This design comes from an exercise in tuning for small area, a short achievable clock period and few clock cycles per item on the open sky130 flow, not from production work.
RTL that was checked went through simulation tests only; none was proved equivalent to the original.
Not every run is shown, and edits may drop behaviour that the tests do not exercise.
The RTL of run 4 was laid out without a check of its function.

==> design.v <==
module MUL #(
    parameter DATA_W = 32,
    parameter INT_BITS = 8,  
    parameter FRAC_BITS = 24
 ) (
     input  wire [DATA_W-1:0]         a,
     input  wire [DATA_W-1:0]         b,
     output wire [DATA_W-1:0]         p
 );
    wire signed [2*DATA_W-1:0] mult_full;
    assign mult_full = $signed(a) * $signed(b);  
    assign p = mult_full >>> FRAC_BITS;  
endmodule
module INV #(
    parameter DATA_W    = 32,
    parameter INT_BITS  = 8,
    parameter FRAC_BITS = 24,
    parameter N_ITER    = 3
)(
    input  wire                 clk,
    input  wire                 rstn,
    input  wire                 start,
    input  wire [DATA_W-1:0]    dd,      
    output reg  [DATA_W-1:0]    q,       
    output reg                  done
);
    localparam IDLE  = 3'd0;
    localparam INIT  = 3'd1;
    localparam MUL1  = 3'd2;
    localparam SUB   = 3'd3;
    localparam MUL2  = 3'd4;
    localparam CHECK = 3'd5;
    localparam DONE  = 3'd6;
    reg [2:0] state;
    reg [1:0] iter;
    reg [DATA_W-1:0] x;       
    reg [DATA_W-1:0] t1;      
    reg [DATA_W-1:0] t2;      
    wire signed [2*DATA_W-1:0] mult_full;
    wire signed [2*DATA_W-1:0] mult2_full;
    assign mult_full = $signed(dd) * $signed(x);
    assign mult2_full = $signed(x) * $signed(t2);
    always @(posedge clk or negedge rstn) begin
        if (!rstn) begin
            state <= IDLE;
            done  <= 1'b0;
        end else begin
            case (state)
                IDLE: begin
                    done <= 1'b0;
                    if (start) begin
                        iter  <= 0;
                        state <= INIT;
                    end
                end
                INIT: begin
                    x     <= (1 << FRAC_BITS);  
                    state <= MUL1;
                end
                MUL1: begin
                    t1    <= mult_full >>> FRAC_BITS;  
                    state <= SUB;
                end
                SUB: begin
                    t2    <= (2 << FRAC_BITS) - t1;
                    state <= MUL2;
                end
                MUL2: begin
                    x     <= mult2_full >>> FRAC_BITS;
                    state <= CHECK;
                end
                CHECK: begin
                    if (iter == N_ITER-1)
                        state <= DONE;
                    else begin
                        iter  <= iter + 1;
                        state <= MUL1;
                    end
                end
                DONE: begin
                    q    <= x;
                    done <= 1'b1;
                    if (!start)
                        state <= IDLE;
                end
            endcase
        end
    end
endmodule
==> run.sh <==
#!/bin/bash
# synth_recipe.tcl (not shown) runs the flow's synth.tcl, then flattens the netlist and writes it again
# the make line also repeats each setting of config.mk as NAME=value (left out here)
make -C /OpenROAD-flow-scripts/flow DESIGN_CONFIG=/design/flow/config.mk WORK_HOME=/design/flow/orfs CLKGATE_MAP_FILE= SYNTH_SCRIPT=/design/flow/synth_recipe.tcl finish
==> config.mk <==
export PLATFORM = sky130hd
export DESIGN_NAME = INV
export DESIGN_NICKNAME = INV
export VERILOG_FILES = /design/flow/design.v
export SDC_FILE = /design/flow/constraint.sdc
export NUM_CORES = 4
export LEC_CHECK = 0
export CAP_MARGIN = 20
export CORE_MARGIN = 2
export CORE_UTILIZATION = 40
export SLEW_MARGIN = 20
==> constraint.sdc <==
create_clock -name core_clock -period 12.0 [get_ports {clk}]
set_input_delay 2.4000 -clock core_clock [delete_from_list [all_inputs] [get_ports {clk}]]
set_output_delay 2.4000 -clock core_clock [all_outputs]
set_load 0.01 [all_outputs]
Figure 1. M1 wires (run 1).
Scale bar: 100 µm. Supply wires on this layer in grey.
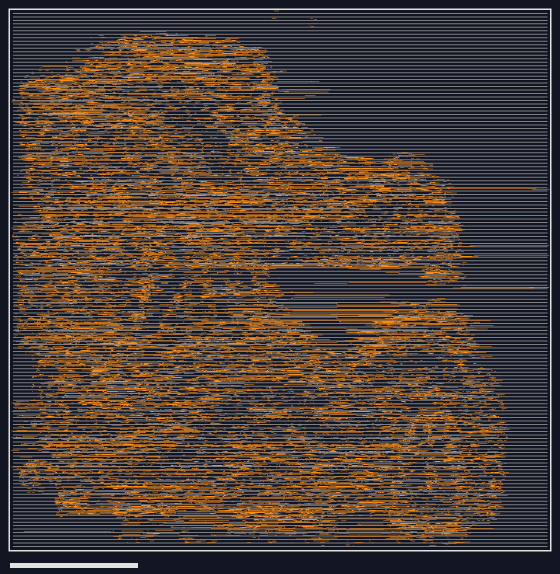
longest straight run: 93.8 µm
main direction: horizontal
share of all routed wire: 40%
wire length on this layer: 77.1 mm
drt total wl: 192000 µm
grt met1 use: 29.3%
Vias: 47600

Figure 2. Met2 routing (run 1).
Cells faint in the background.
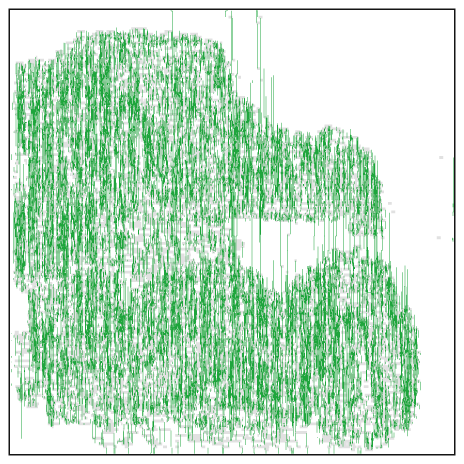
nets with wire on the layer: 8232
main direction: vertical
longest straight run: 100 µm
share of all routed wire: 51%
wire length on this layer: 98.5 mm
met2 Usage GRT: 39.5%

==> flow_summary.ini, run 1 <==
[cells_and_area]
layout_common_cells = 1964 x fa_1, 1769 x inv_1, 1114 x nand2_1, 877 x and2_1, 344 x ha_1
utilization_pct = 42.4
syn2layout_area_growth_pct = 5.49
fin_area_um2 = 73600
mostFrequentLayoutCell = fa_1
fin_cells = 9426
drive_gt1_share_pct = 2.83
num-nets-final = 9430

[placement]
place_area_um2 = 72900
io_buffers = 67
dpl.hpwl_um = 153000
dp.cells = 9392
place_worst_setup_slack_ns = 0.859
gp_congestion = 0.879

[floorplanning]
ios = 68
start_util_pct = 40.2
die_width_um = 422
coreArea_um2 = 174000
num_rows = 153
die_height_um = 422
dieArea_um2 = 178000

[route]
drt_iter0_drc = 2739
drcViolationCount = 0
ant_nets = 0
wl_per_cell_um = 20.3
via_per_inst = 5.05
dr.pass1.iters = 5

[timing]
relSlewSlack_pct = 14.3
period_share_pct = 90.3
whs_ns = 0.453
fin_ws_ns = 1.17
slew_violations = 0
worst_pin_slew_ns = 1.27
setup_violations = 0
rsz0062_at_grt = no
period_needed_ns = 10.83
finalHoldViolCount = 0
max_freq_mhz = 92.3
fin_skew_ns = 0.0217
finalSetupTns_ns = 0

[synth]
synth_top_area_share_pct = 56.4
synth_cell_types = 65
synthCells = 7268
synthMuxAreaShare_pct = 0.0144
netlist_area_um2 = 69700
synthTopCellsByArea = fa_1 56%, inv_1 9.5%, and2_1 7.9%, ha_1 6.2%, nand2_1 6.0%
synth_common_cells = 1964 x fa_1, 1769 x inv_1, 1114 x nand2_1
ys_ff_latch = 134
yosysMostFrequentCell = fa_1
synth.avg_cell_area_um2 = 9.60
ys_seq_area_share_pct = 5.74
synthXorXnorAreaFrac_pct = 1.72
yosys.area_share.simple_pct = 16.0
yosysWarnings = 1
synth_compound_gate_area_share_pct = 2.24
synth_edf_count = 130
synth_flop_cell = edfxtp_1
synthAdderAreaFrac_pct = 62.6
async_flop_share_pct = 2.99
yosysTopAreaCell = fa_1
synth_top_family_by_area = adder cells

[clock_network]
htreeDepth = 4
cts.sinks = 134
ctsResizeCount = 0
cts_tree = yes
root_buffer = clkbuf_16
insertion_delay_ns = 0.50
cts.path.max_buffers = 2
post-cts-setup-buffer-count = 0
cts_buffers = 17
clkSlewWorstSetupHoldPaths_ns = 0.07
cts-hold-fix-buffers = 0

[setup_path]
start_kind = primary input
critPathArrivalTime_ns = 11.05
path_common_cell = fa_1
endpoint_kind = flop
path_max_fanout = 24
slowest_stage = o311ai_1
crit_family = adder cells
worstPathRequired_ns = 12.22
crit_buf_inv = 7
crit_type = in -> reg
max_stage_delay_ns = 1.03

[global_routing]
track_usage_pct = 22.5
grt_pass1_vias = 53300
grt_overflow = 0
grt_pass1_wl_um = 308000
grt_max_degree = 65
grt_antenna_before_repair = 11

[job]
maxCapViolations = 0

[hold_path]
min_path_type = reg -> reg

[status]
status = no timing/DRC/antenna violations
Testbench counts for the RTL of run 1, summed over its fixed seeds: cycles 27,200, items 1,600.
Figure 3. Signal wires on met3 (run 1).
Scale bar: 100 µm.
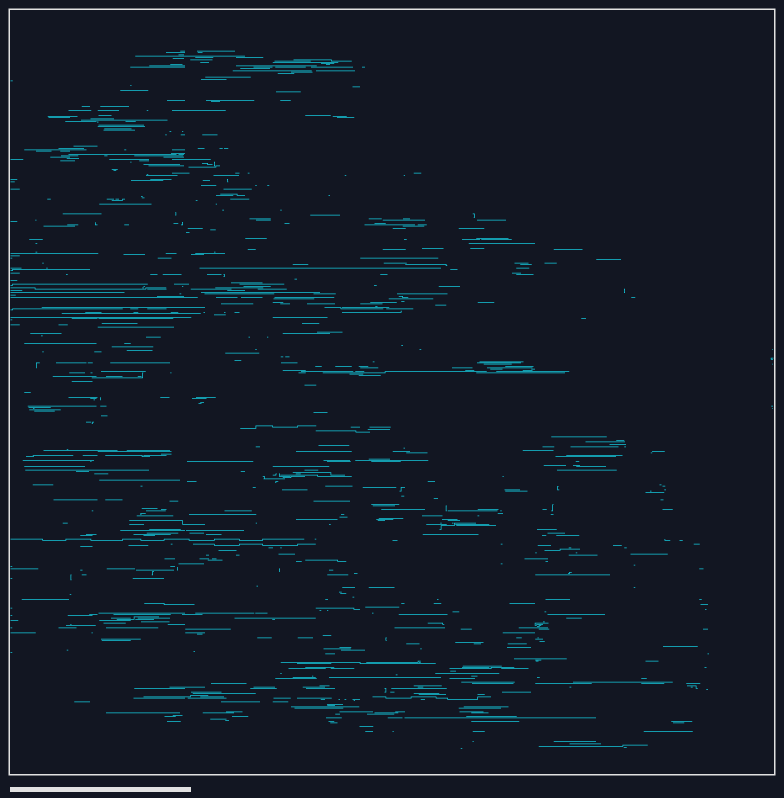
wire length on this layer: 9950 µm
longest straight run: 133 µm
share of all routed wire: 5.2%
main direction: horizontal
nets with wire on the layer: 352
routing usage on met3: 2.39%

Figure 4. The metal 4 layer (run 1).
Supply wires on this layer in grey.
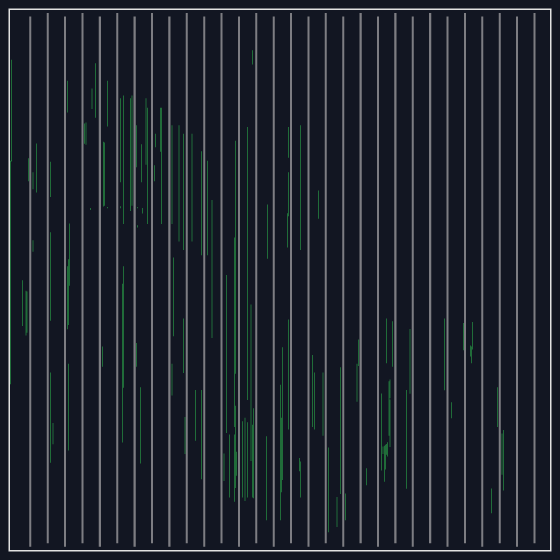
nets with wire on the layer: 96
wire length on this layer: 6070 µm

## run 1: layer usage
layer | vias up | GRT usage (%) | share of wire [%]
li1 | 20300 | - | -
met1 | 25600 | 29.3 | 40
met2 | 1402 | 39.5 | 51
met3 | 264 | 2.39 | 5.2
met4 | 12 | 6.89 | 3.2
met5 | - | 0 | 0.044
## run 1: final cells by class
| cell class | count | area [µm²] |
|---|---|---|
| Fill cell | 17000 | 100000 |
| Multi-Input combinational cell | 4951 | 57600 |
| Inverter | 1769 | 6640 |
| Sequential cell | 134 | 4000 |
| Tap cell | 2325 | 2910 |
| Timing Repair Buffer | 214 | 1830 |
| Clock buffer | 17 | 425 |
| Clock inverter | 15 | 199 |
| Antenna cell | 1 | 2.50 |
## run 1: path summary, 6_finish.rpt
kind,startpoint,endpoint,slack (ns),depth (start not counted)
worst max register to register,t2[5],x[25],2.56,23
max in group asynchronous,rstn,state[2],9.62,1
worst min-delay path,x[14],q[14],0.45,0
min in group asynchronous,rstn,done,2.14,1
worst max-delay path,dd[11],t1[31],1.17,25
worst min register to register,x[14],q[14],0.45,0
## run 1: state kept, by name (all words and copies together) (netlist names)
signal	flops
t2	32
x	32
t1	32
done	1
q	32
iter	2
state	3
==> run 2, diff against run 1 <==
==> design.v (replaced) <==
module INV #(
    parameter DATA_W    = 32,
    parameter INT_BITS  = 8,
    parameter FRAC_BITS = 24,
    parameter N_ITER    = 3
)(
    input  wire                 clk,
    input  wire                 rstn,
    input  wire                 start,
    input  wire [DATA_W-1:0]    dd,      
    output reg  [DATA_W-1:0]    q,       
    output reg                  done
);
    localparam [DATA_W-1:0] TWO = 2 << FRAC_BITS;
    reg [2:0]        ph;      
    reg [DATA_W-1:0] d;       
    reg [DATA_W-1:0] x;       
    reg [DATA_W-1:0] t;       
    wire [DATA_W-1:0]          b = ph[0] ? d : t;
    wire signed [2*DATA_W-1:0] p = $signed(x) * $signed(b);
    wire [DATA_W-1:0]          r = p[FRAC_BITS +: DATA_W];
    always @(posedge clk or negedge rstn) begin
        if (!rstn) begin
            ph   <= 3'd0;
            done <= 1'b0;
        end else begin
            case (ph)
                3'd0: if (start) ph <= 3'd1;
                3'd4: begin ph <= 3'd5; done <= 1'b1; end
                3'd5: if (!start) begin ph <= 3'd0; done <= 1'b0; end
                default: ph <= ph + 3'd1;
            endcase
        end
    end
    always @(posedge clk) begin
        case (ph)
            3'd0: begin d <= dd; x <= TWO - dd; end
            3'd1, 3'd3: t <= TWO - r;
            3'd2: x <= r;
            3'd4: q <= r;
            default: ;
        endcase
    end
endmodule
--- a/config.mk
+++ b/config.mk
@@ -7,2 +7,3 @@
 export LEC_CHECK = 0
+export ABC_CLOCK_PERIOD_IN_PS = 5000
 export CAP_MARGIN = 20
@@ -10,2 +11,3 @@
 export CORE_UTILIZATION = 40
+export SETUP_SLACK_MARGIN = 5
 export SLEW_MARGIN = 20
==> run 2 against run 1 <==
Cell count down 41%. Synthesized cell count is 44% lower. Die area decreased by 43%. Hold slack improved by 0.14 ns. Clock-buffer cell count stayed put. Clock skew down 0.0089 ns. Final area shrank 36%. First-iteration DRC count shrank 18%. Fmax up 17%. Sequential share of layout area is 2.9 points higher. Non-clock buffer count is 162 higher. Critical endpoint is now t[23].
==> flow_summary.ini, run 2 <==
[route]
dr.pass1.iters = 6
wl_met3_um = 11700
wl_per_cell_um = 23.3
dr_wl_met2_um = 63500
wl_met1_um = 48000
via_per_inst = 5.36

[setup_path]
critPathCapture = t[23]
worstPathRequired_ns = 12.17
path_common_cell = fa_1
reg2reg_depth = 26
path_depth = 26
crit_type = reg -> reg
critical_path.startpoint = ph[0]
reg2reg_slack_ns = 2.77
endpoint_kind = flop
slowest_stage = fa_1
rr_endpoint = t[23]

[synth]
synthMuxAreaShare_pct = 1.09
synth_common_cells = 982 x fa_1, 912 x inv_1, 574 x nand2_1
synthTopCellsByArea = fa_1 50%, edfxtp_1 9.8%, inv_1 8.7%, and2_1 6.3%, ha_1 5.7%
synth.avg_cell_area_um2 = 9.67
synthAdderAreaFrac_pct = 55.7
synth_cell_types = 75
synthCells = 4069
synth_top_family_by_area = adder cells
yosysMostFrequentCell = fa_1
ys_ff_latch = 132
synth_compound_gate_area_share_pct = 3.89

[global_routing]
grt_overflow = 0
track_usage_pct = 25.5
met1_usage_pct = 32.6
grt_pass1_wl_um = 194000
grt_antenna_before_repair = 11
grt_max_degree = 63

[cells_and_area]
layout_common_cells = 941 x fa_1, 887 x inv_1, 555 x nand2_1, 381 x and2_1, 225 x buf_4
fillers = 8806
fin_area_um2 = 47400
syn2layout_area_growth_pct = 20.4
utilization_pct = 48.3

[placement]
dp.cells = 5261
place_area_um2 = 41800
dpl.hpwl_um = 86700

[floorplanning]
coreArea_um2 = 98000
die_width_um = 318

[hold_path]
hold_path.startpoint = done

[timing]
rsz0062_at_grt = yes
whs_ns = 0.595
slew_violations = 0
worst_pin_slew_ns = 0.887
period_needed_ns = 9.23
max_freq_mhz = 108
finalSetupTns_ns = 0
period_share_pct = 76.9
fin_skew_ns = 0.0128

[clock_network]
htreeDepth = 4
ctsResizeCount = 330
cts.path.max_buffers = 2
clkSlewWorstSetupHoldPaths_ns = 0.06

[status]
status = no timing/DRC/antenna violations
Testbench counts for the RTL of run 2, summed over its fixed seeds: cycles 9,600, items 1,600.
## run 2: cell count changes in the layout (fill, tap and decap cells not counted), moves of 22 or more
cell	before	now
xnor2_1	93	59
xor2_1	44	22
ha_4	0	32
a21oi_1	85	39
fa_1	1964	941
ha_1	344	142
buf_6	0	44
mux2_4	0	40
fa_2	0	41
nand2_1	1114	555
and2_1	877	381
inv_1	1769	887
buf_4	142	225
o21ai_0	48	15
## run 2: through the flow
step | worst slack, ns
after floorplan | 3.05
after global placement | 1.90
after detailed placement | 1.71
after CTS | 2.80
after global routing | 2.56
final | 2.77
## run 2: final cells by class
| class | count | area (µm²) | area share, % |
|---|---|---|---|
| inverters | 912 | 3440 | 7.25 |
| clock inverters | 15 | 129 | 0.272 |
| well taps | 1287 | 1610 | 3.40 |
| clock buffers | 17 | 425 | 0.898 |
| flip-flops and latches | 132 | 3950 | 8.33 |
| multi-input cells | 2832 | 34100 | 72.0 |
| diodes | 5 | 12.5 | 0.0264 |
| repair buffers | 376 | 3710 | 7.84 |
Figure 5. Final layout (run 2).
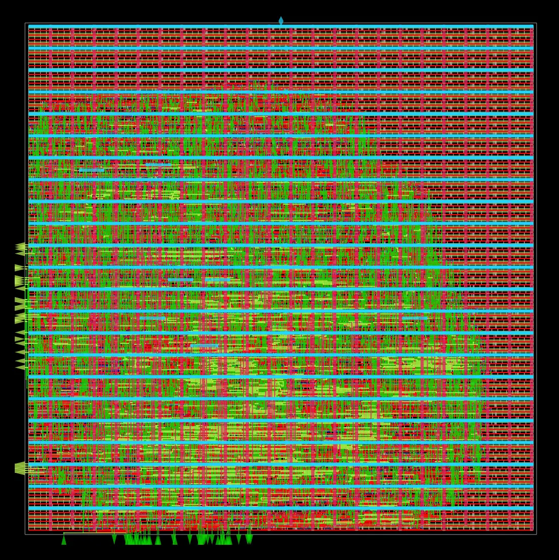
die area: 101000 µm²
num rows: 115
fin cells: 5576

Figure 6. The metal 4 layer (run 2).
Supply wires on this layer in grey.
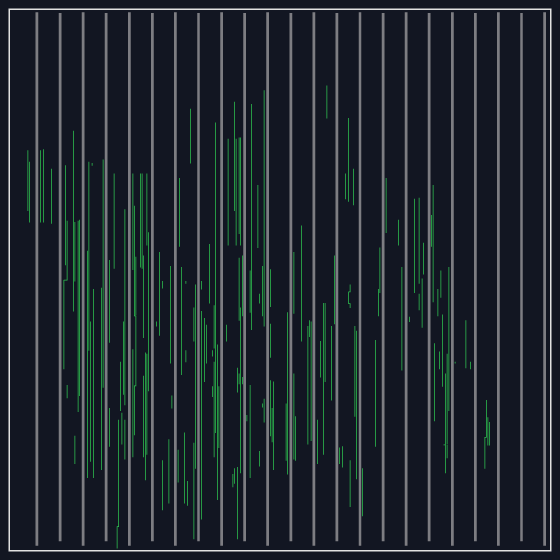
main direction: vertical
longest straight run: 182 µm
nets with wire on the layer: 126
Vias: 29900
drt total wl: 130000 µm

Figure 7. Signal wires on met3 (run 2).
Scale bar: 100 µm.
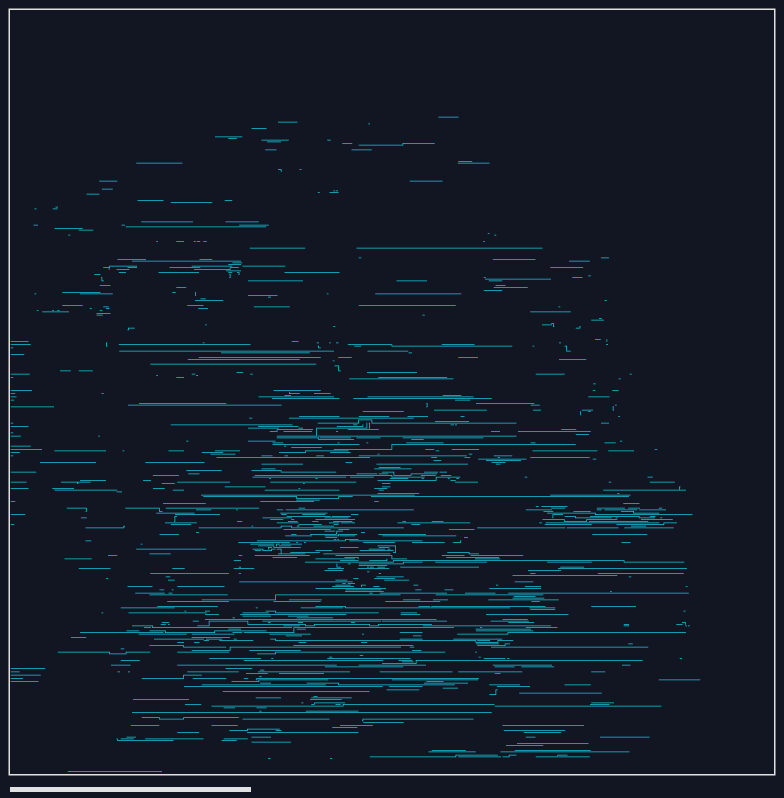
nets with wire on the layer: 433
longest straight run: 149 µm
share of all routed wire: 9.0%
wire length on this layer: 11700 µm
routing usage on met3: 4.45%

Figure 8. Met2 routing (run 2).
Cells faint in the background.
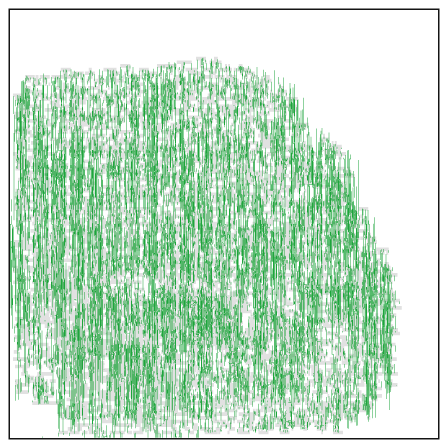
longest straight run: 107 µm
nets with wire on the layer: 4887
share of all routed wire: 49%
met2 Usage GRT: 42.8%

==> run 3, diff against run 2 <==
--- a/config.mk
+++ b/config.mk
@@ -7,3 +7,2 @@
 export LEC_CHECK = 0
-export ABC_CLOCK_PERIOD_IN_PS = 5000
 export CAP_MARGIN = 20
@@ -11,3 +10,2 @@
 export CORE_UTILIZATION = 40
-export SETUP_SLACK_MARGIN = 5
 export SLEW_MARGIN = 20
Figure 9. Met2 routing (run 3).
Cells faint in the background.
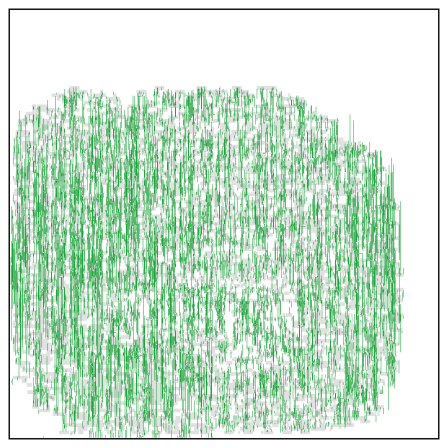
wire length on this layer: 54.3 mm
share of all routed wire: 50%
Vias: 27300
met2 Usage GRT: 38.6%
drt total wl: 108000 µm

Figure 10. Signal wires on met3 (run 3).
Scale bar: 100 µm.
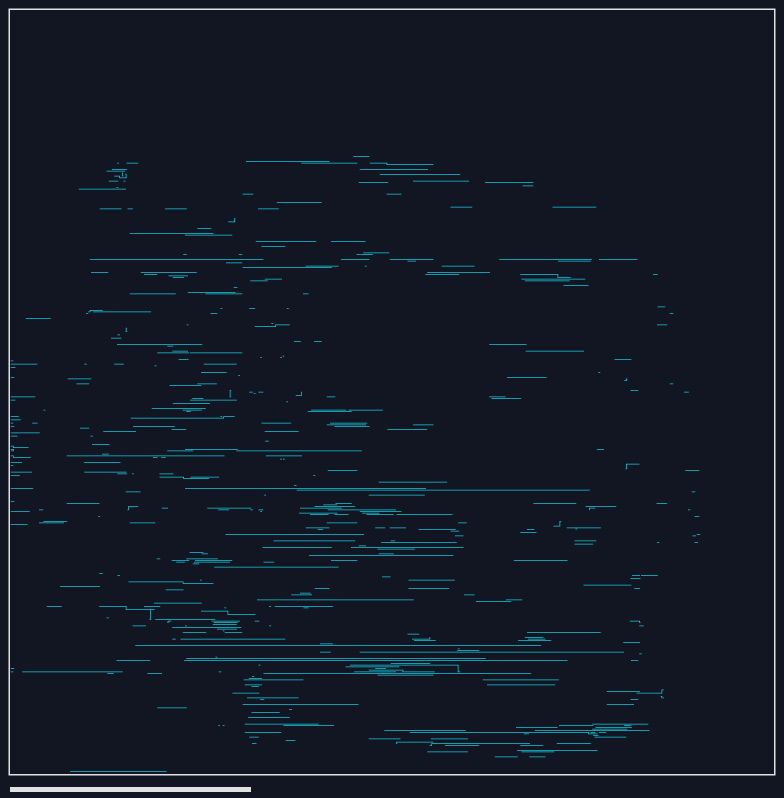
wire length on this layer: 5440 µm
share of all routed wire: 5.1%
longest straight run: 168 µm
routing usage on met3: 2.60%

==> run 3 against run 2 <==
Non-clock buffer count is 248 lower. Setup slack worse by 1.5 ns. Final area is 12% lower. First-iteration DRC count is 30% lower. Fmax is 14% lower. Die area stayed put. Still clean. Clock skew hardly changed. Highest routed layer unchanged. Routed wire length is 17% lower.
==> flow_summary.ini, run 3 <==
[clock_network]
ctsResizeCount = 0
clkSlewWorstSetupHoldPaths_ns = 0.06
cts.sinks = 132
cts-hold-fix-buffers = 0
insertion_delay_ns = 0.43
cts.path.max_buffers = 2
post-cts-setup-buffer-count = 0
root_buffer = clkbuf_16
htreeDepth = 4
cts_tree = yes

[timing]
slew_violations = 0
period_share_pct = 89.6
relSlewSlack_pct = 31.0
finalHoldViolCount = 0
rsz0062_at_grt = no
period_needed_ns = 10.76
whs_ns = 0.574
fin_skew_ns = 0.0125
finalSetupTns_ns = 0
setup_violations = 0
max_freq_mhz = 93.0

[floorplanning]
die_height_um = 318
coreArea_um2 = 98000
dieArea_um2 = 101000
ios = 68
die_width_um = 318
start_util_pct = 40.1
num_rows = 115
tap_cells = 1287

[route]
ant_nets = 0
via_per_inst = 5.16
drcViolationCount = 0
dr.pass1.iters = 5

[cells_and_area]
dominant_cells = multi-input gates
n_all_inverters = 912
seqCellArea_um2 = 3950
seq_share_pct = 9.42
fin_area_um2 = 41900
nMultiInputCombCells = 2807
fillers = 9452
num-nets-final = 5194
layout.nonclk_buf_share_pct = 2.75
fin_cells = 5299
syn2layout_area_growth_pct = 6.51
multiInputGateArea_um2 = 31200
clk_share_pct = 1.40
mostFrequentLayoutCell = fa_1
diodes = 1
drive_gt1_share_pct = 4.06
seq_cell_count = 132
n_clock_buffer = 17
buffers_excl_clock = 128
layout_common_cells = 982 x fa_1, 912 x inv_1, 573 x nand2_1, 398 x and2_1, 179 x ha_1

[setup_path]
crit_type = reg -> reg
endpoint_kind = flop
start_kind = flop
critical_path.startpoint = ph[0]
rr_endpoint = t[30]
critPathArrivalTime_ns = 10.90
reg2reg_depth = 26
reg2reg_slack_ns = 1.24
path_max_fanout = 30
timing.rr.start = ph[0]

[synth]
yosysWarnings = 1
synth_top_area_share_pct = 50.0
synth.avg_cell_area_um2 = 9.67
synth_common_cells = 982 x fa_1, 912 x inv_1, 574 x nand2_1
async_flop_share_pct = 3.03
synthCells = 4069
synth_flop_cell = edfxtp_1
netlist_area_um2 = 39300
synth_edf_count = 128
yosysTopAreaCell = fa_1
yosysMostFrequentCell = fa_1
ys_seq_area_share_pct = 10.0
synth_cell_types = 75

[hold_path]
min_to = done
worstHoldPathCells = 2
hold_path.startpoint = done
min_path_type = reg -> reg

[placement]
gp_congestion = 0.903
dp.cells = 5265
place_area_um2 = 41300
io_buffers = 67
dpl.hpwl_um = 86400
place_worst_setup_slack_ns = 1.42

[status]
status = no timing/DRC/antenna violations

[global_routing]
grt_overflow = 0
grt_max_degree = 63
grt_antenna_before_repair = 2
grt_pass1_wl_um = 173000
track_usage_pct = 22.2
grt_pass1_vias = 30100

[job]
maxCapViolations = 0
Figure 11. M1 wires (run 3).
Scale bar: 100 µm. Supply wires on this layer in grey.
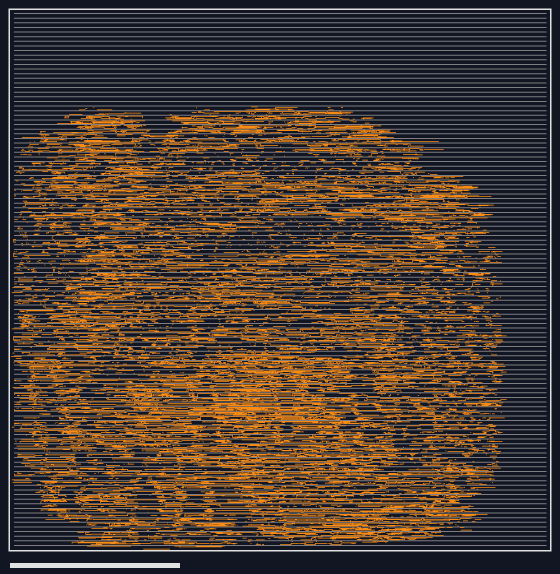
share of all routed wire: 42%
main direction: horizontal
grt met1 use: 29.4%

Figure 12. The metal 4 layer (run 3).
Supply wires on this layer in grey.
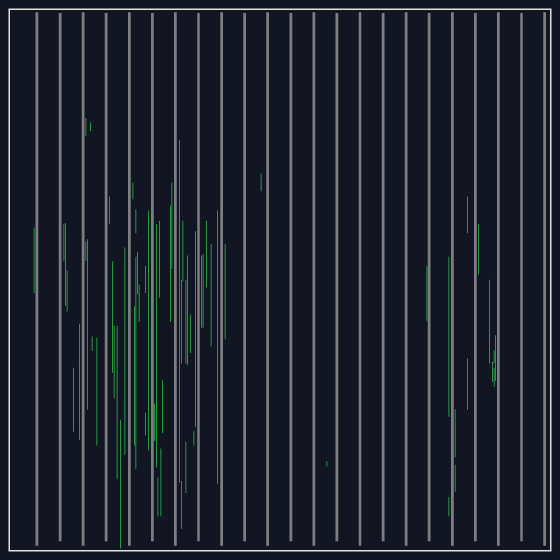
nets with wire on the layer: 53
longest straight run: 201 µm
share of all routed wire: 2.9%
wire length on this layer: 3090 µm

run 3: critical path, stage by stage (launching register included):
cell       delay (ns)
dfrtp_2          0.83
buf_4            0.33
mux2_2           0.70
nand2_1          0.20
fa_1             0.57
inv_1            0.06
fa_1             0.55
fa_1             0.42
fa_1             0.50
fa_1             0.55
fa_1             0.43
fa_1             0.50
inv_1            0.05
fa_1             0.48
inv_1            0.04
ha_1             0.40
a21oi_1          0.31
o21ai_0          0.25
a2111oi_0        0.58
o211ai_1         0.28
a41oi_1          0.61
o21ba_2          0.25
xnor2_1          0.21
nor4_1           0.54
nand3_1          0.28
a211oi_1         0.36
xnor2_1          0.10
run 3: kinds of logic after synthesis:
kind of cell / count (synthesis) / synth area share, %
compound gates: 225 / 3.89
xor+xnor: 104 / 2.33
fa+ha+maj: 1161 / 55.7
buf+inv: 1130 / 10.8
flops: 132 / 10.0
mux: 38 / 1.09
simple gates: 1279 / 16.2
run 3: layer usage:
metal | wire length, µm | part of all wire, % | GRT usage [%]
met2 | 54300 | 50 | 38.6
met4 | 3090 | 2.9 | 6.02
met1 | 44800 | 42 | 29.4
met3 | 5440 | 5.1 | 2.60
met5 | 64 | 0.059 | 0.520
## Run 4: large edit since run 3, in outline
design.v: 44 -> 1554 lines; modules unchanged: 0
  INV: edited, 44 -> 1554 lines
==> run 4 against run 3 <==
Routed wire length is 53% higher. Synthesized cell count is 39% higher. Non-clock buffer count is 119 higher. Register-to-register slack better by 0.22 ns. Die area is 1.3% higher. Core utilization is 0.39 points lower. Area after synthesis is 1.3% higher. Fmax is 2.1% higher.
==> flow_summary.ini, run 4 <==
[status]
status = no timing/DRC/antenna violations

[clock_network]
root_buffer = clkbuf_16
cts.sinks = 132
htreeDepth = 4
post-cts-setup-buffer-count = 0
clkSlewWorstSetupHoldPaths_ns = 0.06
cts.path.max_buffers = 2
cts_buffers = 17
cts_tree = yes
insertion_delay_ns = 0.43

[setup_path]
critPathArrivalTime_ns = 10.70
start_kind = flop
path_max_fanout = 57
crit_buf_inv = 2
slowest_stage = dfrtp_4
max_stage_delay_ns = 1.18
crit_family = adder cells
endpoint_kind = flop

[synth]
yosysWarnings = 1
synthCells = 5674
ys_ff_latch = 132
yosysMostFrequentCell = nand2_1
synth.avg_cell_area_um2 = 7.03
synth_top_family_by_area = adder cells
synth_compound_gate_area_share_pct = 28.6
synthXorXnorAreaFrac_pct = 2.59
netlist_area_um2 = 39900
synth_edf_count = 128
synth_common_cells = 744 x nand2_1, 647 x nor2_1, 640 x a21oi_1
synth_top_area_share_pct = 20.1
async_flop_share_pct = 3.03
synthTopCellsByArea = fa_1 20%, edfxtp_1 9.6%, a21oi_1 8.0%, nand2_1 7.0%, nor2_1 6.1%
yosys.area_share.simple_pct = 17.3
synthMuxAreaShare_pct = 2.01
synthAdderAreaFrac_pct = 29.5

[route]
via_per_inst = 6.48
dr.pass1.iters = 7
wl_per_cell_um = 25.2
drt_iter0_drc = 6226

[cells_and_area]
seq_cell_count = 132
seqCellArea_um2 = 3950
seq_share_pct = 9.45
dominant_cells = multi-input gates
layout.nonclk_buf_share_pct = 4.99
multiInputGateArea_um2 = 32100
clk_share_pct = 1.34
utilization_pct = 42.4
fillers = 10000
n_all_inverters = 390
mostFrequentLayoutCell = nand2_1
diodes = 0
fin_area_um2 = 41800
num-nets-final = 5803
n_clock_buffer = 17
buffers_excl_clock = 247
nMultiInputCombCells = 4468
syn2layout_area_growth_pct = 4.75
multi_input_area_share_pct = 76.9

[timing]
worst_pin_slew_ns = 1.25
slew_violations = 0
whs_ns = 0.571
rsz0062_at_grt = no
finalSetupTns_ns = 0

[floorplanning]
ios = 68
num_rows = 115
coreArea_um2 = 98600
start_util_pct = 40.4
tap_cells = 1287

[global_routing]
grt_antenna_before_repair = 2
grt_max_degree = 170
track_usage_pct = 31.4
grt_overflow = 0

[placement]
place_worst_setup_slack_ns = 1.70
io_buffers = 67
place_area_um2 = 41200

[hold_path]
min_path_type = reg -> reg
run 4: path summary, 6_finish.rpt:
| check | slack [ns] | endpoint | startpoint | depth (start not counted) |
|---|---|---|---|---|
| setup / recovery | 1.47 | t[30] | ph[0] | 25 |
| hold / removal | 0.57 | ph[1] | ph[1] | 1 |
| setup reg to reg | 1.47 | t[30] | ph[0] | 25 |
| hold reg to reg | 0.57 | ph[1] | ph[1] | 1 |
| max in group asynchronous | 9.59 | ph[0] | rstn | 1 |
| min in group asynchronous | 2.20 | ph[1] | rstn | 1 |
run 4: per-layer routing:
metal  track usage [%]  vias to the layer above  wire length, µm
met1              44.9                    20400            68300
li1                  -                    19000                -
met3              8.89                      347            22800
met2              45.6                     2713            68200
met4              9.94                        2             5720
met5                 0                        -               13
Figure 13. Final layout (run 4).
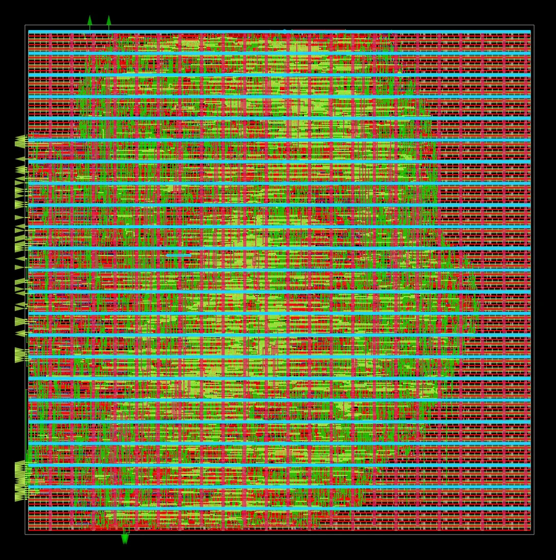
die area: 102000 µm²
fin cells: 6556
Die X-Extent: 320 µm

Figure 14. M1 wires (run 4).
Scale bar: 100 µm. Supply wires on this layer in grey.
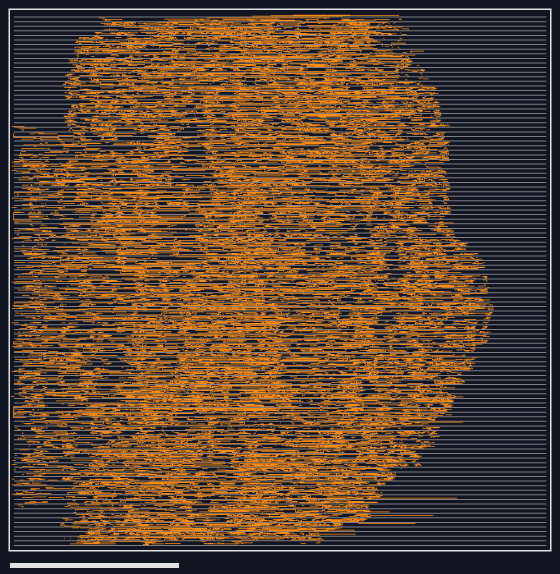
wire length on this layer: 68.3 mm
share of all routed wire: 41%
longest straight run: 104 µm
Vias: 42500
grt met1 use: 44.9%

Figure 15. The metal 4 layer (run 4).
Supply wires on this layer in grey.
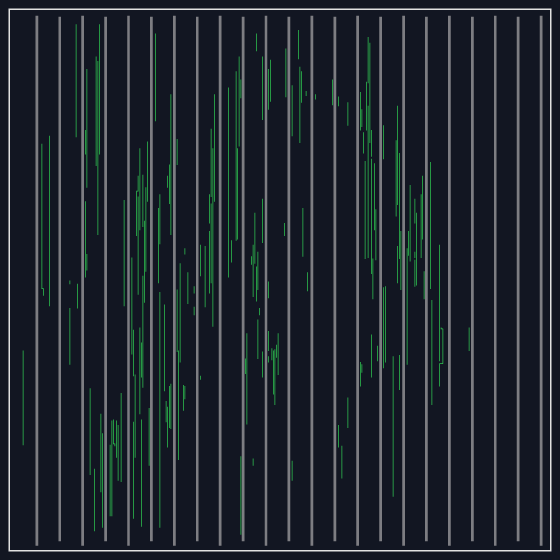
share of all routed wire: 3.5%
main direction: vertical
drt total wl: 165000 µm

Figure 16. Met2 routing (run 4).
Cells faint in the background.
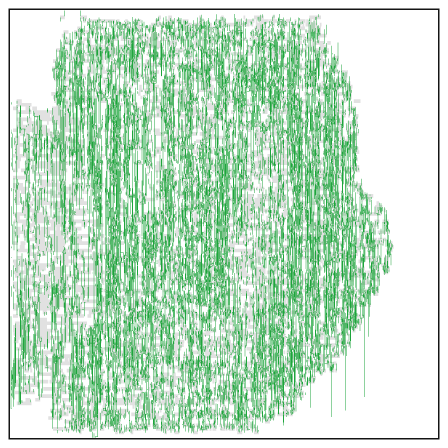
wire length on this layer: 68.2 mm
longest straight run: 102 µm
main direction: vertical
met2 Usage GRT: 45.6%

## Run 5: large edit since run 4, in outline
design.v: 1554 -> 1639 lines; modules unchanged: 0
  INV: edited, 1554 -> 1639 lines
--- a/config.mk
+++ b/config.mk
@@ -6,6 +6,8 @@
 export NUM_CORES = 4
 export LEC_CHECK = 0
+export ABC_AREA = 1
 export CAP_MARGIN = 20
 export CORE_MARGIN = 2
 export CORE_UTILIZATION = 40
+export SETUP_SLACK_MARGIN = 5
 export SLEW_MARGIN = 20
Figure 17. The metal 4 layer (run 5).
Supply wires on this layer in grey.
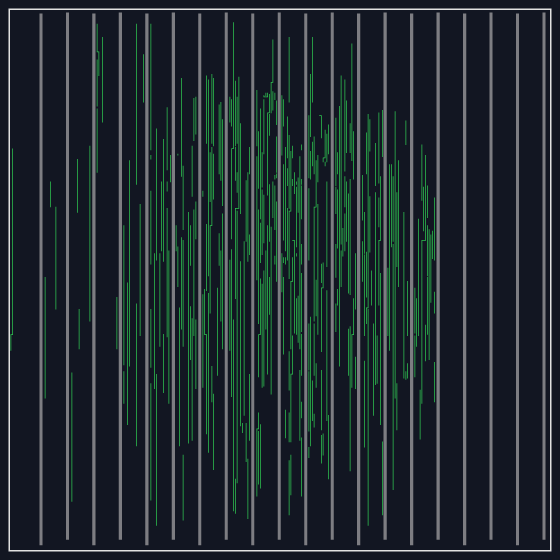
longest straight run: 147 µm
main direction: vertical
drt total wl: 135000 µm
Vias: 29200

Figure 18. Met2 routing (run 5).
Cells faint in the background.
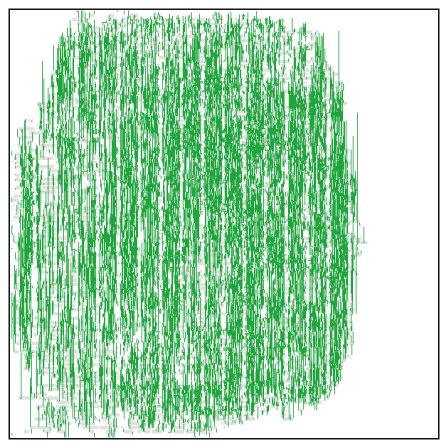
main direction: vertical
longest straight run: 95.7 µm
wire length on this layer: 57.8 mm
nets with wire on the layer: 3649
met2 Usage GRT: 51.8%

==> run 5 against run 4 <==
Die area down 25%. Critical path type unchanged. Via count down 31%. Cell count down 27%. First-iteration DRC count down 44%. Hold slack worse by 0.024 ns. Critical endpoint is now t[24]. Clock skew about the same. Area after synthesis down 25%. Final area down 14%.
==> flow_summary.ini, run 5 <==
[synth]
synth_cell_types = 44
yosysMostFrequentCell = inv_1
synth_top_area_share_pct = 29.1
ys_seq_area_share_pct = 10.1
synthXorXnorAreaFrac_pct = 16.4
synthCells = 3719
synth_common_cells = 638 x inv_1, 545 x xor2_1, 494 x o22ai_1
yosys.area_share.simple_pct = 11.9
synthMuxAreaShare_pct = 0.639
synth.avg_cell_area_um2 = 8.00
synth_edf_count = 97
synth_compound_gate_area_share_pct = 14.4
synth_flop_cell = edfxtp_1
synthAdderAreaFrac_pct = 34.1

[job]
maxCapViolations = 0

[clock_network]
cts.path.max_buffers = 2
insertion_delay_ns = 0.37
cts.sinks = 101
cts_tree = yes
cts_buffers = 9

[route]
dr.max_layer_used = met5
wl_met1_um = 47500
via_per_inst = 6.10
wl_met3_um = 18300
drt_iter0_drc = 3500
drcViolationCount = 0
wl_per_cell_um = 28.1
dr_wl_met2_um = 57800

[setup_path]
reg2reg_depth = 32
worstPathRequired_ns = 12.12
max_stage_delay_ns = 0.66
crit_type = reg -> reg
critPathArrivalTime_ns = 7.12
path_max_fanout = 8
start_kind = flop
endpoint_kind = flop

[timing]
period_needed_ns = 7.00
relSlewSlack_pct = 40.9
max_freq_mhz = 143
fin_skew_ns = 0.00855

[placement]
place_area_um2 = 31500
io_buffers = 67
place_worst_setup_slack_ns = 3.15
dp.cells = 4585
gp_congestion = 1.06

[cells_and_area]
multiInputGateArea_um2 = 24600
fillers = 7098
syn2layout_area_growth_pct = 20.7

[floorplanning]
die_width_um = 277
start_util_pct = 40.2
num_rows = 100

[global_routing]
grt_max_degree = 36
grt_busiest_layer = met2
grt_pass1_vias = 29200
grt.met3_usage_pct = 10.6

[status]
status = no timing/DRC/antenna violations
Testbench counts for the RTL of run 5, summed over its fixed seeds: cycles 9,600, items 1,600.
Figure 19. M1 wires (run 5).
Scale bar: 100 µm. Supply wires on this layer in grey.
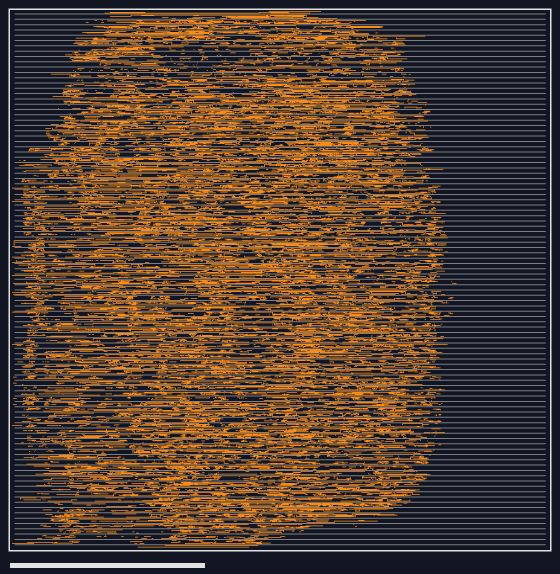
main direction: horizontal
share of all routed wire: 35%
nets with wire on the layer: 4113
grt met1 use: 40.9%

Figure 20. Final layout (run 5).
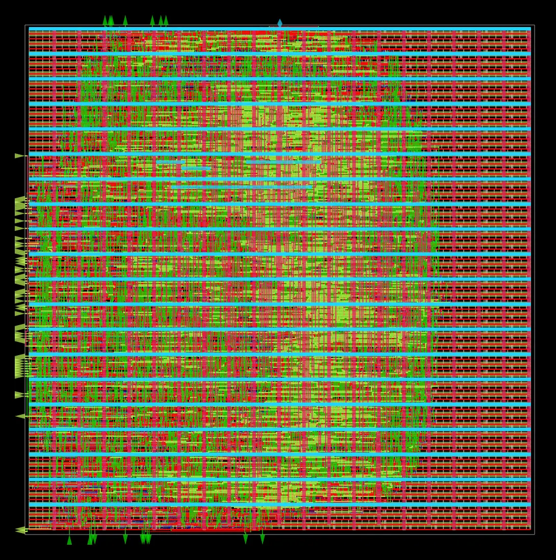
IO Count: 68
die area: 76600 µm²
fin cells: 4793

run 5: cell count changes after synthesis, sizes merged, moves of 127 or more:
cell / before / now
clkbuf: 541 / 138
o21ai: 405 / 107
nor2: 647 / 225
a21oi: 641 / 89
inv: 389 / 653
o22ai: 334 / 494
o221ai: 128 / 1
nand2: 744 / 424
xor2: 49 / 545
maj3: 234 / 0
run 5: layout make-up:
cell class	count	share of cell area (%)
Sequential cell	101	8.40
Timing Repair Buffer	359	11.6
Antenna cell	1	0.00697
Clock buffer	9	0.627
Clock inverter	7	0.160
Timing Repair inverter	3	0.0557
Tap cell	969	3.37
Inverter	660	7.25
Multi-Input combinational cell	2684	68.5
run 5: worst paths after layout:
check	start	end	slack, ns
setup reg to reg	x[5]	t[24]	5.00
hold reg to reg	done	done	0.55
setup / recovery	x[5]	t[24]	5.00
hold / removal	done	done	0.55
max in group asynchronous	rstn	ph[0]	9.59
min in group asynchronous	rstn	done	2.22
run 5: critical path: cells and delay by family (launching register included):
family	cells	cell delay (ns)
AO/OA/AOI/OAI	2	0.15
AND/OR/NAND/NOR	11	1.24
XOR/XNOR	1	0.19
buffers and inverters	11	1.12
flip-flops	1	0.46
adder cells (fa/ha/maj)	7	3.59
==> run 6, diff against run 5 <==
--- a/config.mk
+++ b/config.mk
@@ -11,3 +11,2 @@
 export CORE_UTILIZATION = 40
-export SETUP_SLACK_MARGIN = 5
 export SLEW_MARGIN = 20
Figure 21. Signal wires on met3 (run 6).
Scale bar: 100 µm.
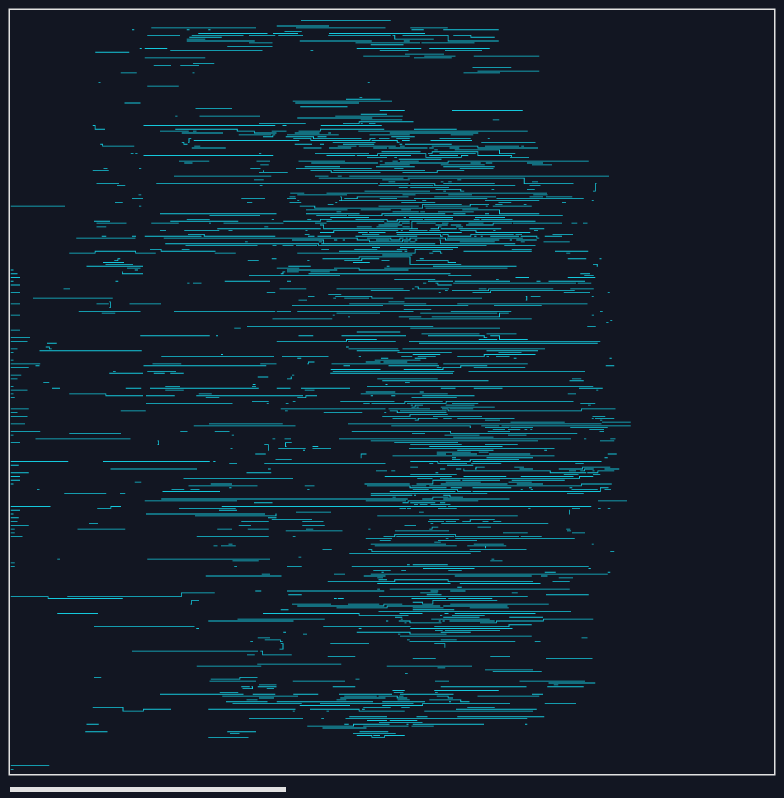
longest straight run: 93.8 µm
wire length on this layer: 15000 µm
share of all routed wire: 12%
main direction: horizontal
Vias: 27900
routing usage on met3: 9.41%

Figure 22. The metal 4 layer (run 6).
Supply wires on this layer in grey.
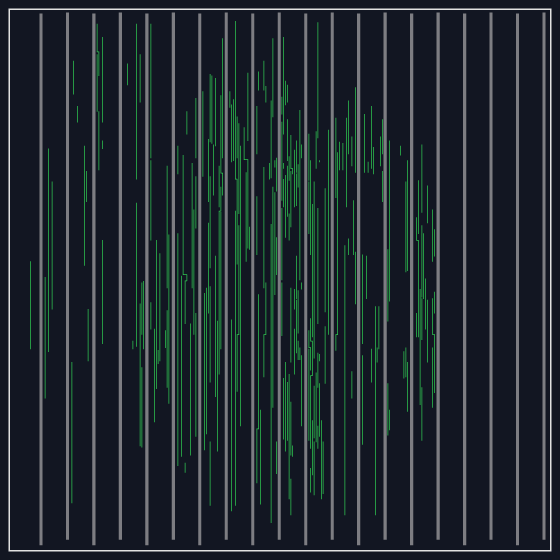
wire length on this layer: 8530 µm
nets with wire on the layer: 128
share of all routed wire: 6.8%
longest straight run: 153 µm
main direction: vertical
drt total wl: 126000 µm

Figure 23. Final layout (run 6).
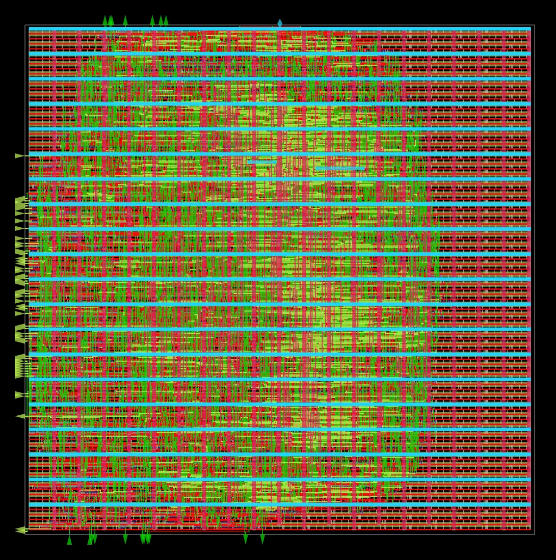
Die X-Extent: 277 µm
final instance area: 31700 µm²
fin cells: 4601
Util after Layout: 42.8%
die height: 277 µm

Figure 24. M1 wires (run 6).
Scale bar: 100 µm. Supply wires on this layer in grey.
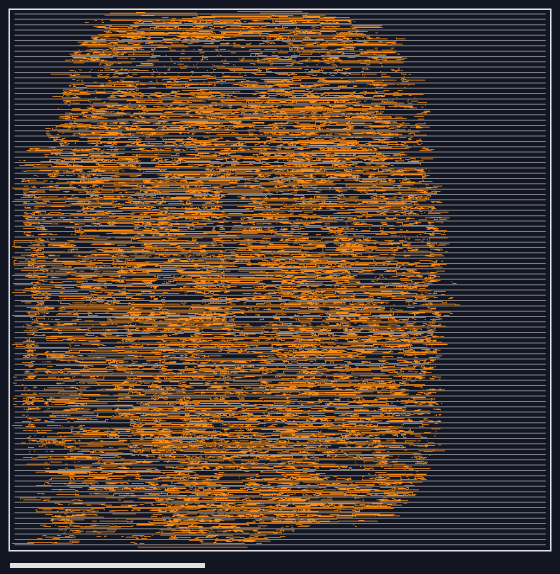
wire length on this layer: 46.8 mm
share of all routed wire: 37%
main direction: horizontal
longest straight run: 106 µm
nets with wire on the layer: 3905
grt met1 use: 40.3%

==> run 6 against run 5 <==
Still clean on timing, DRC and antenna. Hold slack about the same. Clock skew grew 0.00064 ns. Area after synthesis unchanged. First-iteration DRC count shrank 6.9%. Sequential cell count did not move. Critical endpoint is now t[26].
==> flow_summary.ini, run 6 <==
[status]
status = no timing/DRC/antenna violations

[clock_network]
cts_buffers = 9
cts-hold-fix-buffers = 0
cts.path.max_buffers = 2
cts_tree = yes
root_buffer = clkbuf_16
ctsResizeCount = 0
htreeDepth = 3
insertion_delay_ns = 0.37

[route]
wl_per_cell_um = 27.4
drt_iter0_drc = 3259
dr.max_layer_used = met5
ant_nets = 0
dr_wl_met2_um = 55400
wl_met3_um = 15000

[synth]
synth_flop_cell = edfxtp_1
synth_edf_count = 97
yosysTopAreaCell = fa_1
synth_compound_gate_area_share_pct = 14.4
synth_cell_types = 44
synthAdderAreaFrac_pct = 34.1
netlist_area_um2 = 29800
synthXorXnorAreaFrac_pct = 16.4
async_flop_share_pct = 3.96
ys_seq_area_share_pct = 10.1
ys_ff_latch = 101
synth.avg_cell_area_um2 = 8.00
synth_top_family_by_area = adder cells
yosysMostFrequentCell = inv_1
synth_top_area_share_pct = 29.1
synthMuxAreaShare_pct = 0.639
synthTopCellsByArea = fa_1 29%, xor2_1 16%, o22ai_1 10%, edfxtp_1 9.8%, inv_1 8.0%

[global_routing]
grt_pass1_wl_um = 186000
grt_antenna_before_repair = 1
grt_overflow = 0
grt_pass1_vias = 28700
grt_max_degree = 36
grt_busiest_layer = met2
track_usage_pct = 32.6
globalRouteMet2Util_pct = 51.2

[placement]
gp_congestion = 1.06
io_buffers = 67
place_worst_setup_slack_ns = 3.15
dp.cells = 4585

[setup_path]
rr_endpoint = t[26]
crit_buf_inv = 6
reg2reg_slack_ns = 2.83
critPathArrivalTime_ns = 9.29
crit_family = adder cells
crit_type = reg -> reg
max_stage_delay_ns = 0.74
endpoint_kind = flop

[cells_and_area]
fillers = 7484
reg_top3 = nd x33, t x32, x x32
mostFrequentLayoutCell = inv_1
syn2layout_area_growth_pct = 6.62
layout_common_cells = 630 x inv_1, 545 x xor2_1, 494 x o22ai_1, 433 x fa_1, 424 x nand2_1
largest_reg_flops = 33
top_register = nd

[floorplanning]
coreArea_um2 = 74100
ios = 68
num_rows = 100

[timing]
setup_violations = 0
max_freq_mhz = 109
period_share_pct = 76.4
relSlewSlack_pct = 29.6
whs_ns = 0.547
slew_violations = 0
period_needed_ns = 9.17
finalHoldViolCount = 0
rsz0062_at_grt = no

[hold_path]
min_to = done
hold_path.startpoint = done

[job]
maxCapViolations = 0
-- run 6: cell counts after synthesis --
Identical to the previous run, type by type.
-- run 6: worst max-delay path by stage --
stage | startpoint | endpoint | slack (ns) | cells past startpoint
finish | ph[0] | t[26] | 2.83 | 27
global route | ph[0] | t[26] | 2.67 | 27
CTS | ph[0] | t[26] | 3.09 | 27
detailed placement | ph[0] | t[26] | 3.15 | 27
global placement | ph[0] | t[28] | 2.69 | 24
floorplan | ph[0] | t[27] | 5.13 | 25
-- run 6: layout make-up --
cell class	count	area, µm²	share of cell area (%)
Timing Repair Buffer	171	1450	4.57
Clock buffer	9	225	0.710
Multi-Input combinational cell	2684	23300	73.4
Sequential cell	101	3020	9.51
Clock inverter	7	57.6	0.181
Inverter	660	2480	7.81
Tap cell	969	1210	3.82
-- run 6: cell families after synthesis --
group | after synthesis
buffers and inverters | 934
adders and majority gates | 552
muxes | 19
AOI/OAI and AO/OA | 716
xor gates and xnor gates | 554
DFF | 101
and+or+nand+nor | 843
==> run 7, diff against run 6 <==
--- a/design.v
+++ b/design.v
@@ -17,5 +17,4 @@
     reg [31:0] x;       
-    reg [31:0] t;       
-    wire        tstep = ph[0];                  
-    wire [32:0] ma    = tstep ? nd : {t[31], t};
+    reg [32:0] ma;      
+    reg        tstep;   
     wire m1 = 1'b0 ^ x[0];
@@ -1632,5 +1631,7 @@
         case (ph)
-            3'd0: begin nd <= -{dd[31], dd}; x <= TWO - dd; end
-            3'd1, 3'd3: t <= r;
-            3'd2, 3'd4: x <= r;
+            3'd0: begin nd <= -{dd[31], dd}; x <= TWO - dd;
+                        ma <= -{dd[31], dd}; tstep <= 1'b1; end
+            3'd1, 3'd3: begin ma <= {r[31], r}; tstep <= 1'b0; end
+            3'd2: begin x <= r; ma <= nd; tstep <= 1'b1; end
+            3'd4: x <= r;
             default: ;
--- a/config.mk
+++ b/config.mk
@@ -11,2 +11,3 @@
 export CORE_UTILIZATION = 40
+export SETUP_SLACK_MARGIN = 5
 export SLEW_MARGIN = 20
Figure 25. The metal 4 layer (run 7).
Supply wires on this layer in grey.
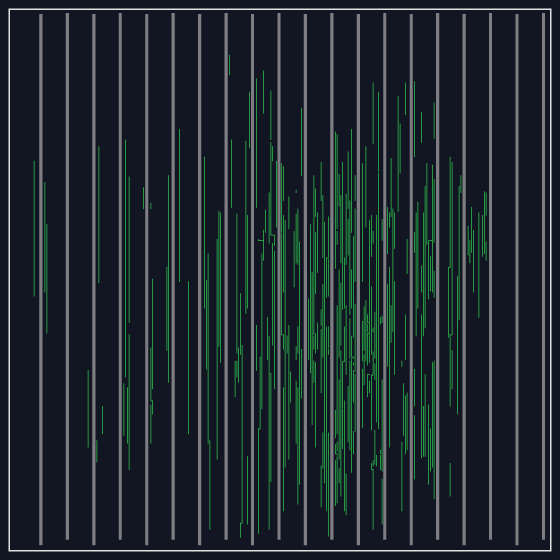
main direction: vertical
longest straight run: 134 µm
nets with wire on the layer: 162
Vias: 28700
drt total wl: 134000 µm

Figure 26. M1 wires (run 7).
Scale bar: 100 µm. Supply wires on this layer in grey.
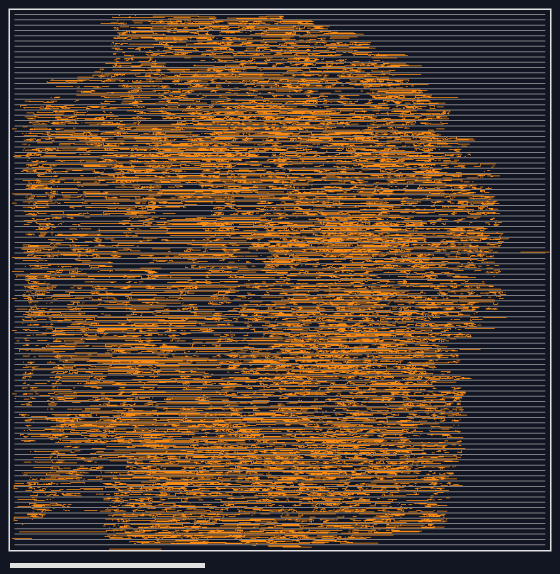
main direction: horizontal
share of all routed wire: 37%
nets with wire on the layer: 4053
grt met1 use: 42.3%

==> run 7 against run 6 <==
Register-to-register slack better by 2.0 ns. Core utilization increased by 4.1 points. Fmax is 29% higher. Critical path depth increased by 1. Via count is 2.8% higher. Clock skew is 0.0056 ns higher. Clock-buffer cell count unchanged. Area after synthesis rose by 0.20%. Final area increased by 9.5%. Global-route usage rose by 0.59 points. Synthesized cell count up 0.51%.
==> flow_summary.ini, run 7 <==
[hold_path]
worstHoldPathCells = 2
hold_path.startpoint = nd[21]

[timing]
finalHoldViolCount = 0
max_freq_mhz = 140
rsz0062_at_grt = yes
worst_pin_slew_ns = 1.02
slew_violations = 0
relSlewSlack_pct = 32.0
finalSetupTns_ns = 0
period_needed_ns = 7.13
fin_skew_ns = 0.0148

[cells_and_area]
drive_gt1_share_pct = 13.0
dominant_cells = multi-input gates
seq_share_pct = 8.84
reg_top3 = ma x33, nd x33, x x32
multiInputGateArea_um2 = 24100
clk_share_pct = 0.897
diodes = 0
n_all_inverters = 671
layout.nonclk_buf_share_pct = 9.77
mostFrequentLayoutCell = inv_1
seqCellArea_um2 = 3070
layout_common_cells = 623 x inv_1, 529 x xor2_1, 483 x o22ai_1, 424 x fa_1, 419 x nand2_1
seq_cell_count = 103
nMultiInputCombCells = 2689
multi_input_area_share_pct = 69.5
num-nets-final = 4355
fillers = 7305
n_clock_buffer = 9

[setup_path]
worstPathRequired_ns = 12.13
rr_endpoint = ma[24]
critical_path.startpoint = x[7]
reg2reg_depth = 28
path_max_fanout = 12
crit_buf_inv = 7
slowest_stage = xor2_1
critPathCapture = ma[24]
crit_family = adder cells
reg2reg_slack_ns = 4.87
path_common_cell = nand2_1
max_stage_delay_ns = 0.67
path_depth = 28
timing.rr.start = x[7]
start_kind = flop

[clock_network]
root_buffer = clkbuf_16
cts_tree = yes
cts-hold-fix-buffers = 0
clkSlewWorstSetupHoldPaths_ns = 0.09
insertion_delay_ns = 0.38
cts.sinks = 103

[synth]
synth_common_cells = 646 x inv_1, 533 x xor2_1, 491 x o22ai_1
synth.avg_cell_area_um2 = 7.98
ys_ff_latch = 103
async_flop_share_pct = 3.88
yosysTopAreaCell = fa_1
synth_top_area_share_pct = 29.1
synth_cell_types = 51
ys_seq_area_share_pct = 10.3
yosysWarnings = 1
netlist_area_um2 = 29800
synthTopCellsByArea = fa_1 29%, xor2_1 16%, o22ai_1 10%, edfxtp_1 10%, inv_1 8.1%

[route]
wl_per_cell_um = 28.3
dr.pass1.iters = 7
dr.max_layer_used = met5
drt_iter0_drc = 3481
wl_met3_um = 16300
via_per_inst = 6.06

[placement]
io_buffers = 67
place_area_um2 = 31300
gp_congestion = 0.976

[global_routing]
grt_pass1_wl_um = 188000
grt_antenna_before_repair = 1
grt_overflow = 0
grt_pass1_vias = 28100
track_usage_pct = 33.2

[status]
status = no timing/DRC/antenna violations

[job]
maxCapViolations = 0

[floorplanning]
coreArea_um2 = 74100
start_util_pct = 40.3
ios = 68
Testbench counts for the RTL of run 7, summed over its fixed seeds: cycles 9,600, items 1,600.
Figure 27. Final layout (run 7).
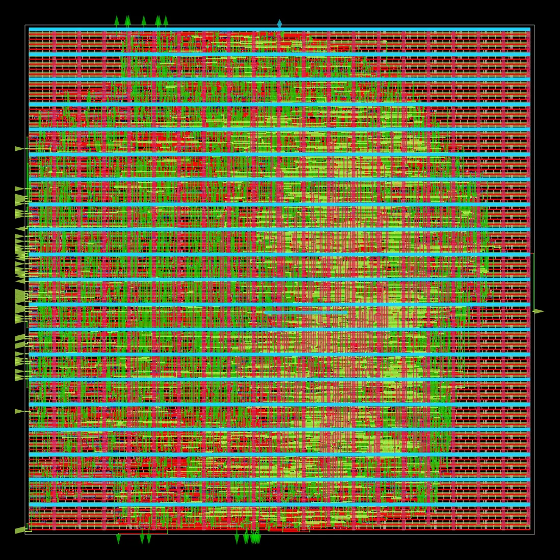
num rows: 100
final instance area: 34700 µm²
Die X-Extent: 277 µm
Util after Layout: 46.9%

Figure 28. Signal wires on met3 (run 7).
Scale bar: 100 µm.
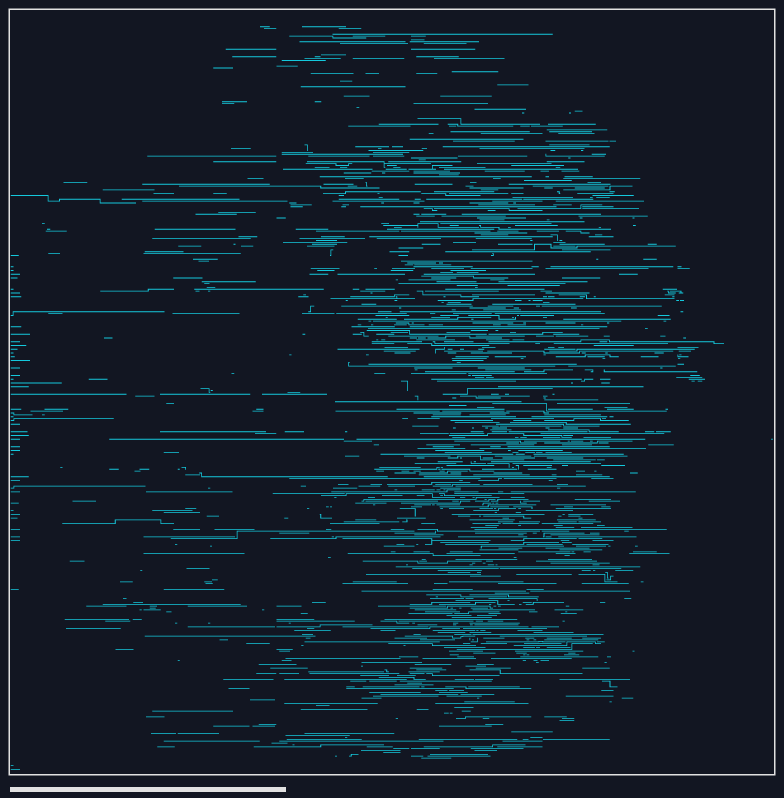
wire length on this layer: 16300 µm
main direction: horizontal
routing usage on met3: 7.89%

-- run 7: what timing repair did --
item	in CTS	in global routing
buffers inserted	24	83
setup endpoints to repair	65	65
cloned	7	20
gates resized for setup	222	191
pin swaps	22	75
-- run 7: metrics by stage --
stage | worst slack (ns) | utilization [%] | instances | hold WS (ns)
3_3_place_gp | 3.46 | 42.3 | 4592 | 0.521
4_1_cts | 4.95 | 44.4 | 4639 | 0.542
2_1_floorplan | 5.58 | - | 3738 | 0.492
6_report | 4.87 | 46.9 | 4742 | 0.537
5_1_grt | 4.79 | 46.9 | 4742 | 0.560
3_5_place_dp | 3.42 | 42.3 | 4592 | 0.523
-- run 7: logic make-up (layout without fill, tap and decap cells) --
logic type	Yosys count	in the layout	share of synthesized area [%]
fa+ha+maj	552	552	34.1
buf+inv	948	981	12.3
compound gates	750	750	15.1
flops	103	103	10.3
simple gates	839	841	12.1
xor+xnor	546	546	16.1
Figure 29. Met2 routing (run 7).
Cells faint in the background.
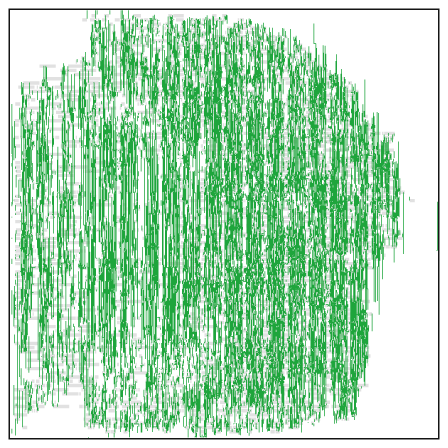

==> run 8: too many edits to list; what changed since run 7 <==
design.v: 1640 -> 1660 lines; modules unchanged: 0
  INV: edited, 1640 -> 1640 lines
  FA: new, 4 lines
  FAX: new, 6 lines
  XOR2: new, 3 lines
  MAJ3: new, 3 lines
  HA: new, 4 lines
==> module MAJ3 as of run 8 <==
module MAJ3 (input a, input b, input c, output y);
    assign y = (a & b) | (a & c) | (b & c);
endmodule
==> module FAX as of run 8 <==
module FAX (input a, input b, input c, output s, output co);
    wire t;
    XOR2 u_x0 (.a(a), .b(b), .y(t));
    XOR2 u_x1 (.a(t), .b(c), .y(s));
    MAJ3 u_m (.a(a), .b(b), .c(c), .y(co));
endmodule
==> module FA as of run 8 <==
module FA (input a, input b, input c, output s, output co);
    assign s  = a ^ b ^ c;
    assign co = (a & b) | (a & c) | (b & c);
endmodule
==> module HA as of run 8 <==
module HA (input a, input b, output s, output co);
    assign s  = a ^ b;
    assign co = a & b;
endmodule
==> module XOR2 as of run 8 <==
module XOR2 (input a, input b, output y);
    assign y = a ^ b;
endmodule
--- a/config.mk
+++ b/config.mk
@@ -12,2 +12,4 @@
 export SETUP_SLACK_MARGIN = 5
 export SLEW_MARGIN = 20
+export SYNTH_HIERARCHICAL = 1
+export SYNTH_MINIMUM_KEEP_SIZE = 0
Figure 30. Met2 routing (run 8).
Cells faint in the background.
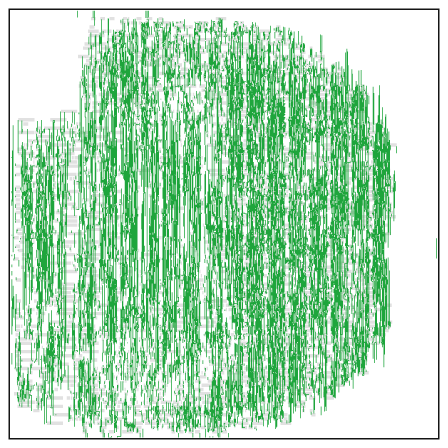
nets with wire on the layer: 3338
share of all routed wire: 45%
wire length on this layer: 55.4 mm
longest straight run: 82.3 µm
Vias: 27500
drt total wl: 124000 µm
met2 Usage GRT: 50.2%

Figure 31. The metal 4 layer (run 8).
Supply wires on this layer in grey.
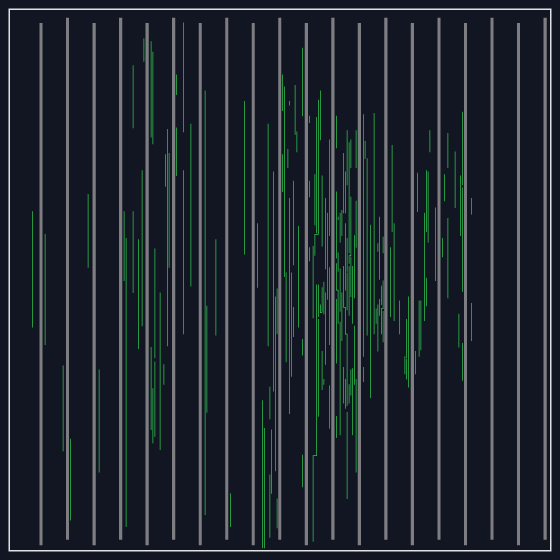
wire length on this layer: 6150 µm
nets with wire on the layer: 109

==> run 8 against run 7 <==
Via count shrank 4.1%. Sequential share of layout area up 0.61 points. Sequential cell count did not move. Still clean on timing, DRC and antenna. Area after synthesis shrank 0.61%. Cell count down 3.7%.
==> flow_summary.ini, run 8 <==
[global_routing]
grt_pass1_vias = 27900
grt.met3_usage_pct = 7.80
grt_pass1_wl_um = 181000
grt_busiest_layer = met2
grt_overflow = 0
grt_antenna_before_repair = 1
track_usage_pct = 31.7
grt_max_degree = 67

[cells_and_area]
fillers = 7315
syn2layout_area_growth_pct = 9.70
num-nets-final = 4199
seqCellArea_um2 = 3070
layout_common_cells = 720 x nand2_1, 501 x xor2_1, 465 x o22ai_1, 456 x fa_1, 375 x inv_1
drive_gt1_share_pct = 8.38
multiInputGateArea_um2 = 24300
reg_top3 = ma x33, nd x33, x x32
mostFrequentLayoutCell = nand2_1

[hold_path]
min_to = done
hold_path.startpoint = done
min_path_type = reg -> reg
worstHoldPathCells = 2

[setup_path]
critPathArrivalTime_ns = 7.00
crit_family = adder cells
path_cells = inv_4 -> buf_4 -> a211oi_1 -> a21oi_2 -> fa_1 -> fa_1 -> fa_1 -> fa_1 -> fa_1 -> fa_1 -> ha_2 -> nand2_1 -> nor2_2 -> inv_1 -> nor2_1 -> nand2_1 -> nor3_2 -> nand2_1 -> nand2_1 -> nand2_1 -> nand3_1 -> nand2_1
reg2reg_slack_ns = 5.13
slowest_stage = fa_1
crit_type = reg -> reg
reg2reg_depth = 22
endpoint_kind = flop
start_kind = flop
critPathCapture = ma[30]
rr_endpoint = ma[30]
worstPathRequired_ns = 12.13
max_stage_delay_ns = 0.58
timing.rr.start = ma[32]
path_max_fanout = 20
crit_buf_inv = 3
critical_path.startpoint = ma[32]
path_depth = 22

[clock_network]
htreeDepth = 3
ctsResizeCount = 61
cts_tree = yes
cts.sinks = 103
cts_buffers = 9
post-cts-setup-buffer-count = 12
clkSlewWorstSetupHoldPaths_ns = 0.08
cts-hold-fix-buffers = 0
cts.path.max_buffers = 2
root_buffer = clkbuf_16
insertion_delay_ns = 0.38

[synth]
yosys.area_share.simple_pct = 16.4
yosysMostFrequentCell = nand2_1
synth.avg_cell_area_um2 = 8.08
synth_edf_count = 99
synth_compound_gate_area_share_pct = 13.2
synth_top_family_by_area = adder cells
synth_top_area_share_pct = 31.1
synth_common_cells = 736 x nand2_1, 504 x xor2_1, 466 x o22ai_1
yosysTopAreaCell = fa_1
netlist_area_um2 = 29600
async_flop_share_pct = 3.88
synthAdderAreaFrac_pct = 35.5
synth_flop_cell = edfxtp_1
synthTopCellsByArea = fa_1 31%, xor2_1 15%, edfxtp_1 10%, o22ai_1 9.8%, nand2_1 9.3%
yosysWarnings = 7
synth_cell_types = 45
ys_ff_latch = 103
synthCells = 3670
synthXorXnorAreaFrac_pct = 15.1
ys_seq_area_share_pct = 10.4
synthMuxAreaShare_pct = 0

[route]
dr.pass1.iters = 6
wl_met1_um = 47700
via_per_inst = 6.03
dr.max_layer_used = met4
wl_per_cell_um = 27.2
wl_met3_um = 14900
drt_iter0_drc = 2918
dr_wl_met2_um = 55400
ant_nets = 0
drcViolationCount = 0

[timing]
worst_pin_slew_ns = 1.03
slew_violations = 0
max_freq_mhz = 146
finalHoldViolCount = 0
setup_violations = 0
rsz0062_at_grt = no
fin_skew_ns = 0.0122
period_share_pct = 57.3
period_needed_ns = 6.87
finalSetupTns_ns = 0
relSlewSlack_pct = 31.5

[placement]
io_buffers = 67
gp_congestion = 1.02
dpl.hpwl_um = 86400

[floorplanning]
die_width_um = 276
die_height_um = 276
start_util_pct = 40.5
num_rows = 99
coreArea_um2 = 73200
ios = 68

[job]
maxCapViolations = 0

[status]
status = no timing/DRC/antenna violations
Testbench counts for the RTL of run 8, summed over its fixed seeds: cycles 9,600, items 1,600.
Figure 32. M1 wires (run 8).
Scale bar: 100 µm. Supply wires on this layer in grey.
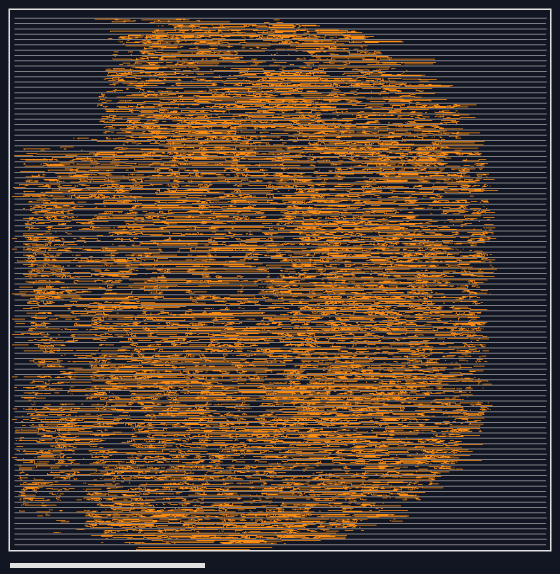
longest straight run: 84.2 µm
share of all routed wire: 38%
nets with wire on the layer: 3817
grt met1 use: 41.3%

Figure 33. Final layout (run 8).
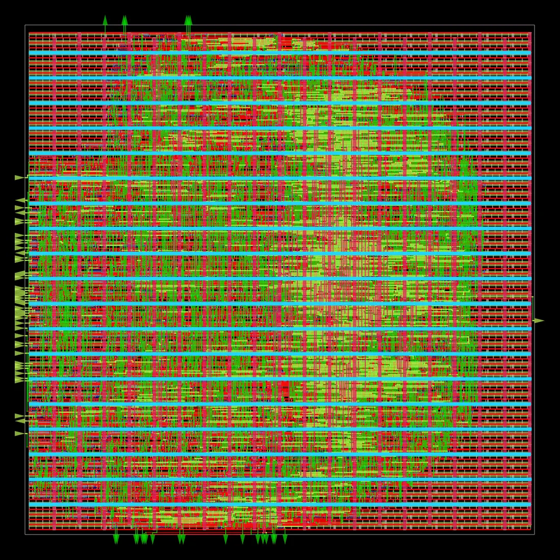
die area: 76300 µm²
Util after Layout: 44.4%
final instance area: 32500 µm²

## run 8: cell count changes in the layout (fill, tap and decap cells not counted), sizes merged, moves of 25 or more
cell / change
buf: -90
fa: +28
inv: -263
nand2: +302
o21ai: -59
o22ai: -25
xor2: -30
## run 8: area by class of cell
class | count | area share, %
clock buffer | 10 | 0.704
multi-input combinational | 2893 | 74.8
timing repair buffer | 191 | 6.50
antenna | 2 | 0.0154
sequential | 103 | 9.45
inverter | 401 | 4.65
tap | 959 | 3.69
clock inverter | 6 | 0.185
## run 8: per-stage QoR
stage	std cells	worst slack [ns]	util [%]	instance area [µm²]	hold WS (ns)
final	4565	5.13	44.4	32500	0.529
after CTS	4539	4.99	43.3	31700	0.543
after floorplan	3681	6.07	-	29700	0.512
after detailed placement	4510	3.89	42.4	31000	0.522
after global placement	4510	3.92	42.4	31000	0.510
after global routing	4563	4.96	44.4	32500	0.570
## run 8: Yosys stat by module (local to each module, per instance)
module / area (µm²) / flops+latches / cells inside / times used
INV: 19900 / 103 / 3166 / 1
HA: 12.5 / 0 / 1 / 43
FA: 20.0 / 0 / 1 / 461

-- port drivers added, routing unchanged --
No port has a modelled driver above. Below, the same layouts with a new extraction and two added sets of constraints. Step 1 (the two cells are an assumption about what drives the block):
set clk [get_ports {clk}]
set_driving_cell -lib_cell sky130_fd_sc_hd__clkbuf_16 $clk
set_driving_cell -lib_cell sky130_fd_sc_hd__buf_2 [delete_from_list [all_inputs] $clk]
Step 2 also shifts input and output timing later by t, the mid clock arrival at the registers, as if the neighbouring blocks saw the same clock. a / b / c = no drivers / after step 1 / after step 2; a / b = the first two.
| run | t, ns | setup slack, ns | worst setup path at the end | latest minus earliest clock arrival (ns) |
|---|---|---|---|---|
| run 1 | 0.570 | 1.168 / 1.155 / 0.585 | input to register | 0.022 / 0.022 |
| run 2 | 0.465 | 2.767 / 2.767 / 2.767 | register to register | 0.012 / 0.013 |
| run 3 | 0.463 | 1.245 / 1.245 / 1.245 | register to register | 0.012 / 0.013 |
| run 4 | 0.467 | 1.465 / 1.465 / 1.465 | register to register | 0.009 / 0.008 |
| run 5 | 0.403 | 5.003 / 5.003 / 5.003 | register to register | 0.008 / 0.008 |
| run 6 | 0.411 | 2.831 / 2.831 / 2.831 | register to register | 0.009 / 0.009 |
| run 7 | 0.422 | 4.866 / 4.866 / 4.866 | register to register | 0.014 / 0.015 |
| run 8 | 0.423 | 5.128 / 5.128 / 5.128 | register to register | 0.012 / 0.013 |
After both steps setup and hold are still met in every run listed. The setup slack of run 1, which loses most, moves by -0.013 ns with the drivers and by -0.583 ns with both steps.
